This design comes from an exercise in tuning for small area, a short achievable clock period and few clock cycles per item on the open sky130 flow, not from production work.
At most, simulation tests tie the RTL to the original design; equivalence was not proved.
The series may have gaps, and a smaller design here may also do less where the tests do not look.
For run 2, only the layout was checked, not whether the RTL still works.

==> run_1/cell_classes.png <==
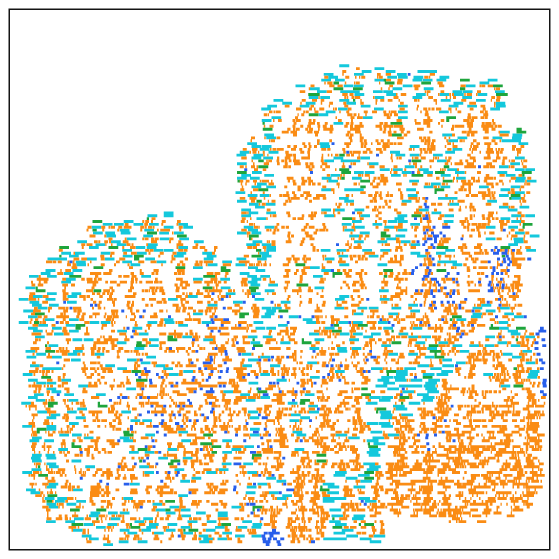
==> run_1/final_worst_path.png <==
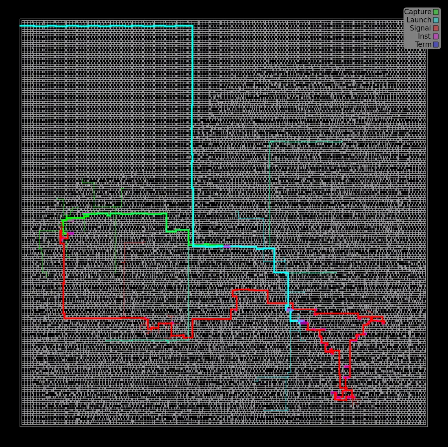
==> run_1/pins.png <==
Pins as bars across the die edge, other pins in gray.
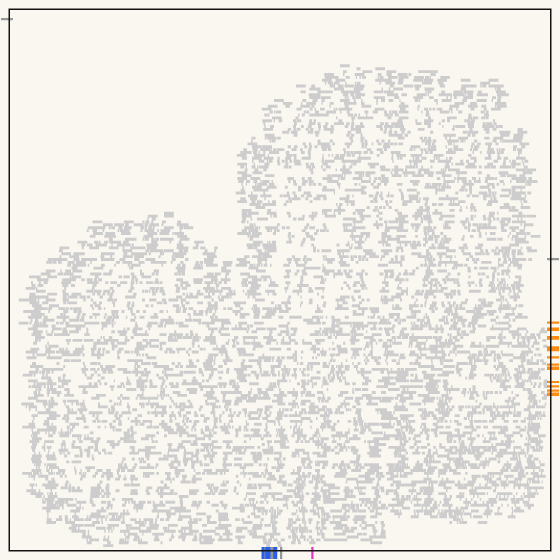
==> run_1/metal_stack.png <==
Bar = 200 µm. Two of the layers only.
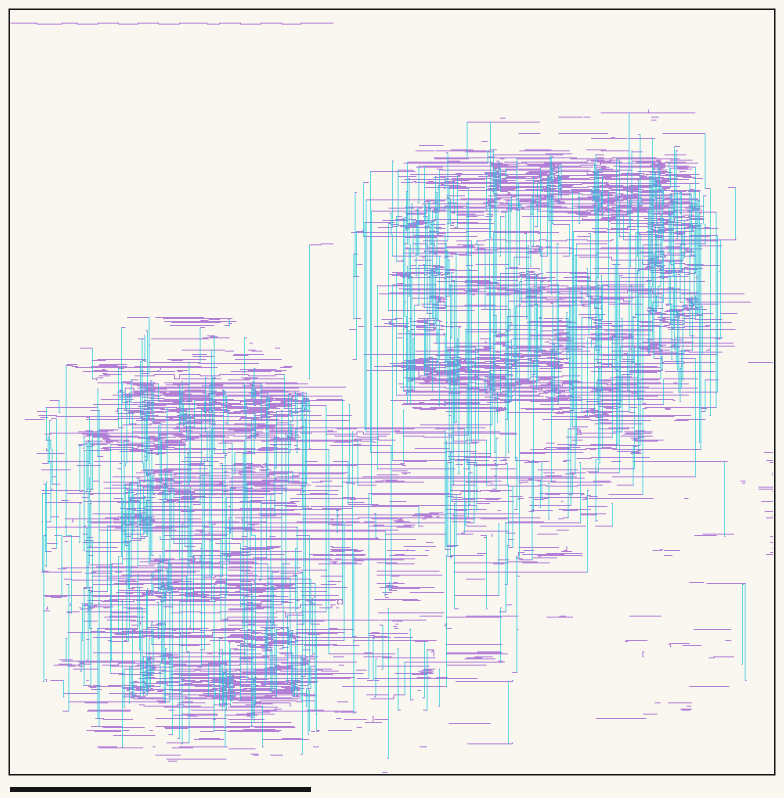
--- flow/run.sh ---
#!/bin/bash
# synth_recipe.tcl (not shown) runs the flow's synth.tcl, then flattens the netlist and writes it again
# the make line also repeats each setting of config.mk as NAME=value (left out here)
make -C /OpenROAD-flow-scripts/flow DESIGN_CONFIG=/design/flow/config.mk WORK_HOME=/design/flow/orfs CLKGATE_MAP_FILE= SYNTH_SCRIPT=/design/flow/synth_recipe.tcl finish
--- flow/config.mk ---
export PLATFORM = sky130hd
export DESIGN_NAME = MCH
export DESIGN_NICKNAME = MCH
export VERILOG_FILES = /design/flow/design.v
export SDC_FILE = /design/flow/constraint.sdc
export NUM_CORES = 8
export LEC_CHECK = 0
export CAP_MARGIN = 20
export CORE_MARGIN = 2
export CORE_UTILIZATION = 25
export PLACE_DENSITY = 0.45
export SLEW_MARGIN = 20
--- flow/constraint.sdc ---
create_clock -name core_clock -period 13.0 [get_ports {clk}]
set_input_delay 2.6000 -clock core_clock [delete_from_list [all_inputs] [get_ports {clk}]]
set_output_delay 2.6000 -clock core_clock [all_outputs]
set_load 0.01 [all_outputs]
--- flow/design.v ---
module MCH (
    input               clk,
    input               reset,
    input               [ 7:0]  X,
    input               [ 7:0]  Y,
    output               Done,
    output reg          [16:0]  area
);
parameter READ = 4'd0, INIT0 = 4'd1, CROSS_JUDGE = 4'd2, CROSS = 4'd3, INIT1 = 4'd4, SCAN_JUDGE = 4'd5, SCAN = 4'd6, INIT2 = 4'd7, CALC_AREA = 4'd8, PREPARE_OUTPUT = 4'd9, DONE = 4'd10, CROSS_COLLINEAR = 4'd11;
reg [3:0] state, next_state;
reg [4:0] input_cnt, sort_boundary_cnt, sort_cnt, stack_cnt, area_cnt;
reg [7:0] X_buffer [0:19];
reg [7:0] Y_buffer [0:19];
reg [7:0] X_stack [0:19];
reg [7:0] Y_stack [0:19];
reg [7:0] x [0:2];
reg [7:0] y [0:2];
reg [8:0] dx1, dy1, dx2, dy2;  
reg signed  [ 8:0]  Vx, Vy, Wx, Wy;
reg signed  [17:0]  VxWy, WxVy;
reg signed  [18:0]  VxWy_WxVy;
reg signed  [21:0]  total_area;
always @(posedge clk or posedge reset) begin
    if (reset) begin
        state <= READ;
    end else begin
        state <= next_state;
    end
end
always @(*) begin
    case (state)
        READ: next_state = (input_cnt == 5'd19) ? INIT0 : READ;
        INIT0: next_state = CROSS_JUDGE;
        CROSS_JUDGE: begin
            if(sort_boundary_cnt == 5'd20) next_state = INIT1;
            else if(VxWy_WxVy == 0) next_state = CROSS_COLLINEAR; 
            else next_state = CROSS;
        end
        CROSS: next_state = CROSS_JUDGE;
        CROSS_COLLINEAR: next_state = (sort_boundary_cnt == 5'd20) ? INIT1 : CROSS;
        INIT1: next_state = SCAN_JUDGE;
        SCAN_JUDGE: next_state = (sort_boundary_cnt == 5'd20) ? INIT2 : SCAN;
        SCAN: next_state = SCAN_JUDGE;
        INIT2: next_state = CALC_AREA;
        CALC_AREA: next_state = (area_cnt == stack_cnt + 5'd1) ? PREPARE_OUTPUT : CALC_AREA;
        PREPARE_OUTPUT: next_state = DONE;
        DONE: next_state = READ;
        default: next_state = READ;
    endcase
end
integer i;
always @(posedge clk or posedge reset) begin
    if (reset) begin
        input_cnt <= 5'd0;
        sort_boundary_cnt <= 5'd2;
        sort_cnt <= 5'd2; 
        stack_cnt <= 5'd0;
        area_cnt <= 5'd1;
        total_area <= 22'd0;
        for (i = 0; i < 20; i = i + 1) begin
            X_buffer[i] <= 8'd0;
            Y_buffer[i] <= 8'd0;
            X_stack[i] <= 8'd0;
            Y_stack[i] <= 8'd0;
        end
    end else begin
        case (state)
            READ: begin                          
                input_cnt <= input_cnt + 5'd1;
                if(input_cnt == 5'd0) begin
                    X_buffer[0] <= X;
                    Y_buffer[0] <= Y;
                end 
                else if(Y < Y_buffer[0] || (Y == Y_buffer[0] && X < X_buffer[0])) begin
                    X_buffer[0] <= X;
                    Y_buffer[0] <= Y;
                    X_buffer[input_cnt] <= X_buffer[0];
                    Y_buffer[input_cnt] <= Y_buffer[0];
                end
                else begin
                    X_buffer[input_cnt] <= X;
                    Y_buffer[input_cnt] <= Y;
                end
            end
            INIT0: begin
                x[0] <= X_buffer[0];
                y[0] <= Y_buffer[0];
                x[1] <= X_buffer[1];
                y[1] <= Y_buffer[1];
                x[2] <= X_buffer[2];
                y[2] <= Y_buffer[2];
            end
            CROSS_JUDGE: begin
                if(sort_boundary_cnt != 5'd20) begin
                    if(VxWy_WxVy < 0) begin              
                        X_buffer[sort_cnt] <= X_buffer[sort_cnt - 1];
                        Y_buffer[sort_cnt] <= Y_buffer[sort_cnt - 1];
                        X_buffer[sort_cnt - 1] <= X_buffer[sort_cnt];
                        Y_buffer[sort_cnt - 1] <= Y_buffer[sort_cnt];
                        if(sort_cnt == 5'd2) begin
                            sort_boundary_cnt <= sort_boundary_cnt + 5'd1;
                            sort_cnt <= sort_boundary_cnt + 5'd1;
                        end
                        else begin
                            sort_cnt <= sort_cnt - 5'd1;
                        end
                    end
                    else if(VxWy_WxVy == 0) begin      
                        dx1 = (X_buffer[sort_cnt-1] > X_buffer[0]) ?  (X_buffer[sort_cnt-1] - X_buffer[0]) : (X_buffer[0] - X_buffer[sort_cnt-1]);
                        dy1 = (Y_buffer[sort_cnt-1] > Y_buffer[0]) ?  (Y_buffer[sort_cnt-1] - Y_buffer[0]) : (Y_buffer[0] - Y_buffer[sort_cnt-1]);
                        dx2 = (X_buffer[sort_cnt] > X_buffer[0]) ?  (X_buffer[sort_cnt] - X_buffer[0]) : (X_buffer[0] - X_buffer[sort_cnt]);
                        dy2 = (Y_buffer[sort_cnt] > Y_buffer[0]) ?  (Y_buffer[sort_cnt] - Y_buffer[0]) : (Y_buffer[0] - Y_buffer[sort_cnt]);
                    end
                    else begin                        
                        sort_boundary_cnt <= sort_boundary_cnt + 5'd1;
                        sort_cnt <= sort_boundary_cnt + 5'd1;
                    end
                end
            end
            CROSS: begin
                x[1] <= X_buffer[sort_cnt - 1];
                y[1] <= Y_buffer[sort_cnt - 1];
                x[2] <= X_buffer[sort_cnt];
                y[2] <= Y_buffer[sort_cnt];
            end
            CROSS_COLLINEAR: begin
                if(dx1 + dy1 > dx2 + dy2) begin              
                    X_buffer[sort_cnt] <= X_buffer[sort_cnt - 1];
                    Y_buffer[sort_cnt] <= Y_buffer[sort_cnt - 1];
                    X_buffer[sort_cnt - 1] <= X_buffer[sort_cnt];
                    Y_buffer[sort_cnt - 1] <= Y_buffer[sort_cnt];
                    if(sort_cnt == 5'd2) begin
                        sort_boundary_cnt <= sort_boundary_cnt + 5'd1;
                        sort_cnt <= sort_boundary_cnt + 5'd1;
                    end
                    else begin
                        sort_cnt <= sort_cnt - 5'd1;
                    end
                end
                else begin
                    sort_boundary_cnt <= sort_boundary_cnt + 5'd1;
                    sort_cnt <= sort_boundary_cnt + 5'd1; 
                end
            end
            INIT1: begin
                x[0] <=  X_buffer[0];
                y[0] <=  Y_buffer[0];
                x[1] <=  X_buffer[1];
                y[1] <=  Y_buffer[1];
                x[2] <=  X_buffer[2];
                y[2] <=  Y_buffer[2];
                X_stack[0] <= X_buffer[0];
                Y_stack[0] <= Y_buffer[0];
                X_stack[1] <= X_buffer[1];
                Y_stack[1] <= Y_buffer[1];
                stack_cnt <= 5'd1;
                sort_boundary_cnt <= 5'd2;
            end
            SCAN_JUDGE: begin
                if(sort_boundary_cnt < 5'd20) begin
                    if(VxWy_WxVy <= 19'sd0) begin             
                        if(stack_cnt == 5'd1) begin          
                            X_stack[1] <= X_buffer[sort_boundary_cnt];
                            Y_stack[1] <= Y_buffer[sort_boundary_cnt];
                            sort_boundary_cnt <= sort_boundary_cnt + 5'd1;
                        end
                        else begin
                            stack_cnt <= stack_cnt - 5'd1;
                        end    
                    end
                    else begin
                        X_stack[stack_cnt + 1] <= X_buffer[sort_boundary_cnt];
                        Y_stack[stack_cnt + 1] <= Y_buffer[sort_boundary_cnt];
                        stack_cnt <= stack_cnt + 5'd1;
                        sort_boundary_cnt <= sort_boundary_cnt + 5'd1;
                    end
                end
            end
            SCAN: begin
                x[0] <= X_stack[stack_cnt - 1];
                y[0] <= Y_stack[stack_cnt - 1];
                x[1] <= X_stack[stack_cnt];
                y[1] <= Y_stack[stack_cnt];
                x[2] <= X_buffer[sort_boundary_cnt];
                y[2] <= Y_buffer[sort_boundary_cnt];
            end
            INIT2: begin
                x[0] <= 8'd0;
                y[0] <= 8'd0;
                x[1] <= X_stack[0];
                y[1] <= Y_stack[0];
                x[2] <= X_stack[1];
                y[2] <= Y_stack[1];
                total_area <= 22'd0;       
            end
            CALC_AREA: begin
                total_area <= total_area + VxWy_WxVy;
                area_cnt <= area_cnt + 5'd1;
                x[1] <= X_stack[area_cnt];
                y[1] <= Y_stack[area_cnt];
                if(area_cnt == stack_cnt) begin
                    x[2] <= X_stack[0];
                    y[2] <= Y_stack[0];
                end
                else begin
                    x[2] <= X_stack[area_cnt + 1];
                    y[2] <= Y_stack[area_cnt + 1];
                end
            end
            DONE: begin
                input_cnt <= 5'd0;
                sort_boundary_cnt <= 5'd2;
                sort_cnt <= 5'd2; 
                stack_cnt <= 5'd0;
                area_cnt <= 5'd1;
                for (i = 0; i < 20; i = i + 1) begin
                    X_buffer[i] <= 8'd0;
                    Y_buffer[i] <= 8'd0;
                    X_stack[i] <= 8'd0;
                    Y_stack[i] <= 8'd0;
                end
            end
        endcase
    end
end
always @(*) begin
    Vx = {1'b0, x[1]} - {1'b0, x[0]};
    Vy = {1'b0, y[1]} - {1'b0, y[0]};
    Wx = {1'b0, x[2]} - {1'b0, x[0]};
    Wy = {1'b0, y[2]} - {1'b0, y[0]};
    VxWy = Vx * Wy;
    WxVy = Wx * Vy;
    VxWy_WxVy = VxWy - WxVy;
end
always @(*) begin
    if(state == DONE || state == PREPARE_OUTPUT) area = total_area[16:0];
    else area = 17'd0;
end
assign Done = (state == DONE) ? 1'b1 : 1'b0;
endmodule
==> flow_metrics.tcl, run 1 <==
set metrics [dict create \
    drive_gt1_share_pct 11.69 \
    nNetsFinal 7583 \
    hold_ws_ns 0.5067 \
    slew_headroom_pct 14.03 \
    synth.largest_area_cell "dfrtp_1" \
    vias_per_cell 6.486 \
    grt_max_degree 130 \
    multi_input_comb_cells 5517 \
    wl_met2_mm 163.5 \
    syn_inst 7214 \
    start_util_pct 25.07 \
    hold_depth 1 \
    synth_simple_gate_area_share_pct 17.23 \
    largest_cell_class "multi-input combinational cells" \
    vias 68573 \
    dr_wl_met3_mm 50.90 \
    worstReg2RegStart "x[1][0]$_DFFE_PP_" \
    bufAreaShareNonClock_pct 4.384 \
    met2_usage_pct 42.90 \
    antenna_left 0 \
    antenna_cells 11 \
    inverters_excl_clock 316 \
    dp_hpwl_mm 267.9 \
    crit_fanout 24 \
    instances_no_fill 10573 \
    final-seq-area_um2 19700 \
    synth_top_area_share_pct 26.90 \
    root_buffer "clkbuf_16" \
    syn_nets 7686 \
    drt_wl_total_mm 402.5 \
    synth_warnings 7 \
    fp-row-count 185 \
    drt_iter0_drc 11584 \
    hold_start "total_area[16]$_DFFE_PP0N_" \
    outcome "timing/DRC/antenna clean" \
    cp_common_cell "fa_1" \
    ctsResizeCount 0 \
    synth_top_family_by_area "compound AO/OA/AOI/OAI gates" \
    cap_violations 0 \
    critPathKind "reg2reg" \
]
Testbench counts for the RTL of run 1, summed over its fixed seeds: cycles 114,076, hulls 384.
Back to the opening pictures, cell_classes.png:
Key: blue = other buffers and delay cells [cells 407, share of their area 4.7%]; orange = all other logic [cells 5,833, share of their area 62%]; green = clock drivers and dummy loads [cells 186, share of their area 5.1%]; cyan = flip-flops [cells 770, share of their area 29%]

Back to the opening pictures, final_worst_path.png:
worst setup margin: 2.153 ns
Final min period: 10.85 ns
final core occ: 28.76%
Final TNS setup: 0 ns

Back to the opening pictures, pins.png:
Key: orange = `area` [pins 17, direction output, edge right]; magenta = `reset` [pins 1, direction input, edge bottom]; blue = `X` [pins 8, direction input, edge bottom]
All pins by edge: 18 right, 17 bottom, 1 left.

Back to the opening pictures, metal_stack.png:
Key: cyan = met4 [wire length 32.1 mm]; purple = met3 [wire length 50.9 mm]

==> run_1/final_ir_drop.png <==
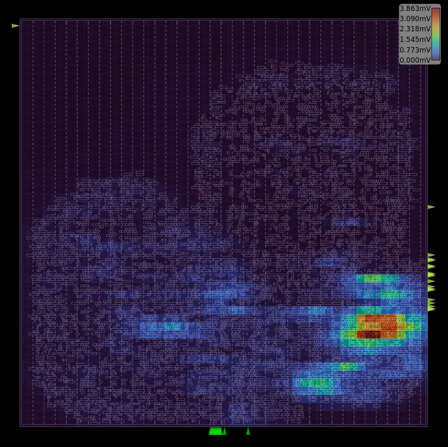

==> run 2: a larger rewrite; changed files in full <==
==> flow/design.v <==
module MCH (
    input               clk,
    input               reset,
    input       [ 7:0]  X,
    input       [ 7:0]  Y,
    output              Done,
    output      [16:0]  area
);
localparam N = 20;
localparam S_READ = 2'd0, S_WAIT = 2'd1, S_SCAN = 2'd2, S_DONE = 2'd3;
reg  [1:0] state;
reg  [4:0] icnt;
reg  [2:0] init;      
reg        ph;        
reg        done_r;
reg  [7:0] px, py;
reg        pv;
reg  [7:0] ex [0:N-1];
reg  [7:0] ey [0:N-1];
reg  [N-1:0] val, nNE, nNW, nSE, nSW;
reg  [N-1:0] onU, onD;
wire [N-1:0] lt_x, eq_x, lt_y, eq_y;
genvar g;
generate for (g = 0; g < N; g = g + 1) begin : cmp
    assign lt_x[g] = ex[g] < px;
    assign eq_x[g] = ex[g] == px;
    assign lt_y[g] = ey[g] < py;
    assign eq_y[g] = ey[g] == py;
end endgenerate
wire [N-1:0] le_x = lt_x | eq_x;
wire [N-1:0] le_y = lt_y | eq_y;
wire [N-1:0] eq_p = eq_x & eq_y;
wire dNE_p = |(val & ~lt_x & ~lt_y);
wire dNW_p = |(val &  le_x & ~lt_y);
wire dSE_p = |(val & ~lt_x &  le_y);
wire dSW_p = |(val &  le_x &  le_y);
wire dead_p = dNE_p & dNW_p & dSE_p & dSW_p;
wire [N-1:0] kNE = le_x &  le_y & ~eq_p;
wire [N-1:0] kNW = ~lt_x & le_y & ~eq_p;
wire [N-1:0] kSE = le_x & ~lt_y & ~eq_p;
wire [N-1:0] kSW = ~lt_x & ~lt_y & ~eq_p;
wire [N-1:0] upd = {N{pv}};
wire [N-1:0] fNE = nNE & ~(kNE & upd);
wire [N-1:0] fNW = nNW & ~(kNW & upd);
wire [N-1:0] fSE = nSE & ~(kSE & upd);
wire [N-1:0] fSW = nSW & ~(kSW & upd);
wire [N-1:0] kl = val & (lt_x | (eq_x & lt_y));
wire ins = pv & ~dead_p;
wire [N-1:0] lastv = val & ~{1'b0, val[N-1:1]};
wire [N-1:0] ends  = {{(N-1){1'b0}}, 1'b1} | lastv;
wire [N-1:0] relU  = val & (nNE | nNW | ends);
wire [N-1:0] relD  = val & (nSE | nSW | ends);
reg [7:0] tx [0:1], ty [0:1];  reg [4:0] tp [0:1];    
reg [7:0] sx [0:1], sy [0:1];  reg [4:0] sp [0:1];    
reg [7:0] hx [0:1], hy [0:1];  reg [4:0] hp [0:1];    
reg [7:0] qx [0:1], qy [0:1];  reg [4:0] qp [0:1];   reg qok [0:1];   
reg [7:0] nx [0:1], ny [0:1];  reg [4:0] np [0:1];   reg nok [0:1];   
reg [4:0] sz [0:1];
reg       first [0:1];
reg       rdn [0:1];    
reg       rdh [0:1];    
function [N-1:0] lowest;  input [N-1:0] m; integer k; begin
    lowest = 0;
    for (k = N-1; k >= 0; k = k - 1) if (m[k]) begin lowest = 0; lowest[k] = 1'b1; end
end endfunction
function [N-1:0] highest; input [N-1:0] m; integer k; begin
    highest = 0;
    for (k = 0; k < N; k = k + 1) if (m[k]) begin highest = 0; highest[k] = 1'b1; end
end endfunction
function [N-1:0] above; input [4:0] a; integer k; begin
    for (k = 0; k < N; k = k + 1) above[k] = (k > a);
end endfunction
function [N-1:0] below; input [4:0] a; integer k; begin
    for (k = 0; k < N; k = k + 1) below[k] = (k < a);
end endfunction
wire [N-1:0] selU, selD;
reg  [4:0] rposU, rposD;
reg  [7:0] rxU, ryU, rxD, ryD;
wire [4:0] nfromU = (init == 3'd1) ? 5'd0 : (init == 3'd2) ? qp[0] : np[0];
wire [4:0] nfromD = (init == 3'd1) ? 5'd0 : (init == 3'd2) ? qp[1] : np[1];
assign selU = rdh[0] ? highest(onU & below(sp[0])) : lowest(relU & above(nfromU));
assign selD = rdh[1] ? highest(onD & below(sp[1])) : lowest(relD & above(nfromD));
wire okU = |selU, okD = |selD;
integer r;
always @(*) begin
    rxU = 0; ryU = 0; rposU = 0; rxD = 0; ryD = 0; rposD = 0;
    for (r = 0; r < N; r = r + 1) begin
        rxU = rxU | (ex[r] & {8{selU[r]}});
        ryU = ryU | (ey[r] & {8{selU[r]}});
        rposU = rposU | (r[4:0] & {5{selU[r]}});
        rxD = rxD | (ex[r] & {8{selD[r]}});
        ryD = ryD | (ey[r] & {8{selD[r]}});
        rposD = rposD | (r[4:0] & {5{selD[r]}});
    end
end
wire       c1 = ~ph;
wire       scan = (state == S_SCAN) && (init != 3'd1);
wire       iss = scan && qok[c1];
wire [8:0] ax = {1'b0, tx[c1]} - {1'b0, sx[c1]};    
wire [8:0] ay = {1'b0, ty[c1]} - {1'b0, sy[c1]};
wire [8:0] bx = {1'b0, qx[c1]} - {1'b0, sx[c1]};    
wire [8:0] by = {1'b0, qy[c1]} - {1'b0, sy[c1]};
wire signed [17:0] m1 = $signed({1'b0, ax[7:0]}) * $signed(by);
wire signed [17:0] m2 = $signed(ay) * $signed({1'b0, bx[7:0]});
wire [7:0] tw = qx[c1] - tx[c1];
wire [8:0] th = {1'b0, qy[c1]} + {1'b0, ty[c1]};
wire [16:0] trap = tw * th;
reg  signed [17:0] r1, r2;
reg  [16:0] rtrap;
reg         s2v, s2c, s2first, s2force;
wire signed [17:0] tv = r1 - r2;
wire popU = s2v && !s2force && (s2c == 1'b0) && !tv[17];                  
wire popD = s2v && !s2force && (s2c == 1'b1) && (tv[17] || tv == 18'd0);  
wire pop  = popU | popD;
wire push = s2v && !pop;
reg  [16:0] acc;
wire [16:0] add = (s2first ? rtrap : 17'd0) + (pop ? tv[16:0] : 17'd0);
integer i, c;
always @(posedge clk or posedge reset) begin
    if (reset) begin
        state <= S_READ;
        icnt <= 5'd0;
        pv <= 1'b0;
        done_r <= 1'b0;
        init <= 3'd0;
        ph <= 1'b0;
        s2v <= 1'b0;
    end else begin
        done_r <= 1'b0;
        pv <= (state == S_READ);
        case (state)
            S_READ: begin
                icnt <= icnt + 5'd1;
                if (icnt == 5'd19) state <= S_WAIT;
            end
            S_WAIT: begin
                state <= S_SCAN;
                init <= 3'd1;
                ph <= 1'b0;
            end
            S_SCAN: begin
                ph <= ~ph;
                if (init == 3'd1) init <= 3'd2;
                else if (init == 3'd2) init <= 3'd3;
                else init <= 3'd0;
                if (init == 3'd0 && !s2v && !qok[0] && !qok[1]) begin
                    state <= S_DONE;
                    done_r <= 1'b1;
                end
            end
            S_DONE: begin
                state <= S_READ;
                icnt <= 5'd0;
            end
        endcase
        s2v <= iss;
    end
end
always @(posedge clk) begin
    px <= X;
    py <= Y;
    if (state == S_READ && icnt == 5'd0) begin
        val <= {N{1'b0}};
    end else if (ins) begin
        for (i = 0; i < N; i = i + 1) begin
            if (kl[i]) begin
                nNE[i] <= fNE[i]; nNW[i] <= fNW[i]; nSE[i] <= fSE[i]; nSW[i] <= fSW[i];
            end else if (i == 0 || kl[i-1]) begin
                ex[i] <= px; ey[i] <= py; val[i] <= 1'b1;
                nNE[i] <= ~dNE_p; nNW[i] <= ~dNW_p; nSE[i] <= ~dSE_p; nSW[i] <= ~dSW_p;
            end else begin
                ex[i] <= ex[i-1]; ey[i] <= ey[i-1]; val[i] <= val[i-1];
                nNE[i] <= fNE[i-1]; nNW[i] <= fNW[i-1]; nSE[i] <= fSE[i-1]; nSW[i] <= fSW[i-1];
            end
        end
    end else if (pv) begin
        nNE <= fNE; nNW <= fNW; nSE <= fSE; nSW <= fSW;
    end
    r1 <= m1; r2 <= m2; rtrap <= trap;
    s2c <= c1; s2first <= first[c1]; s2force <= (sz[c1] < 5'd2);
    if (state == S_WAIT) begin
        acc <= 17'd0;
    end else if (s2v) begin
        if (s2c == 1'b0) acc <= acc + add;
        else             acc <= acc - add;
    end
    for (c = 0; c < 2; c = c + 1) begin
        rdn[c] <= 1'b0;
        rdh[c] <= 1'b0;
    end
    if (state == S_WAIT) begin
        onU <= 0; onD <= 0;
    end
    if (state == S_SCAN && init == 3'd1) begin
        onU <= {{(N-1){1'b0}}, 1'b1};
        onD <= {{(N-1){1'b0}}, 1'b1};
        for (c = 0; c < 2; c = c + 1) begin
            tx[c] <= ex[0]; ty[c] <= ey[0]; tp[c] <= 5'd0; sz[c] <= 5'd1; first[c] <= 1'b1;
        end
        qx[0] <= rxU; qy[0] <= ryU; qp[0] <= rposU; qok[0] <= okU;
        qx[1] <= rxD; qy[1] <= ryD; qp[1] <= rposD; qok[1] <= okD;
    end
    if (state == S_SCAN && init == 3'd2) begin
        nx[0] <= rxU; ny[0] <= ryU; np[0] <= rposU; nok[0] <= okU;
        nx[1] <= rxD; ny[1] <= ryD; np[1] <= rposD; nok[1] <= okD;
    end
    if (state == S_SCAN && init == 3'd0) begin
        if (rdn[0]) begin nx[0] <= rxU; ny[0] <= ryU; np[0] <= rposU; nok[0] <= okU; end
        if (rdh[0]) begin hx[0] <= rxU; hy[0] <= ryU; hp[0] <= rposU; end
        if (rdn[1]) begin nx[1] <= rxD; ny[1] <= ryD; np[1] <= rposD; nok[1] <= okD; end
        if (rdh[1]) begin hx[1] <= rxD; hy[1] <= ryD; hp[1] <= rposD; end
    end
    if (s2v) begin
        if (push) begin
            if (s2c == 1'b0) onU[qp[0]] <= 1'b1; else onD[qp[1]] <= 1'b1;
            hx[s2c] <= sx[s2c]; hy[s2c] <= sy[s2c]; hp[s2c] <= sp[s2c];
            sx[s2c] <= tx[s2c]; sy[s2c] <= ty[s2c]; sp[s2c] <= tp[s2c];
            tx[s2c] <= qx[s2c]; ty[s2c] <= qy[s2c]; tp[s2c] <= qp[s2c];
            qx[s2c] <= nx[s2c]; qy[s2c] <= ny[s2c]; qp[s2c] <= np[s2c]; qok[s2c] <= nok[s2c];
            sz[s2c] <= sz[s2c] + 5'd1;
            first[s2c] <= 1'b1;
            rdn[s2c] <= 1'b1;
        end else begin
            if (s2c == 1'b0) onU[tp[0]] <= 1'b0; else onD[tp[1]] <= 1'b0;
            tx[s2c] <= sx[s2c]; ty[s2c] <= sy[s2c]; tp[s2c] <= sp[s2c];
            sx[s2c] <= hx[s2c]; sy[s2c] <= hy[s2c]; sp[s2c] <= hp[s2c];
            sz[s2c] <= sz[s2c] - 5'd1;
            first[s2c] <= 1'b0;
            rdh[s2c] <= 1'b1;
        end
    end
end
assign Done = done_r;
assign area = acc;
endmodule
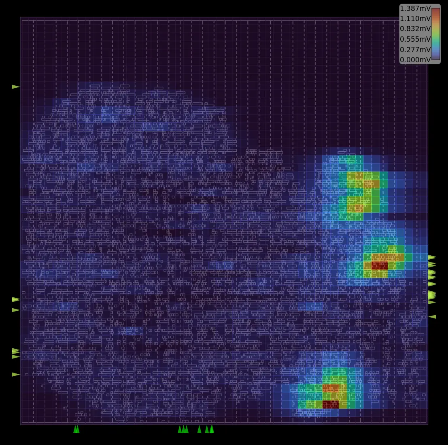
(run_2/final_ir_drop.png)

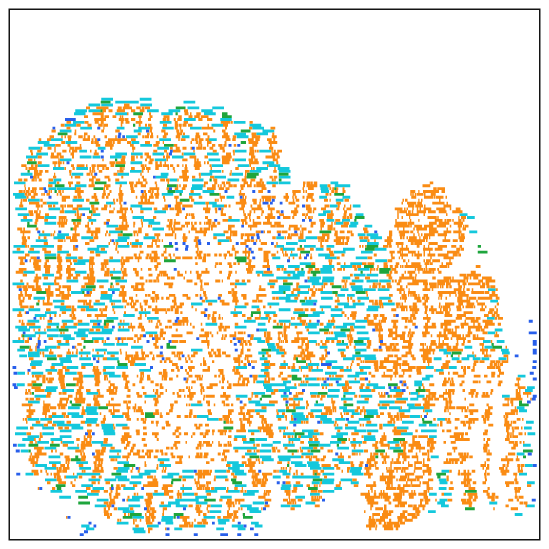
(run_2/cell_classes.png)
Key: green = clock drivers and dummy loads [cells 183, share of their area 4.9%]; orange = all other logic [cells 5,381, share of their area 59%]; blue = other buffers and delay cells [cells 220, share of their area 2.7%]; cyan = flip-flops [cells 788, share of their area 33%]

==> flow_metrics.tcl, run 2 <==
set metrics [dict create \
    outcome "timing/DRC/antenna clean" \
    synth_warnings 13 \
    worstReg2RegStart "r2[10]$_DFF_P_" \
    inverters_excl_clock 445 \
    drive_gt1_share_pct 10.54 \
    grt_use_total_pct 22.94 \
    bufAreaShareNonClock_pct 2.562 \
    fin_tns_setup_ns 0 \
    multi_input_comb_cells 4936 \
    syn_nets 7219 \
    crit_fanout 36 \
    vias 54884 \
    critPathKind "reg2reg" \
    antenna_cells 6 \
    setup_slack_ns 3.889 \
    hold_ws_ns 0.4483 \
    cp_common_cell "a21o_1" \
    instances_no_fill 9780 \
    root_buffer "clkbuf_16" \
    final-seq-area_um2 21610 \
    antenna_left 0 \
    syn_inst 6480 \
    fp-row-count 181 \
    grt_max_degree 77 \
    dp_hpwl_mm 227.6 \
    drt_wl_total_mm 295.4 \
    vias_per_cell 5.612 \
    drt_iter0_drc 6517 \
    cap_violations 0 \
    start_util_pct 25.16 \
    hold_depth 2 \
    hold_start "ny[0][7]$_DFF_P_" \
    fin_crit_ns 9.111 \
]
--- run 3 (changed files replaced; the others as in run 2) ---
==> flow/design.v <==
module MCH (
    input               clk,
    input               reset,
    input       [ 7:0]  X,
    input       [ 7:0]  Y,
    output              Done,
    output      [16:0]  area
);
localparam N = 20;
localparam S_READ = 2'd0, S_WAIT = 2'd1, S_SCAN = 2'd2, S_DONE = 2'd3;
reg  [1:0] state;
reg  [4:0] icnt;
reg  [2:0] scnt;      
reg        ph;        
reg  [7:0] px, py;
reg        pv;
reg  [7:0] ex [0:N-1];
reg  [7:0] ey [0:N-1];
reg  [N-1:0] val, nNE, nNW, nSE, nSW;
function [1:0] cmp8;   
    input [7:0] a, b;
    integer k;
    reg l, e;
    begin
        l = 1'b0; e = 1'b1;
        for (k = 7; k >= 0; k = k - 1) begin
            l = l | (e & ~a[k] & b[k]);
            e = e & ~(a[k] ^ b[k]);
        end
        cmp8 = {l, e};
    end
endfunction
wire [N-1:0] lt_x, eq_x, lt_y, eq_y;
genvar g;
generate for (g = 0; g < N; g = g + 1) begin : cmp
    assign {lt_x[g], eq_x[g]} = cmp8(ex[g], px);
    assign {lt_y[g], eq_y[g]} = cmp8(ey[g], py);
end endgenerate
wire [N-1:0] le_x = lt_x | eq_x;
wire [N-1:0] le_y = lt_y | eq_y;
wire [N-1:0] eq_p = eq_x & eq_y;
wire dNE_p = |(val & ~lt_x & ~lt_y);
wire dNW_p = |(val &  le_x & ~lt_y);
wire dSE_p = |(val & ~lt_x &  le_y);
wire dSW_p = |(val &  le_x &  le_y);
wire [N-1:0] upd = {N{pv}} & ~eq_p;
wire [N-1:0] fNE = nNE & ~(upd &  le_x &  le_y);
wire [N-1:0] fNW = nNW & ~(upd & ~lt_x &  le_y);
wire [N-1:0] fSE = nSE & ~(upd &  le_x & ~lt_y);
wire [N-1:0] fSW = nSW & ~(upd & ~lt_x & ~lt_y);
wire [N-1:0] kl = val & (lt_x | (eq_x & lt_y));
wire ins = pv;
integer i;
always @(posedge clk) begin
    px <= X;
    py <= Y;
    if (state == S_READ && icnt == 5'd0) begin
        val <= {N{1'b0}};
    end else if (ins) begin
        for (i = 0; i < N; i = i + 1) begin
            if (kl[i]) begin
                nNE[i] <= fNE[i]; nNW[i] <= fNW[i]; nSE[i] <= fSE[i]; nSW[i] <= fSW[i];
            end else if (i == 0 || kl[i-1]) begin
                ex[i] <= px; ey[i] <= py; val[i] <= 1'b1;
                nNE[i] <= ~dNE_p; nNW[i] <= ~dNW_p; nSE[i] <= ~dSE_p; nSW[i] <= ~dSW_p;
            end else begin
                ex[i] <= ex[i-1]; ey[i] <= ey[i-1]; val[i] <= val[i-1];
                nNE[i] <= fNE[i-1]; nNW[i] <= fNW[i-1]; nSE[i] <= fSE[i-1]; nSW[i] <= fSW[i-1];
            end
        end
    end else if (pv) begin
        nNE <= fNE; nNW <= fNW; nSE <= fSE; nSW <= fSW;
    end
end
function [N-1:0] lowest;   
    input [N-1:0] m;
    integer k;
    begin
        lowest = {N{1'b0}};
        for (k = N-1; k >= 0; k = k - 1)
            if (m[k]) begin lowest = {N{1'b0}}; lowest[k] = 1'b1; end
    end
endfunction
function [N-1:0] highest;   
    input [N-1:0] m;
    integer k;
    begin
        highest = {N{1'b0}};
        for (k = 0; k < N; k = k + 1)
            if (m[k]) begin highest = {N{1'b0}}; highest[k] = 1'b1; end
    end
endfunction
wire [N-1:0] lastv = val & ~{1'b0, val[N-1:1]};
wire [N-1:0] ends  = {{(N-1){1'b0}}, 1'b1} | lastv;
wire [N-1:0] relU  = val & (nNE | nNW | ends);
wire [N-1:0] relD  = val & (nSE | nSW | ends);
reg [7:0] tx0, ty0, sx0, sy0, hx0, hy0, qx0, qy0, nx0, ny0;
reg [7:0] tx1, ty1, sx1, sy1, hx1, hy1, qx1, qy1, nx1, ny1;
reg [4:0] tp0, sp0, hp0, qp0, np0;
reg [4:0] tp1, sp1, hp1, qp1, np1;
reg       qok0, nok0, first0, rdn0, rdh0;
reg       qok1, nok1, first1, rdn1, rdh1;
reg       sv0, hv0, sv1, hv1;      
wire scan = (state == S_SCAN);
reg  [N-1:0] rem0, rem1, deep0, deep1;
reg        rq0, rn0, rq1, rn1;                   
wire       rdh = ph ? rdh0 : rdh1;
wire [N-1:0] cmask = rq0 ? (relU & ~{{(N-1){1'b0}}, 1'b1}) : rq1 ? (relD & ~{{(N-1){1'b0}}, 1'b1}) : (ph ? rem0 : rem1);
wire [N-1:0] sel = rdh ? highest(ph ? deep0 : deep1) : lowest(cmask);
reg  [7:0] rx, ry;
reg  [4:0] rp;
wire       rok = |sel;
integer r;
always @(*) begin
    rx = 8'd0; ry = 8'd0; rp = 5'd0;
    for (r = 0; r < N; r = r + 1) begin
        rx = rx | (ex[r] & {8{sel[r]}});
        ry = ry | (ey[r] & {8{sel[r]}});
        rp = rp | (r[4:0] & {5{sel[r]}});
    end
end
function [N-1:0] dec;   
    input [4:0] a;
    integer k;
    begin
        for (k = 0; k < N; k = k + 1) dec[k] = (a == k);
    end
endfunction
reg  [7:0] dA, dD, dW;
reg  [8:0] dB, dC, dH;
reg        d1v, d1c, d1first, d1force;    
    wire tu1 = dA[0] & dB[0];
    wire tu2 = dA[0] & dB[1];
    wire tu3 = dA[0] & dB[2];
    wire tu4 = dA[0] & dB[3];
    wire tu5 = dA[0] & dB[4];
    wire tu6 = dA[0] & dB[5];
    wire tu7 = dA[0] & dB[6];
    wire tu8 = dA[0] & dB[7];
    wire tu9 = ~(dA[0] & dB[8]);
    wire tu10 = dA[1] & dB[0];
    wire tu11 = dA[1] & dB[1];
    wire tu12 = dA[1] & dB[2];
    wire tu13 = dA[1] & dB[3];
    wire tu14 = dA[1] & dB[4];
    wire tu15 = dA[1] & dB[5];
    wire tu16 = dA[1] & dB[6];
    wire tu17 = dA[1] & dB[7];
    wire tu18 = ~(dA[1] & dB[8]);
    wire tu19 = dA[2] & dB[0];
    wire tu20 = dA[2] & dB[1];
    wire tu21 = dA[2] & dB[2];
    wire tu22 = dA[2] & dB[3];
    wire tu23 = dA[2] & dB[4];
    wire tu24 = dA[2] & dB[5];
    wire tu25 = dA[2] & dB[6];
    wire tu26 = dA[2] & dB[7];
    wire tu27 = ~(dA[2] & dB[8]);
    wire tu28 = dA[3] & dB[0];
    wire tu29 = dA[3] & dB[1];
    wire tu30 = dA[3] & dB[2];
    wire tu31 = dA[3] & dB[3];
    wire tu32 = dA[3] & dB[4];
    wire tu33 = dA[3] & dB[5];
    wire tu34 = dA[3] & dB[6];
    wire tu35 = dA[3] & dB[7];
    wire tu36 = ~(dA[3] & dB[8]);
    wire tu37 = dA[4] & dB[0];
    wire tu38 = dA[4] & dB[1];
    wire tu39 = dA[4] & dB[2];
    wire tu40 = dA[4] & dB[3];
    wire tu41 = dA[4] & dB[4];
    wire tu42 = dA[4] & dB[5];
    wire tu43 = dA[4] & dB[6];
    wire tu44 = dA[4] & dB[7];
    wire tu45 = ~(dA[4] & dB[8]);
    wire tu46 = dA[5] & dB[0];
    wire tu47 = dA[5] & dB[1];
    wire tu48 = dA[5] & dB[2];
    wire tu49 = dA[5] & dB[3];
    wire tu50 = dA[5] & dB[4];
    wire tu51 = dA[5] & dB[5];
    wire tu52 = dA[5] & dB[6];
    wire tu53 = dA[5] & dB[7];
    wire tu54 = ~(dA[5] & dB[8]);
    wire tu55 = dA[6] & dB[0];
    wire tu56 = dA[6] & dB[1];
    wire tu57 = dA[6] & dB[2];
    wire tu58 = dA[6] & dB[3];
    wire tu59 = dA[6] & dB[4];
    wire tu60 = dA[6] & dB[5];
    wire tu61 = dA[6] & dB[6];
    wire tu62 = dA[6] & dB[7];
    wire tu63 = ~(dA[6] & dB[8]);
    wire tu64 = dA[7] & dB[0];
    wire tu65 = dA[7] & dB[1];
    wire tu66 = dA[7] & dB[2];
    wire tu67 = dA[7] & dB[3];
    wire tu68 = dA[7] & dB[4];
    wire tu69 = dA[7] & dB[5];
    wire tu70 = dA[7] & dB[6];
    wire tu71 = dA[7] & dB[7];
    wire tu72 = ~(dA[7] & dB[8]);
    wire tu73 = dD[0] & dC[0];
    wire tu74 = dD[0] & dC[1];
    wire tu75 = dD[0] & dC[2];
    wire tu76 = dD[0] & dC[3];
    wire tu77 = dD[0] & dC[4];
    wire tu78 = dD[0] & dC[5];
    wire tu79 = dD[0] & dC[6];
    wire tu80 = dD[0] & dC[7];
    wire tu81 = ~(dD[0] & dC[8]);
    wire tu82 = dD[1] & dC[0];
    wire tu83 = dD[1] & dC[1];
    wire tu84 = dD[1] & dC[2];
    wire tu85 = dD[1] & dC[3];
    wire tu86 = dD[1] & dC[4];
    wire tu87 = dD[1] & dC[5];
    wire tu88 = dD[1] & dC[6];
    wire tu89 = dD[1] & dC[7];
    wire tu90 = ~(dD[1] & dC[8]);
    wire tu91 = dD[2] & dC[0];
    wire tu92 = dD[2] & dC[1];
    wire tu93 = dD[2] & dC[2];
    wire tu94 = dD[2] & dC[3];
    wire tu95 = dD[2] & dC[4];
    wire tu96 = dD[2] & dC[5];
    wire tu97 = dD[2] & dC[6];
    wire tu98 = dD[2] & dC[7];
    wire tu99 = ~(dD[2] & dC[8]);
    wire tu100 = dD[3] & dC[0];
    wire tu101 = dD[3] & dC[1];
    wire tu102 = dD[3] & dC[2];
    wire tu103 = dD[3] & dC[3];
    wire tu104 = dD[3] & dC[4];
    wire tu105 = dD[3] & dC[5];
    wire tu106 = dD[3] & dC[6];
    wire tu107 = dD[3] & dC[7];
    wire tu108 = ~(dD[3] & dC[8]);
    wire tu109 = dD[4] & dC[0];
    wire tu110 = dD[4] & dC[1];
    wire tu111 = dD[4] & dC[2];
    wire tu112 = dD[4] & dC[3];
    wire tu113 = dD[4] & dC[4];
    wire tu114 = dD[4] & dC[5];
    wire tu115 = dD[4] & dC[6];
    wire tu116 = dD[4] & dC[7];
    wire tu117 = ~(dD[4] & dC[8]);
    wire tu118 = dD[5] & dC[0];
    wire tu119 = dD[5] & dC[1];
    wire tu120 = dD[5] & dC[2];
    wire tu121 = dD[5] & dC[3];
    wire tu122 = dD[5] & dC[4];
    wire tu123 = dD[5] & dC[5];
    wire tu124 = dD[5] & dC[6];
    wire tu125 = dD[5] & dC[7];
    wire tu126 = ~(dD[5] & dC[8]);
    wire tu127 = dD[6] & dC[0];
    wire tu128 = dD[6] & dC[1];
    wire tu129 = dD[6] & dC[2];
    wire tu130 = dD[6] & dC[3];
    wire tu131 = dD[6] & dC[4];
    wire tu132 = dD[6] & dC[5];
    wire tu133 = dD[6] & dC[6];
    wire tu134 = dD[6] & dC[7];
    wire tu135 = ~(dD[6] & dC[8]);
    wire tu136 = dD[7] & dC[0];
    wire tu137 = dD[7] & dC[1];
    wire tu138 = dD[7] & dC[2];
    wire tu139 = dD[7] & dC[3];
    wire tu140 = dD[7] & dC[4];
    wire tu141 = dD[7] & dC[5];
    wire tu142 = dD[7] & dC[6];
    wire tu143 = dD[7] & dC[7];
    wire tu144 = ~(dD[7] & dC[8]);
    wire tu145 = tu7 ^ tu15;
    wire tu146 = tu7 & tu15;
    wire tu147 = tu8 ^ tu16 ^ tu24;
    wire tu148 = (tu8 & tu16) | (tu8 & tu24) | (tu16 & tu24);
    wire tu149 = tu32 ^ tu40 ^ tu48;
    wire tu150 = (tu32 & tu40) | (tu32 & tu48) | (tu40 & tu48);
    wire tu151 = tu9 ^ tu17 ^ tu25;
    wire tu152 = (tu9 & tu17) | (tu9 & tu25) | (tu17 & tu25);
    wire tu153 = tu33 ^ tu41 ^ tu49;
    wire tu154 = (tu33 & tu41) | (tu33 & tu49) | (tu41 & tu49);
    wire tu155 = tu57 ^ tu65;
    wire tu156 = tu57 & tu65;
    wire tu157 = tu18 ^ tu26 ^ tu34;
    wire tu158 = (tu18 & tu26) | (tu18 & tu34) | (tu26 & tu34);
    wire tu159 = tu42 ^ tu50 ^ tu58;
    wire tu160 = (tu42 & tu50) | (tu42 & tu58) | (tu50 & tu58);
    wire tu161 = tu66 ^ tu90;
    wire tu162 = tu66 & tu90;
    wire tu163 = tu27 ^ tu35 ^ tu43;
    wire tu164 = (tu27 & tu35) | (tu27 & tu43) | (tu35 & tu43);
    wire tu165 = tu5 ^ tu13;
    wire tu166 = tu5 & tu13;
    wire tu167 = tu6 ^ tu14 ^ tu22;
    wire tu168 = (tu6 & tu14) | (tu6 & tu22) | (tu14 & tu22);
    wire tu169 = tu30 ^ tu38 ^ tu46;
    wire tu170 = (tu30 & tu38) | (tu30 & tu46) | (tu38 & tu46);
    wire tu171 = tu145 ^ tu23 ^ tu31;
    wire tu172 = (tu145 & tu23) | (tu145 & tu31) | (tu23 & tu31);
    wire tu173 = tu39 ^ tu47 ^ tu55;
    wire tu174 = (tu39 & tu47) | (tu39 & tu55) | (tu47 & tu55);
    wire tu175 = tu79 ^ tu87 ^ tu95;
    wire tu176 = (tu79 & tu87) | (tu79 & tu95) | (tu87 & tu95);
    wire tu177 = tu146 ^ tu147 ^ tu149;
    wire tu178 = (tu146 & tu147) | (tu146 & tu149) | (tu147 & tu149);
    wire tu179 = tu56 ^ tu64 ^ tu80;
    wire tu180 = (tu56 & tu64) | (tu56 & tu80) | (tu64 & tu80);
    wire tu181 = tu88 ^ tu96 ^ tu104;
    wire tu182 = (tu88 & tu96) | (tu88 & tu104) | (tu96 & tu104);
    wire tu183 = tu112 ^ tu120;
    wire tu184 = tu112 & tu120;
    wire tu185 = tu148 ^ tu150 ^ tu151;
    wire tu186 = (tu148 & tu150) | (tu148 & tu151) | (tu150 & tu151);
    wire tu187 = tu153 ^ tu155 ^ tu81;
    wire tu188 = (tu153 & tu155) | (tu153 & tu81) | (tu155 & tu81);
    wire tu189 = tu89 ^ tu97 ^ tu105;
    wire tu190 = (tu89 & tu97) | (tu89 & tu105) | (tu97 & tu105);
    wire tu191 = tu113 ^ tu121 ^ tu129;
    wire tu192 = (tu113 & tu121) | (tu113 & tu129) | (tu121 & tu129);
    wire tu193 = tu152 ^ tu154 ^ tu156;
    wire tu194 = (tu152 & tu154) | (tu152 & tu156) | (tu154 & tu156);
    wire tu195 = tu157 ^ tu159 ^ tu161;
    wire tu196 = (tu157 & tu159) | (tu157 & tu161) | (tu159 & tu161);
    wire tu197 = tu98 ^ tu106 ^ tu114;
    wire tu198 = (tu98 & tu106) | (tu98 & tu114) | (tu106 & tu114);
    wire tu199 = tu122 ^ tu130 ^ tu138;
    wire tu200 = (tu122 & tu130) | (tu122 & tu138) | (tu130 & tu138);
    wire tu201 = tu158 ^ tu160 ^ tu162;
    wire tu202 = (tu158 & tu160) | (tu158 & tu162) | (tu160 & tu162);
    wire tu203 = tu163 ^ tu51 ^ tu59;
    wire tu204 = (tu163 & tu51) | (tu163 & tu59) | (tu51 & tu59);
    wire tu205 = tu67 ^ tu99 ^ tu107;
    wire tu206 = (tu67 & tu99) | (tu67 & tu107) | (tu99 & tu107);
    wire tu207 = tu115 ^ tu123 ^ tu131;
    wire tu208 = (tu115 & tu123) | (tu115 & tu131) | (tu123 & tu131);
    wire tu209 = tu164 ^ tu36 ^ tu44;
    wire tu210 = (tu164 & tu36) | (tu164 & tu44) | (tu36 & tu44);
    wire tu211 = tu52 ^ tu60 ^ tu68;
    wire tu212 = (tu52 & tu60) | (tu52 & tu68) | (tu60 & tu68);
    wire tu213 = tu108 ^ tu116 ^ tu124;
    wire tu214 = (tu108 & tu116) | (tu108 & tu124) | (tu116 & tu124);
    wire tu215 = tu45 ^ tu53 ^ tu61;
    wire tu216 = (tu45 & tu53) | (tu45 & tu61) | (tu53 & tu61);
    wire tu217 = tu4 ^ tu12 ^ tu20;
    wire tu218 = (tu4 & tu12) | (tu4 & tu20) | (tu12 & tu20);
    wire tu219 = tu165 ^ tu21 ^ tu29;
    wire tu220 = (tu165 & tu21) | (tu165 & tu29) | (tu21 & tu29);
    wire tu221 = tu37 ^ tu77 ^ tu85;
    wire tu222 = (tu37 & tu77) | (tu37 & tu85) | (tu77 & tu85);
    wire tu223 = tu166 ^ tu167 ^ tu169;
    wire tu224 = (tu166 & tu167) | (tu166 & tu169) | (tu167 & tu169);
    wire tu225 = tu78 ^ tu86 ^ tu94;
    wire tu226 = (tu78 & tu86) | (tu78 & tu94) | (tu86 & tu94);
    wire tu227 = tu102 ^ tu110;
    wire tu228 = tu102 & tu110;
    wire tu229 = tu168 ^ tu170 ^ tu171;
    wire tu230 = (tu168 & tu170) | (tu168 & tu171) | (tu170 & tu171);
    wire tu231 = tu173 ^ tu175 ^ tu103;
    wire tu232 = (tu173 & tu175) | (tu173 & tu103) | (tu175 & tu103);
    wire tu233 = tu111 ^ tu119 ^ tu127;
    wire tu234 = (tu111 & tu119) | (tu111 & tu127) | (tu119 & tu127);
    wire tu235 = tu172 ^ tu174 ^ tu176;
    wire tu236 = (tu172 & tu174) | (tu172 & tu176) | (tu174 & tu176);
    wire tu237 = tu177 ^ tu179 ^ tu181;
    wire tu238 = (tu177 & tu179) | (tu177 & tu181) | (tu179 & tu181);
    wire tu239 = tu183 ^ tu128 ^ tu136;
    wire tu240 = (tu183 & tu128) | (tu183 & tu136) | (tu128 & tu136);
    wire tu241 = tu178 ^ tu180 ^ tu182;
    wire tu242 = (tu178 & tu180) | (tu178 & tu182) | (tu180 & tu182);
    wire tu243 = tu184 ^ tu185 ^ tu187;
    wire tu244 = (tu184 & tu185) | (tu184 & tu187) | (tu185 & tu187);
    wire tu245 = tu189 ^ tu191 ^ tu137;
    wire tu246 = (tu189 & tu191) | (tu189 & tu137) | (tu191 & tu137);
    wire tu247 = tu186 ^ tu188 ^ tu190;
    wire tu248 = (tu186 & tu188) | (tu186 & tu190) | (tu188 & tu190);
    wire tu249 = tu192 ^ tu193 ^ tu195;
    wire tu250 = (tu192 & tu193) | (tu192 & tu195) | (tu193 & tu195);
    wire tu251 = tu197 ^ tu199 ^ 1'b1;
    wire tu252 = (tu197 & tu199) | (tu197 & 1'b1) | (tu199 & 1'b1);
    wire tu253 = tu194 ^ tu196 ^ tu198;
    wire tu254 = (tu194 & tu196) | (tu194 & tu198) | (tu196 & tu198);
    wire tu255 = tu200 ^ tu201 ^ tu203;
    wire tu256 = (tu200 & tu201) | (tu200 & tu203) | (tu201 & tu203);
    wire tu257 = tu205 ^ tu207 ^ tu139;
    wire tu258 = (tu205 & tu207) | (tu205 & tu139) | (tu207 & tu139);
    wire tu259 = tu202 ^ tu204 ^ tu206;
    wire tu260 = (tu202 & tu204) | (tu202 & tu206) | (tu204 & tu206);
    wire tu261 = tu208 ^ tu209 ^ tu211;
    wire tu262 = (tu208 & tu209) | (tu208 & tu211) | (tu209 & tu211);
    wire tu263 = tu213 ^ tu132 ^ tu140;
    wire tu264 = (tu213 & tu132) | (tu213 & tu140) | (tu132 & tu140);
    wire tu265 = tu210 ^ tu212 ^ tu214;
    wire tu266 = (tu210 & tu212) | (tu210 & tu214) | (tu212 & tu214);
    wire tu267 = tu215 ^ tu69 ^ tu117;
    wire tu268 = (tu215 & tu69) | (tu215 & tu117) | (tu69 & tu117);
    wire tu269 = tu125 ^ tu133 ^ tu141;
    wire tu270 = (tu125 & tu133) | (tu125 & tu141) | (tu133 & tu141);
    wire tu271 = tu216 ^ tu54 ^ tu62;
    wire tu272 = (tu216 & tu54) | (tu216 & tu62) | (tu54 & tu62);
    wire tu273 = tu70 ^ tu126 ^ tu134;
    wire tu274 = (tu70 & tu126) | (tu70 & tu134) | (tu126 & tu134);
    wire tu275 = tu3 ^ tu11 ^ tu19;
    wire tu276 = (tu3 & tu11) | (tu3 & tu19) | (tu11 & tu19);
    wire tu277 = tu217 ^ tu28 ^ tu76;
    wire tu278 = (tu217 & tu28) | (tu217 & tu76) | (tu28 & tu76);
    wire tu279 = tu84 ^ tu92;
    wire tu280 = tu84 & tu92;
    wire tu281 = tu218 ^ tu219 ^ tu221;
    wire tu282 = (tu218 & tu219) | (tu218 & tu221) | (tu219 & tu221);
    wire tu283 = tu93 ^ tu101 ^ tu109;
    wire tu284 = (tu93 & tu101) | (tu93 & tu109) | (tu101 & tu109);
    wire tu285 = tu220 ^ tu222 ^ tu223;
    wire tu286 = (tu220 & tu222) | (tu220 & tu223) | (tu222 & tu223);
    wire tu287 = tu225 ^ tu227 ^ tu118;
    wire tu288 = (tu225 & tu227) | (tu225 & tu118) | (tu227 & tu118);
    wire tu289 = tu224 ^ tu226 ^ tu228;
    wire tu290 = (tu224 & tu226) | (tu224 & tu228) | (tu226 & tu228);
    wire tu291 = tu229 ^ tu231 ^ tu233;
    wire tu292 = (tu229 & tu231) | (tu229 & tu233) | (tu231 & tu233);
    wire tu293 = tu230 ^ tu232 ^ tu234;
    wire tu294 = (tu230 & tu232) | (tu230 & tu234) | (tu232 & tu234);
    wire tu295 = tu235 ^ tu237 ^ tu239;
    wire tu296 = (tu235 & tu237) | (tu235 & tu239) | (tu237 & tu239);
    wire tu297 = tu236 ^ tu238 ^ tu240;
    wire tu298 = (tu236 & tu238) | (tu236 & tu240) | (tu238 & tu240);
    wire tu299 = tu241 ^ tu243 ^ tu245;
    wire tu300 = (tu241 & tu243) | (tu241 & tu245) | (tu243 & tu245);
    wire tu301 = tu242 ^ tu244 ^ tu246;
    wire tu302 = (tu242 & tu244) | (tu242 & tu246) | (tu244 & tu246);
    wire tu303 = tu247 ^ tu249 ^ tu251;
    wire tu304 = (tu247 & tu249) | (tu247 & tu251) | (tu249 & tu251);
    wire tu305 = tu248 ^ tu250 ^ tu252;
    wire tu306 = (tu248 & tu250) | (tu248 & tu252) | (tu250 & tu252);
    wire tu307 = tu253 ^ tu255 ^ tu257;
    wire tu308 = (tu253 & tu255) | (tu253 & tu257) | (tu255 & tu257);
    wire tu309 = tu254 ^ tu256 ^ tu258;
    wire tu310 = (tu254 & tu256) | (tu254 & tu258) | (tu256 & tu258);
    wire tu311 = tu259 ^ tu261 ^ tu263;
    wire tu312 = (tu259 & tu261) | (tu259 & tu263) | (tu261 & tu263);
    wire tu313 = tu260 ^ tu262 ^ tu264;
    wire tu314 = (tu260 & tu262) | (tu260 & tu264) | (tu262 & tu264);
    wire tu315 = tu265 ^ tu267 ^ tu269;
    wire tu316 = (tu265 & tu267) | (tu265 & tu269) | (tu267 & tu269);
    wire tu317 = tu266 ^ tu268 ^ tu270;
    wire tu318 = (tu266 & tu268) | (tu266 & tu270) | (tu268 & tu270);
    wire tu319 = tu271 ^ tu273 ^ tu142;
    wire tu320 = (tu271 & tu273) | (tu271 & tu142) | (tu273 & tu142);
    wire tu321 = tu272 ^ tu274 ^ tu63;
    wire tu322 = (tu272 & tu274) | (tu272 & tu63) | (tu274 & tu63);
    wire tu323 = tu71 ^ tu135 ^ tu143;
    wire tu324 = (tu71 & tu135) | (tu71 & tu143) | (tu135 & tu143);
    wire tu325 = tu2 ^ tu10;
    wire tu326 = tu2 & tu10;
    wire tu327 = tu275 ^ tu75 ^ tu83;
    wire tu328 = (tu275 & tu75) | (tu275 & tu83) | (tu75 & tu83);
    wire tu329 = tu276 ^ tu277 ^ tu279;
    wire tu330 = (tu276 & tu277) | (tu276 & tu279) | (tu277 & tu279);
    wire tu331 = tu278 ^ tu280 ^ tu281;
    wire tu332 = (tu278 & tu280) | (tu278 & tu281) | (tu280 & tu281);
    wire tu333 = tu282 ^ tu284 ^ tu285;
    wire tu334 = (tu282 & tu284) | (tu282 & tu285) | (tu284 & tu285);
    wire tu335 = tu286 ^ tu288 ^ tu289;
    wire tu336 = (tu286 & tu288) | (tu286 & tu289) | (tu288 & tu289);
    wire tu337 = tu290 ^ tu292 ^ tu293;
    wire tu338 = (tu290 & tu292) | (tu290 & tu293) | (tu292 & tu293);
    wire tu339 = tu294 ^ tu296 ^ tu297;
    wire tu340 = (tu294 & tu296) | (tu294 & tu297) | (tu296 & tu297);
    wire tu341 = tu298 ^ tu300 ^ tu301;
    wire tu342 = (tu298 & tu300) | (tu298 & tu301) | (tu300 & tu301);
    wire tu343 = tu302 ^ tu304 ^ tu305;
    wire tu344 = (tu302 & tu304) | (tu302 & tu305) | (tu304 & tu305);
    wire tu345 = tu306 ^ tu308 ^ tu309;
    wire tu346 = (tu306 & tu308) | (tu306 & tu309) | (tu308 & tu309);
    wire tu347 = tu310 ^ tu312 ^ tu313;
    wire tu348 = (tu310 & tu312) | (tu310 & tu313) | (tu312 & tu313);
    wire tu349 = tu314 ^ tu316 ^ tu317;
    wire tu350 = (tu314 & tu316) | (tu314 & tu317) | (tu316 & tu317);
    wire tu351 = tu318 ^ tu320 ^ tu321;
    wire tu352 = (tu318 & tu320) | (tu318 & tu321) | (tu320 & tu321);
    wire tu353 = tu322 ^ tu324 ^ tu72;
    wire tu354 = (tu322 & tu324) | (tu322 & tu72) | (tu324 & tu72);
    wire tu355 = tu325 ^ tu74;
    wire tu356 = tu325 & tu74;
    wire tu357 = tu326 ^ tu327 ^ tu91;
    wire tu358 = (tu326 & tu327) | (tu326 & tu91) | (tu327 & tu91);
    wire tu359 = tu328 ^ tu329 ^ tu100;
    wire tu360 = (tu328 & tu329) | (tu328 & tu100) | (tu329 & tu100);
    wire tu361 = tu330 ^ tu331 ^ tu283;
    wire tu362 = (tu330 & tu331) | (tu330 & tu283) | (tu331 & tu283);
    wire tu363 = tu332 ^ tu333 ^ tu287;
    wire tu364 = (tu332 & tu333) | (tu332 & tu287) | (tu333 & tu287);
    wire tu365 = tu334 ^ tu335 ^ tu291;
    wire tu366 = (tu334 & tu335) | (tu334 & tu291) | (tu335 & tu291);
    wire tu367 = tu336 ^ tu337 ^ tu295;
    wire tu368 = (tu336 & tu337) | (tu336 & tu295) | (tu337 & tu295);
    wire tu369 = tu338 ^ tu339 ^ tu299;
    wire tu370 = (tu338 & tu339) | (tu338 & tu299) | (tu339 & tu299);
    wire tu371 = tu340 ^ tu341 ^ tu303;
    wire tu372 = (tu340 & tu341) | (tu340 & tu303) | (tu341 & tu303);
    wire tu373 = tu342 ^ tu343 ^ tu307;
    wire tu374 = (tu342 & tu343) | (tu342 & tu307) | (tu343 & tu307);
    wire tu375 = tu344 ^ tu345 ^ tu311;
    wire tu376 = (tu344 & tu345) | (tu344 & tu311) | (tu345 & tu311);
    wire tu377 = tu346 ^ tu347 ^ tu315;
    wire tu378 = (tu346 & tu347) | (tu346 & tu315) | (tu347 & tu315);
    wire tu379 = tu348 ^ tu349 ^ tu319;
    wire tu380 = (tu348 & tu349) | (tu348 & tu319) | (tu349 & tu319);
    wire tu381 = tu350 ^ tu351 ^ tu323;
    wire tu382 = (tu350 & tu351) | (tu350 & tu323) | (tu351 & tu323);
    wire tu383 = tu352 ^ tu353 ^ tu144;
    wire tu384 = (tu352 & tu353) | (tu352 & tu144) | (tu353 & tu144);
wire [17:0] row0 = {1'b1, tu384, tu382, tu380, tu378, tu376, tu374, tu372, tu370, tu368, tu366, tu364, tu362, tu360, tu358, tu356, tu355, tu1};
wire [17:0] row1 = {1'b0, tu354, tu383, tu381, tu379, tu377, tu375, tu373, tu371, tu369, tu367, tu365, tu363, tu361, tu359, tu357, tu82, tu73};
wire [16:0] trap = dW * dH;
reg  [17:0] q0r, q1r;
reg  [16:0] trr;
reg         s2v, s2c, s2force;
wire [17:0] tv = q0r + q1r;
wire        pop  = s2v && !s2force && !tv[17];
wire        push = s2v && !pop;
wire [16:0] acc_k = acc + trr + {16'd0, s2c};
    wire ac1 = acc[0];
    wire ac2 = trr[0];
    wire ac3 = q0r[0];
    wire ac4 = q1r[0];
    wire ac5 = acc[1];
    wire ac6 = trr[1];
    wire ac7 = q0r[1];
    wire ac8 = q1r[1];
    wire ac9 = acc[2];
    wire ac10 = trr[2];
    wire ac11 = q0r[2];
    wire ac12 = q1r[2];
    wire ac13 = acc[3];
    wire ac14 = trr[3];
    wire ac15 = q0r[3];
    wire ac16 = q1r[3];
    wire ac17 = acc[4];
    wire ac18 = trr[4];
    wire ac19 = q0r[4];
    wire ac20 = q1r[4];
    wire ac21 = acc[5];
    wire ac22 = trr[5];
    wire ac23 = q0r[5];
    wire ac24 = q1r[5];
    wire ac25 = acc[6];
    wire ac26 = trr[6];
    wire ac27 = q0r[6];
    wire ac28 = q1r[6];
    wire ac29 = acc[7];
    wire ac30 = trr[7];
    wire ac31 = q0r[7];
    wire ac32 = q1r[7];
    wire ac33 = acc[8];
    wire ac34 = trr[8];
    wire ac35 = q0r[8];
    wire ac36 = q1r[8];
    wire ac37 = acc[9];
    wire ac38 = trr[9];
    wire ac39 = q0r[9];
    wire ac40 = q1r[9];
    wire ac41 = acc[10];
    wire ac42 = trr[10];
    wire ac43 = q0r[10];
    wire ac44 = q1r[10];
    wire ac45 = acc[11];
    wire ac46 = trr[11];
    wire ac47 = q0r[11];
    wire ac48 = q1r[11];
    wire ac49 = acc[12];
    wire ac50 = trr[12];
    wire ac51 = q0r[12];
    wire ac52 = q1r[12];
    wire ac53 = acc[13];
    wire ac54 = trr[13];
    wire ac55 = q0r[13];
    wire ac56 = q1r[13];
    wire ac57 = acc[14];
    wire ac58 = trr[14];
    wire ac59 = q0r[14];
    wire ac60 = q1r[14];
    wire ac61 = acc[15];
    wire ac62 = trr[15];
    wire ac63 = q0r[15];
    wire ac64 = q1r[15];
    wire ac65 = acc[16];
    wire ac66 = trr[16];
    wire ac67 = q0r[16];
    wire ac68 = q1r[16];
    wire ac69 = s2c;
    wire ac70 = ac1 ^ ac2;
    wire ac71 = ac1 & ac2;
    wire ac72 = ac5 ^ ac6;
    wire ac73 = ac5 & ac6;
    wire ac74 = ac9 ^ ac10;
    wire ac75 = ac9 & ac10;
    wire ac76 = ac13 ^ ac14;
    wire ac77 = ac13 & ac14;
    wire ac78 = ac17 ^ ac18;
    wire ac79 = ac17 & ac18;
    wire ac80 = ac21 ^ ac22;
    wire ac81 = ac21 & ac22;
    wire ac82 = ac25 ^ ac26;
    wire ac83 = ac25 & ac26;
    wire ac84 = ac29 ^ ac30;
    wire ac85 = ac29 & ac30;
    wire ac86 = ac33 ^ ac34;
    wire ac87 = ac33 & ac34;
    wire ac88 = ac37 ^ ac38;
    wire ac89 = ac37 & ac38;
    wire ac90 = ac41 ^ ac42;
    wire ac91 = ac41 & ac42;
    wire ac92 = ac45 ^ ac46;
    wire ac93 = ac45 & ac46;
    wire ac94 = ac49 ^ ac50;
    wire ac95 = ac49 & ac50;
    wire ac96 = ac53 ^ ac54;
    wire ac97 = ac53 & ac54;
    wire ac98 = ac57 ^ ac58;
    wire ac99 = ac57 & ac58;
    wire ac100 = ac61 ^ ac62;
    wire ac101 = ac61 & ac62;
    wire ac102 = ac65 ^ ac66;
    wire ac103 = ac65 & ac66;
    wire ac104 = ac70 ^ ac3;
    wire ac105 = ac70 & ac3;
    wire ac106 = ac71 ^ ac72 ^ ac7;
    wire ac107 = (ac71 & ac72) | (ac71 & ac7) | (ac72 & ac7);
    wire ac108 = ac73 ^ ac74 ^ ac11;
    wire ac109 = (ac73 & ac74) | (ac73 & ac11) | (ac74 & ac11);
    wire ac110 = ac75 ^ ac76 ^ ac15;
    wire ac111 = (ac75 & ac76) | (ac75 & ac15) | (ac76 & ac15);
    wire ac112 = ac77 ^ ac78 ^ ac19;
    wire ac113 = (ac77 & ac78) | (ac77 & ac19) | (ac78 & ac19);
    wire ac114 = ac79 ^ ac80 ^ ac23;
    wire ac115 = (ac79 & ac80) | (ac79 & ac23) | (ac80 & ac23);
    wire ac116 = ac81 ^ ac82 ^ ac27;
    wire ac117 = (ac81 & ac82) | (ac81 & ac27) | (ac82 & ac27);
    wire ac118 = ac83 ^ ac84 ^ ac31;
    wire ac119 = (ac83 & ac84) | (ac83 & ac31) | (ac84 & ac31);
    wire ac120 = ac85 ^ ac86 ^ ac35;
    wire ac121 = (ac85 & ac86) | (ac85 & ac35) | (ac86 & ac35);
    wire ac122 = ac87 ^ ac88 ^ ac39;
    wire ac123 = (ac87 & ac88) | (ac87 & ac39) | (ac88 & ac39);
    wire ac124 = ac89 ^ ac90 ^ ac43;
    wire ac125 = (ac89 & ac90) | (ac89 & ac43) | (ac90 & ac43);
    wire ac126 = ac91 ^ ac92 ^ ac47;
    wire ac127 = (ac91 & ac92) | (ac91 & ac47) | (ac92 & ac47);
    wire ac128 = ac93 ^ ac94 ^ ac51;
    wire ac129 = (ac93 & ac94) | (ac93 & ac51) | (ac94 & ac51);
    wire ac130 = ac95 ^ ac96 ^ ac55;
    wire ac131 = (ac95 & ac96) | (ac95 & ac55) | (ac96 & ac55);
    wire ac132 = ac97 ^ ac98 ^ ac59;
    wire ac133 = (ac97 & ac98) | (ac97 & ac59) | (ac98 & ac59);
    wire ac134 = ac99 ^ ac100 ^ ac63;
    wire ac135 = (ac99 & ac100) | (ac99 & ac63) | (ac100 & ac63);
    wire ac136 = ac101 ^ ac102 ^ ac67;
    wire ac137 = (ac101 & ac102) | (ac101 & ac67) | (ac102 & ac67);
    wire ac138 = ac104 ^ ac4;
    wire ac139 = ac104 & ac4;
    wire ac140 = ac105 ^ ac106 ^ ac8;
    wire ac141 = (ac105 & ac106) | (ac105 & ac8) | (ac106 & ac8);
    wire ac142 = ac107 ^ ac108 ^ ac12;
    wire ac143 = (ac107 & ac108) | (ac107 & ac12) | (ac108 & ac12);
    wire ac144 = ac109 ^ ac110 ^ ac16;
    wire ac145 = (ac109 & ac110) | (ac109 & ac16) | (ac110 & ac16);
    wire ac146 = ac111 ^ ac112 ^ ac20;
    wire ac147 = (ac111 & ac112) | (ac111 & ac20) | (ac112 & ac20);
    wire ac148 = ac113 ^ ac114 ^ ac24;
    wire ac149 = (ac113 & ac114) | (ac113 & ac24) | (ac114 & ac24);
    wire ac150 = ac115 ^ ac116 ^ ac28;
    wire ac151 = (ac115 & ac116) | (ac115 & ac28) | (ac116 & ac28);
    wire ac152 = ac117 ^ ac118 ^ ac32;
    wire ac153 = (ac117 & ac118) | (ac117 & ac32) | (ac118 & ac32);
    wire ac154 = ac119 ^ ac120 ^ ac36;
    wire ac155 = (ac119 & ac120) | (ac119 & ac36) | (ac120 & ac36);
    wire ac156 = ac121 ^ ac122 ^ ac40;
    wire ac157 = (ac121 & ac122) | (ac121 & ac40) | (ac122 & ac40);
    wire ac158 = ac123 ^ ac124 ^ ac44;
    wire ac159 = (ac123 & ac124) | (ac123 & ac44) | (ac124 & ac44);
    wire ac160 = ac125 ^ ac126 ^ ac48;
    wire ac161 = (ac125 & ac126) | (ac125 & ac48) | (ac126 & ac48);
    wire ac162 = ac127 ^ ac128 ^ ac52;
    wire ac163 = (ac127 & ac128) | (ac127 & ac52) | (ac128 & ac52);
    wire ac164 = ac129 ^ ac130 ^ ac56;
    wire ac165 = (ac129 & ac130) | (ac129 & ac56) | (ac130 & ac56);
    wire ac166 = ac131 ^ ac132 ^ ac60;
    wire ac167 = (ac131 & ac132) | (ac131 & ac60) | (ac132 & ac60);
    wire ac168 = ac133 ^ ac134 ^ ac64;
    wire ac169 = (ac133 & ac134) | (ac133 & ac64) | (ac134 & ac64);
    wire ac170 = ac135 ^ ac136 ^ ac68;
    wire ac171 = (ac135 & ac136) | (ac135 & ac68) | (ac136 & ac68);
wire [16:0] acc_p = {ac169, ac167, ac165, ac163, ac161, ac159, ac157, ac155, ac153, ac151, ac149, ac147, ac145, ac143, ac141, ac139, ac138} + {ac170, ac168, ac166, ac164, ac162, ac160, ac158, ac156, ac154, ac152, ac150, ac148, ac146, ac144, ac142, ac140, ac69};
wire        dec0 = s2v && (s2c == 1'b0);
wire        dec1 = s2v && (s2c == 1'b1);
wire        cn = ph;                           
wire [7:0] Tx = cn ? tx1 : tx0, Ty = cn ? ty1 : ty0;
wire [7:0] Sx = cn ? sx1 : sx0, Sy = cn ? sy1 : sy0;
wire [7:0] Hx = cn ? hx1 : hx0, Hy = cn ? hy1 : hy0;
wire [7:0] Qx = cn ? qx1 : qx0, Qy = cn ? qy1 : qy0;
wire [7:0] Nx = cn ? nx1 : nx0, Ny = cn ? ny1 : ny0;
wire       Sv = cn ? sv1 : sv0, Hv = cn ? hv1 : hv0;
wire       Qok = cn ? qok1 : qok0, Nok = cn ? nok1 : nok0;
wire       Frst = cn ? first1 : first0;
wire       hasop = s2v;                        
wire [7:0] ks_x = Sx, ks_y = Sy, kt_x = Tx, kt_y = Ty, kq_x = Qx, kq_y = Qy;
wire [7:0] us_x = Tx, us_y = Ty, ut_x = Qx, ut_y = Qy, uq_x = Nx, uq_y = Ny;
wire [7:0] os_x = Hx, os_y = Hy, ot_x = Sx, ot_y = Sy, oq_x = Qx, oq_y = Qy;
wire [7:0] k1x = cn ? kq_x : kt_x, k1y = cn ? kq_y : kt_y, k2x = cn ? kt_x : kq_x, k2y = cn ? kt_y : kq_y;
wire [7:0] u1x = cn ? uq_x : ut_x, u1y = cn ? uq_y : ut_y, u2x = cn ? ut_x : uq_x, u2y = cn ? ut_y : uq_y;
wire [7:0] o1x = cn ? oq_x : ot_x, o1y = cn ? oq_y : ot_y, o2x = cn ? ot_x : oq_x, o2y = cn ? ot_y : oq_y;
wire [7:0] kA = k1x - ks_x, kD = k2x - ks_x;
wire [8:0] kB = {1'b0, k2y} - {1'b0, ks_y}, kC = {1'b0, ks_y} - {1'b0, k1y};
wire [7:0] uA = u1x - us_x, uD = u2x - us_x;
wire [8:0] uB = {1'b0, u2y} - {1'b0, us_y}, uC = {1'b0, us_y} - {1'b0, u1y};
wire [7:0] oA = o1x - os_x, oD = o2x - os_x;
wire [8:0] oB = {1'b0, o2y} - {1'b0, os_y}, oC = {1'b0, os_y} - {1'b0, o1y};
wire [7:0] kW = kq_x - kt_x, uW = uq_x - ut_x;
wire [8:0] kH = {1'b0, kq_y} + {1'b0, kt_y}, uH = {1'b0, uq_y} + {1'b0, ut_y};
wire useu = hasop && push;
wire useo = hasop && pop;
wire nv   = scan && (cn ? (scnt >= 3'd2) : (scnt >= 3'd1)) && (useu ? Nok : (useo ? 1'b1 : Qok));
reg  [16:0] acc;
reg         done_r;
always @(posedge clk) begin
    q0r <= row0; q1r <= row1;
    trr <= d1first ? (d1c ? ~trap : trap) : {17{d1c}};    
    s2c <= d1c; s2force <= d1force;
    if (state == S_WAIT) acc <= 17'd0;
    else if (s2v) acc <= pop ? acc_p : acc_k;
    d1c <= cn;
    if (useo) begin
        dA <= oA; dB <= oB; dC <= oC; dD <= oD;
        d1first <= 1'b0;
        d1force <= !Hv;
    end else if (useu) begin
        dA <= uA; dB <= uB; dC <= uC; dD <= uD; dW <= uW; dH <= uH;
        d1first <= 1'b1;
        d1force <= 1'b0;
    end else begin
        dA <= kA; dB <= kB; dC <= kC; dD <= kD; dW <= kW; dH <= kH;
        d1first <= Frst;
        d1force <= !Sv;
    end
end
always @(posedge clk) begin
    rdn0 <= 1'b0; rdh0 <= 1'b0;
    rdn1 <= 1'b0; rdh1 <= 1'b0;
    rq0 <= (state == S_WAIT);
    rq1 <= rq0;
    rn0 <= rq1;
    rn1 <= rn0;
    if (rq0) begin
        tx0 <= ex[0]; ty0 <= ey[0]; tp0 <= 5'd0; first0 <= 1'b1; sv0 <= 1'b0; hv0 <= 1'b0; deep0 <= {N{1'b0}};
        qx0 <= rx; qy0 <= ry; qp0 <= rp; qok0 <= rok; rem0 <= cmask & ~sel;
    end
    if (rq1) begin
        tx1 <= ex[0]; ty1 <= ey[0]; tp1 <= 5'd0; first1 <= 1'b1; sv1 <= 1'b0; hv1 <= 1'b0; deep1 <= {N{1'b0}};
        qx1 <= rx; qy1 <= ry; qp1 <= rp; qok1 <= rok; rem1 <= cmask & ~sel;
    end
    if (rn0 || (ph && rdn0)) begin nx0 <= rx; ny0 <= ry; np0 <= rp; nok0 <= rok; rem0 <= rem0 & ~sel; end
    if (ph && rdh0) begin hx0 <= rx; hy0 <= ry; hp0 <= rp; hv0 <= rok; deep0 <= deep0 & ~sel; end
    if (rn1 || (!ph && rdn1)) begin nx1 <= rx; ny1 <= ry; np1 <= rp; nok1 <= rok; rem1 <= rem1 & ~sel; end
    if (!ph && rdh1) begin hx1 <= rx; hy1 <= ry; hp1 <= rp; hv1 <= rok; deep1 <= deep1 & ~sel; end
    if (dec0) begin
        if (push) begin
            if (hv0) deep0 <= deep0 | dec(hp0);
            hx0 <= sx0; hy0 <= sy0; hp0 <= sp0; hv0 <= sv0;
            sx0 <= tx0; sy0 <= ty0; sp0 <= tp0; sv0 <= 1'b1;
            tx0 <= qx0; ty0 <= qy0; tp0 <= qp0;
            qx0 <= nx0; qy0 <= ny0; qp0 <= np0; qok0 <= nok0;
            first0 <= 1'b1;
            rdn0 <= 1'b1;
        end else begin
            tx0 <= sx0; ty0 <= sy0; tp0 <= sp0;
            sx0 <= hx0; sy0 <= hy0; sp0 <= hp0; sv0 <= hv0;
            first0 <= 1'b0;
            rdh0 <= 1'b1;
        end
    end
    if (dec1) begin
        if (push) begin
            if (hv1) deep1 <= deep1 | dec(hp1);
            hx1 <= sx1; hy1 <= sy1; hp1 <= sp1; hv1 <= sv1;
            sx1 <= tx1; sy1 <= ty1; sp1 <= tp1; sv1 <= 1'b1;
            tx1 <= qx1; ty1 <= qy1; tp1 <= qp1;
            qx1 <= nx1; qy1 <= ny1; qp1 <= np1; qok1 <= nok1;
            first1 <= 1'b1;
            rdn1 <= 1'b1;
        end else begin
            tx1 <= sx1; ty1 <= sy1; tp1 <= sp1;
            sx1 <= hx1; sy1 <= hy1; sp1 <= hp1; sv1 <= hv1;
            first1 <= 1'b0;
            rdh1 <= 1'b1;
        end
    end
end
wire qok0_n = dec0 ? (push ? nok0 : 1'b1) : qok0;
wire qok1_n = dec1 ? (push ? nok1 : 1'b1) : qok1;
wire fin = scan && (scnt == 3'd4) && !qok0_n && !qok1_n && !d1v;
always @(posedge clk or posedge reset) begin
    if (reset) begin
        state <= S_READ;
        icnt <= 5'd0;
        pv <= 1'b0;
        scnt <= 3'd0;
        ph <= 1'b0;
        d1v <= 1'b0;
        s2v <= 1'b0;
        done_r <= 1'b0;
    end else begin
        pv <= (state == S_READ);
        s2v <= d1v;
        d1v <= nv;
        done_r <= 1'b0;
        case (state)
            S_READ: begin
                icnt <= icnt + 5'd1;
                if (icnt == 5'd19) state <= S_WAIT;
            end
            S_WAIT: begin
                state <= S_SCAN;
                scnt <= 3'd0;
                ph <= 1'b1;
            end
            S_SCAN: begin
                ph <= ~ph;
                if (scnt != 3'd4) scnt <= scnt + 3'd1;
                if (fin) begin
                    state <= S_DONE;
                    done_r <= 1'b1;
                end
            end
            default: begin
                state <= S_READ;
                icnt <= 5'd0;
            end
        endcase
    end
end
assign Done = done_r;
assign area = acc;
endmodule
==> flow_metrics.tcl, run 3 <==
set metrics [dict create \
    synth_simple_gate_area_share_pct 18.32 \
    crit_fanout 62 \
    antenna_left 0 \
    dr_wl_met3_mm 25.62 \
    vias_per_cell 5.404 \
    start_util_pct 25.12 \
    fin_tns_setup_ns 0 \
    largest_cell_class "multi-input combinational cells" \
    synth_top_area_share_pct 26.97 \
    cp_common_cell "nand3_1" \
    synth_warnings 9 \
    worstReg2RegStart "ph$_DFFE_PP0P_" \
    outcome "timing/DRC/antenna clean" \
    ctsResizeCount 0 \
    grt_use_total_pct 22.75 \
    wl_met2_mm 136.5 \
    cap_violations 0 \
    bufAreaShareNonClock_pct 2.478 \
    hold_start "d1force$_DFF_P_" \
    hold_ws_ns 0.3305 \
    synth_top_family_by_area "simple AND/OR/NAND/NOR gates" \
    drt_wl_total_mm 309.5 \
    fp-row-count 187 \
    multi_input_comb_cells 5275 \
    hold_depth 0 \
]
Testbench counts for the RTL of run 3, summed over its fixed seeds: cycles 15,593, hulls 384.
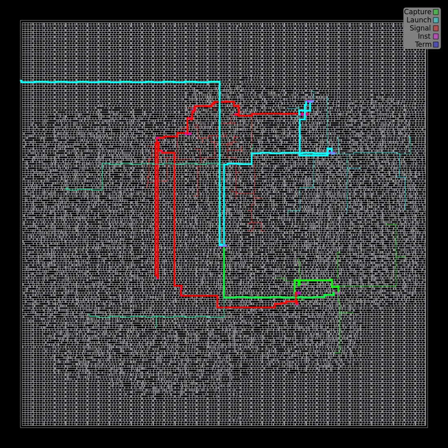
(run_3/final_worst_path.png)
worst setup margin: 6.660 ns
Final min period: 6.340 ns
Finished Layout Cells: 10.57k
final core occ: 28.28%

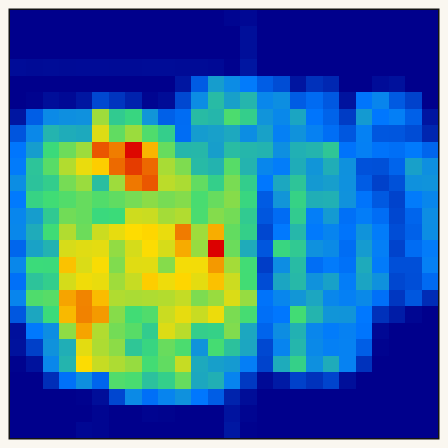
(run_3/wire_density.png)
26 x 26 tiles, from dark blue (low) to red (high), scaled to the fullest tile. Values are wire area over tile area, all layers added.
The mean over all tiles is 0.20. The densest ninth of the die: middle left. 29% of the tiles are nearly empty.

==> run 4: too many edits to list; what changed since run 3 <==
flow/design.v: 847 -> 1203 lines; modules unchanged: 0
  MCH: edited, 847 -> 1203 lines
==> flow_metrics.tcl, run 4 <==
set metrics [dict create \
    largest_cell_class "multi-input combinational cells" \
    final-seq-area_um2 26360 \
    met2_usage_pct 33.30 \
    synth_simple_gate_area_share_pct 17.49 \
    synth_top_area_share_pct 30.56 \
    hold_ws_ns 0.3277 \
    hold_depth 0 \
    vias_per_cell 5.119 \
    crit_fanout 25 \
    slew_headroom_pct 14.48 \
    multi_input_comb_cells 5050 \
    root_buffer "clkbuf_16" \
    start_util_pct 25.09 \
    fp-row-count 188 \
    inverters_excl_clock 642 \
    dr_wl_met3_mm 18.13 \
    vias 54138 \
    nNetsFinal 7440 \
    ctsResizeCount 0 \
    synth_warnings 9 \
    critPathKind "reg2reg" \
    worstReg2RegStart "py[1]$_DFF_P_" \
    drive_gt1_share_pct 7.353 \
    syn_inst 7084 \
    dp_hpwl_mm 213.7 \
    cap_violations 0 \
    bufAreaShareNonClock_pct 1.755 \
    antenna_cells 3 \
    outcome "timing/DRC/antenna clean" \
    syn_nets 7573 \
    fin_tns_setup_ns 0 \
    wl_met2_mm 127.3 \
    hold_start "d1force$_DFF_P_" \
    drt_iter0_drc 5224 \
]
Testbench counts for the RTL of run 4, summed over its fixed seeds: cycles 15,977, hulls 384.
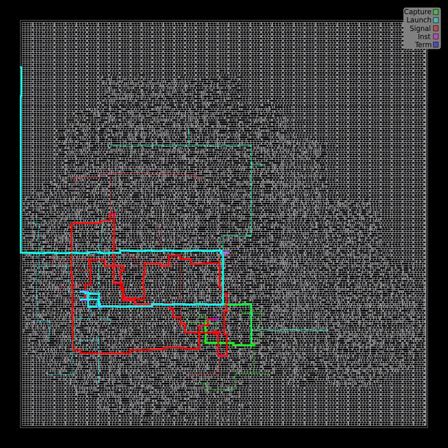
(run_4/final_worst_path.png)
Final min period: 5.422 ns
worst setup margin: 7.578 ns
final core occ: 28.22%
Finished Layout Cells: 10.58k

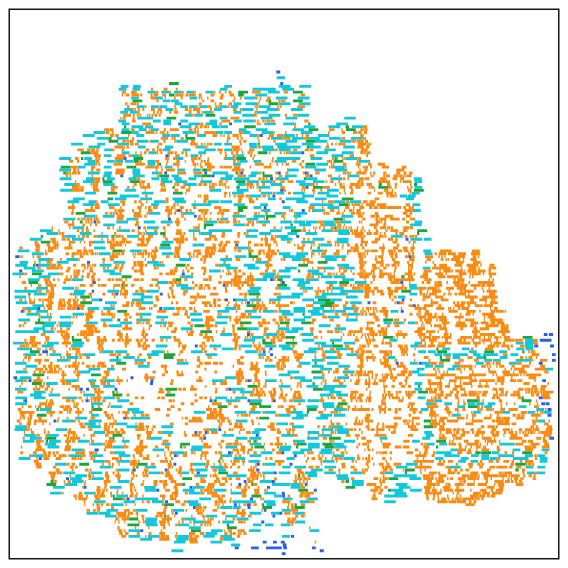
(run_4/cell_classes.png)
core area: 262,000 µm²
Seq/total area: 35.65%

==> run_4/metal_stack.png <==
Bar = 200 µm. Two of the layers only.
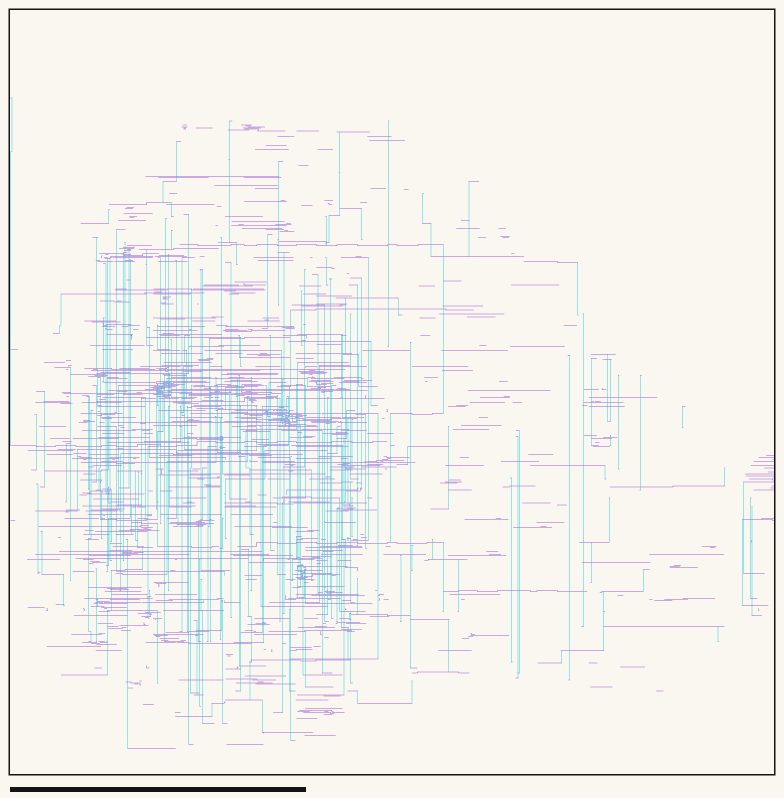

==> run 4 -> run 5 <==
--- a/flow/design.v
+++ b/flow/design.v
@@ -1053,22 +1053,16 @@
 wire       Qok = cn ? qok1 : qok0, Nok = cn ? nok1 : nok0;
 wire       Frst = cn ? first1 : first0;
 wire       hasop = s2v;                        
-wire [7:0] ks_x = Sx, ks_y = Sy, kt_x = Tx, kt_y = Ty, kq_x = Qx, kq_y = Qy;
-wire [7:0] us_x = Tx, us_y = Ty, ut_x = Qx, ut_y = Qy, uq_x = Nx, uq_y = Ny;
-wire [7:0] os_x = Hx, os_y = Hy, ot_x = Sx, ot_y = Sy, oq_x = Qx, oq_y = Qy;
-wire [7:0] k1x = cn ? kq_x : kt_x, k1y = cn ? kq_y : kt_y, k2x = cn ? kt_x : kq_x, k2y = cn ? kt_y : kq_y;
-wire [7:0] u1x = cn ? uq_x : ut_x, u1y = cn ? uq_y : ut_y, u2x = cn ? ut_x : uq_x, u2y = cn ? ut_y : uq_y;
-wire [7:0] o1x = cn ? oq_x : ot_x, o1y = cn ? oq_y : ot_y, o2x = cn ? ot_x : oq_x, o2y = cn ? ot_y : oq_y;
-wire [7:0] kA = k1x - ks_x, kD = k2x - ks_x;
-wire [8:0] kB = {1'b0, k2y} - {1'b0, ks_y}, kC = {1'b0, ks_y} - {1'b0, k1y};
-wire [7:0] uA = u1x - us_x, uD = u2x - us_x;
-wire [8:0] uB = {1'b0, u2y} - {1'b0, us_y}, uC = {1'b0, us_y} - {1'b0, u1y};
-wire [7:0] oA = o1x - os_x, oD = o2x - os_x;
-wire [8:0] oB = {1'b0, o2y} - {1'b0, os_y}, oC = {1'b0, os_y} - {1'b0, o1y};
-wire [7:0] kW = kq_x - kt_x, uW = uq_x - ut_x;
-wire [8:0] kH = {1'b0, kq_y} + {1'b0, kt_y}, uH = {1'b0, uq_y} + {1'b0, ut_y};
 wire useu = hasop && push;
 wire useo = hasop && pop;
+wire [7:0] ps_x = useo ? Hx : useu ? Tx : Sx, ps_y = useo ? Hy : useu ? Ty : Sy;
+wire [7:0] pt_x = useo ? Sx : useu ? Qx : Tx, pt_y = useo ? Sy : useu ? Qy : Ty;
+wire [7:0] pq_x = useu ? Nx : Qx, pq_y = useu ? Ny : Qy;
+wire [7:0] o1x = cn ? pq_x : pt_x, o1y = cn ? pq_y : pt_y, o2x = cn ? pt_x : pq_x, o2y = cn ? pt_y : pq_y;
+wire [7:0] nA = o1x - ps_x, nD = o2x - ps_x;
+wire [8:0] nB = {1'b0, o2y} - {1'b0, ps_y}, nC = {1'b0, ps_y} - {1'b0, o1y};
+wire [7:0] nW = pq_x - pt_x;
+wire [8:0] nH = {1'b0, pq_y} + {1'b0, pt_y};
 wire nv   = scan && (cn ? (scnt >= 3'd2) : (scnt >= 3'd1)) && (useu ? Nok : (useo ? 1'b1 : Qok));
 reg  [16:0] acc;
 reg         done_r;
@@ -1081,19 +1075,9 @@
     if (state == S_WAIT) acc <= 17'd0;
     else if (s2v) acc <= pop ? acc_p : acc_k;
     d1c <= cn;
-    if (useo) begin
-        dA <= oA; dB <= oB; dC <= oC; dD <= oD;
-        d1first <= 1'b0;
-        d1force <= !Hv;
-    end else if (useu) begin
-        dA <= uA; dB <= uB; dC <= uC; dD <= uD; dW <= uW; dH <= uH;
-        d1first <= 1'b1;
-        d1force <= 1'b0;
-    end else begin
-        dA <= kA; dB <= kB; dC <= kC; dD <= kD; dW <= kW; dH <= kH;
-        d1first <= Frst;
-        d1force <= !Sv;
-    end
+    dA <= nA; dB <= nB; dC <= nC; dD <= nD; dW <= nW; dH <= nH;
+    d1first <= useu | (!useo & Frst);
+    d1force <= useo ? !Hv : useu ? 1'b0 : !Sv;
 end
 always @(posedge clk) begin
     rdn0 <= 1'b0; rdh0 <= 1'b0;
--- a/flow/config.mk
+++ b/flow/config.mk
@@ -8,5 +8,7 @@
 export CAP_MARGIN = 20
 export CORE_MARGIN = 2
 export CORE_UTILIZATION = 25
+export CTS_CLUSTER_DIAMETER = 100
+export CTS_CLUSTER_SIZE = 20
 export PLACE_DENSITY = 0.45
 export SLEW_MARGIN = 20
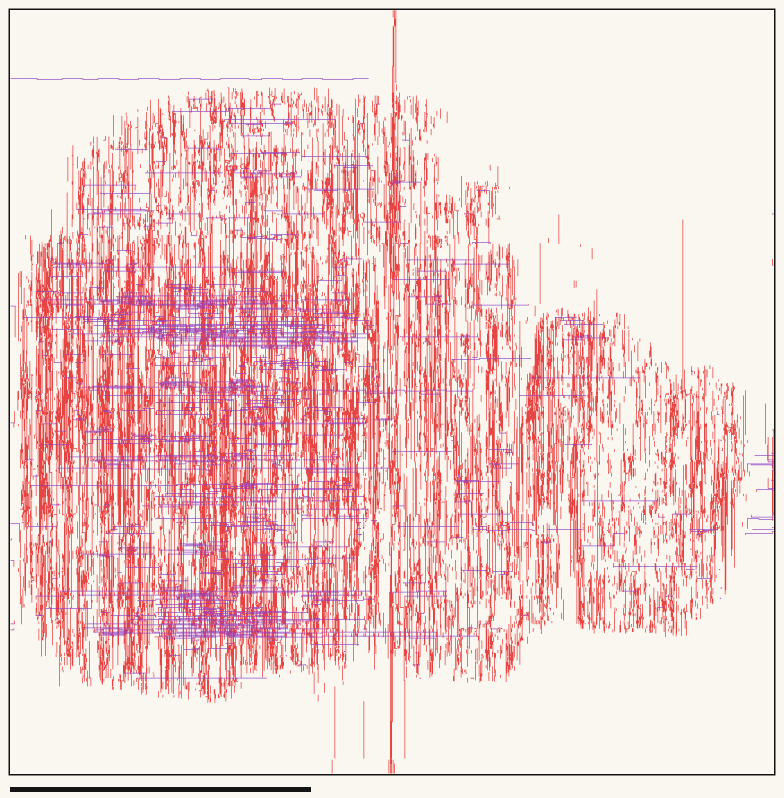
(run_5/metal_stack.png)
Bar = 200 µm. Two of the layers only.
Total Routing Usage GR: 18.02%
drt total wl: 237.4 mm

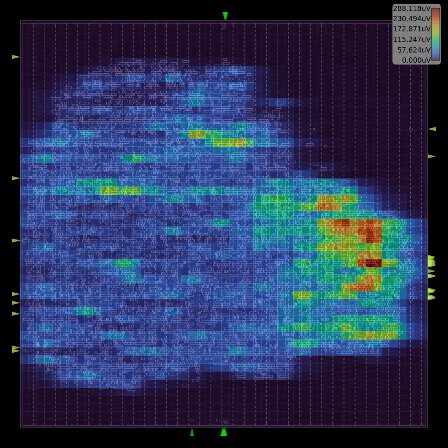
(run_5/final_ir_drop.png)

==> flow_metrics.tcl, run 5 <==
set metrics [dict create \
    outcome "timing/DRC/antenna clean" \
    ctsResizeCount 0 \
    worstReg2RegStart "q0r[8]$_DFF_P_" \
    critPathKind "reg2reg" \
    vias_per_cell 5.020 \
    hold_ws_ns 0.3413 \
    final_util_pct 27.39 \
    syn_nets 7003 \
    synth_most_common_cell "nand2_1" \
    cp_common_cell "o21ai_0" \
    synth_warnings 9 \
    final_cell_mix "nand2_1 (854), edfxtp_1 (652), inv_1 (604)" \
    core-area_um2 251400 \
    drive_gt1_share_pct 6.726 \
    antenna_left 0 \
    fp-row-count 184 \
    root_buffer "clkbuf_16" \
    synth_top_family_by_area "simple AND/OR/NAND/NOR gates" \
    bufAreaShareNonClock_pct 1.748 \
    arrival_ns 6.20 \
    cap_violations 0 \
    first_pass_iters 6 \
    cp-start-kind "register" \
    drt_iter0_drc 4807 \
    multiInputGateArea_um2 33190 \
    inverters_excl_clock 609 \
    dr.max_layer_used "met4" \
    crit_fanout 61 \
    grt_max_degree 116 \
    met2_usage_pct 29.21 \
    dr_wl_met3_mm 14.63 \
    seq_cell_count 976 \
    slew_headroom_pct 18.97 \
    final-seq-area_um2 26190 \
    start_util_pct 25.14 \
    fin_tns_setup_ns 0 \
    synthesis.area_um2 63210 \
    vias 49209 \
    nNetsFinal 6817 \
    hold_start "d1force$_DFF_P_" \
    fill_cells 26630 \
    hold_depth 0 \
    synth_top_area_share_pct 30.97 \
    clock_latency_ns 0.79 \
    sh_seq_area_pct 38.02 \
    ys_async_sr_fraction_pct 1.639 \
    cts_tree "yes" \
    fin_crit_ns 5.578 \
    dp_hpwl_mm 179.2 \
    antenna_cells 1 \
    synth_simple_gate_area_share_pct 16.43 \
    instances_no_fill 9802 \
    largest_cell_class "multi-input combinational cells" \
]
Testbench counts for the RTL of run 5, summed over its fixed seeds: cycles 15,977, hulls 384.
==> run 5 -> run 6 <==
--- a/flow/config.mk
+++ b/flow/config.mk
@@ -7,8 +7,8 @@
 export LEC_CHECK = 0
 export CAP_MARGIN = 20
 export CORE_MARGIN = 2
-export CORE_UTILIZATION = 25
+export CORE_UTILIZATION = 35
 export CTS_CLUSTER_DIAMETER = 100
 export CTS_CLUSTER_SIZE = 20
-export PLACE_DENSITY = 0.45
+export PLACE_DENSITY = 0.55
 export SLEW_MARGIN = 20
==> flow_metrics.tcl, run 6 <==
set metrics [dict create \
    outcome "timing/DRC/antenna clean" \
    vias 49908 \
    multi_input_comb_cells 4611 \
    synth_most_common_cell "nand2_1" \
    final_util_pct 37.74 \
    slew_headroom_pct 21.54 \
    wl_met2_mm 105.3 \
    multiInputGateArea_um2 33190 \
    antenna_left 0 \
    syn_nets 7003 \
    dr_wl_met3_mm 15.94 \
    vias_per_cell 5.667 \
    core-area_um2 179000 \
    ctsResizeCount 0 \
    antenna_cells 1 \
    syn_inst 6590 \
    crit_fanout 47 \
    dp_hpwl_mm 173.1 \
    synth_top_area_share_pct 30.97 \
    arrival_ns 6.19 \
    hold_depth 0 \
    seq_cell_count 976 \
    critPathKind "reg2reg" \
    largest_cell_class "multi-input combinational cells" \
    bufAreaShareNonClock_pct 1.770 \
    hold_ws_ns 0.3422 \
    synthesis.area_um2 63210 \
    cap_violations 0 \
    synth_simple_gate_area_share_pct 16.43 \
    grt_use_total_pct 24.30 \
    cp-start-kind "register" \
    instances_no_fill 8806 \
    worstReg2RegStart "q0r[8]$_DFF_P_" \
    cts_tree "yes" \
    synth.largest_area_cell "edfxtp_1" \
]
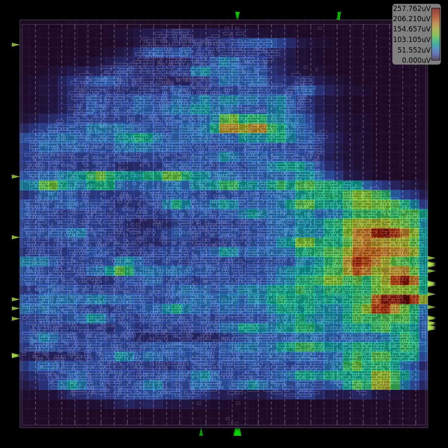
(run_6/final_ir_drop.png)

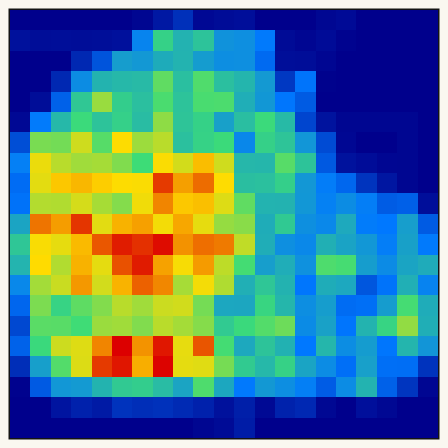
(run_6/wire_density.png)
21 x 21 tiles, from dark blue (low) to red (high), scaled to the fullest tile. Values are wire area over tile area, all layers added.
30% of the tiles are over half the peak. The mean over all tiles is 0.21. The densest ninth of the die: middle left.

[separate check: timing with driven ports]
In the flow no input, the clock included, has a driving cell. The finished layouts below were timed again as built, in two steps.
Step 1, drivers: a clkbuf_16 drives clk and a buf_2 each remaining input, both assumed.
Step 2 times the ports against the registers' clock, not the clock port: input delays grow and output delays shrink by t, the midpoint of the rising clock arrivals with the driver on.
Three values: ideal, step 1, step 2; two values: the first two.
run	shift t [ns]	setup WS [ns]	clock arrival spread, ns
run 1	0.870	2.153 / 2.153 / 2.153	0.076 / 0.076
run 2	0.851	3.889 / 3.889 / 3.889	0.076 / 0.076
run 3	0.870	6.660 / 6.660 / 6.660	0.073 / 0.074
run 4	0.879	7.578 / 7.578 / 7.578	0.115 / 0.115
run 5	0.818	7.422 / 7.422 / 7.422	0.107 / 0.106
run 6	0.799	7.449 / 7.449 / 7.449	0.068 / 0.068
After both steps every run listed still meets setup and hold.
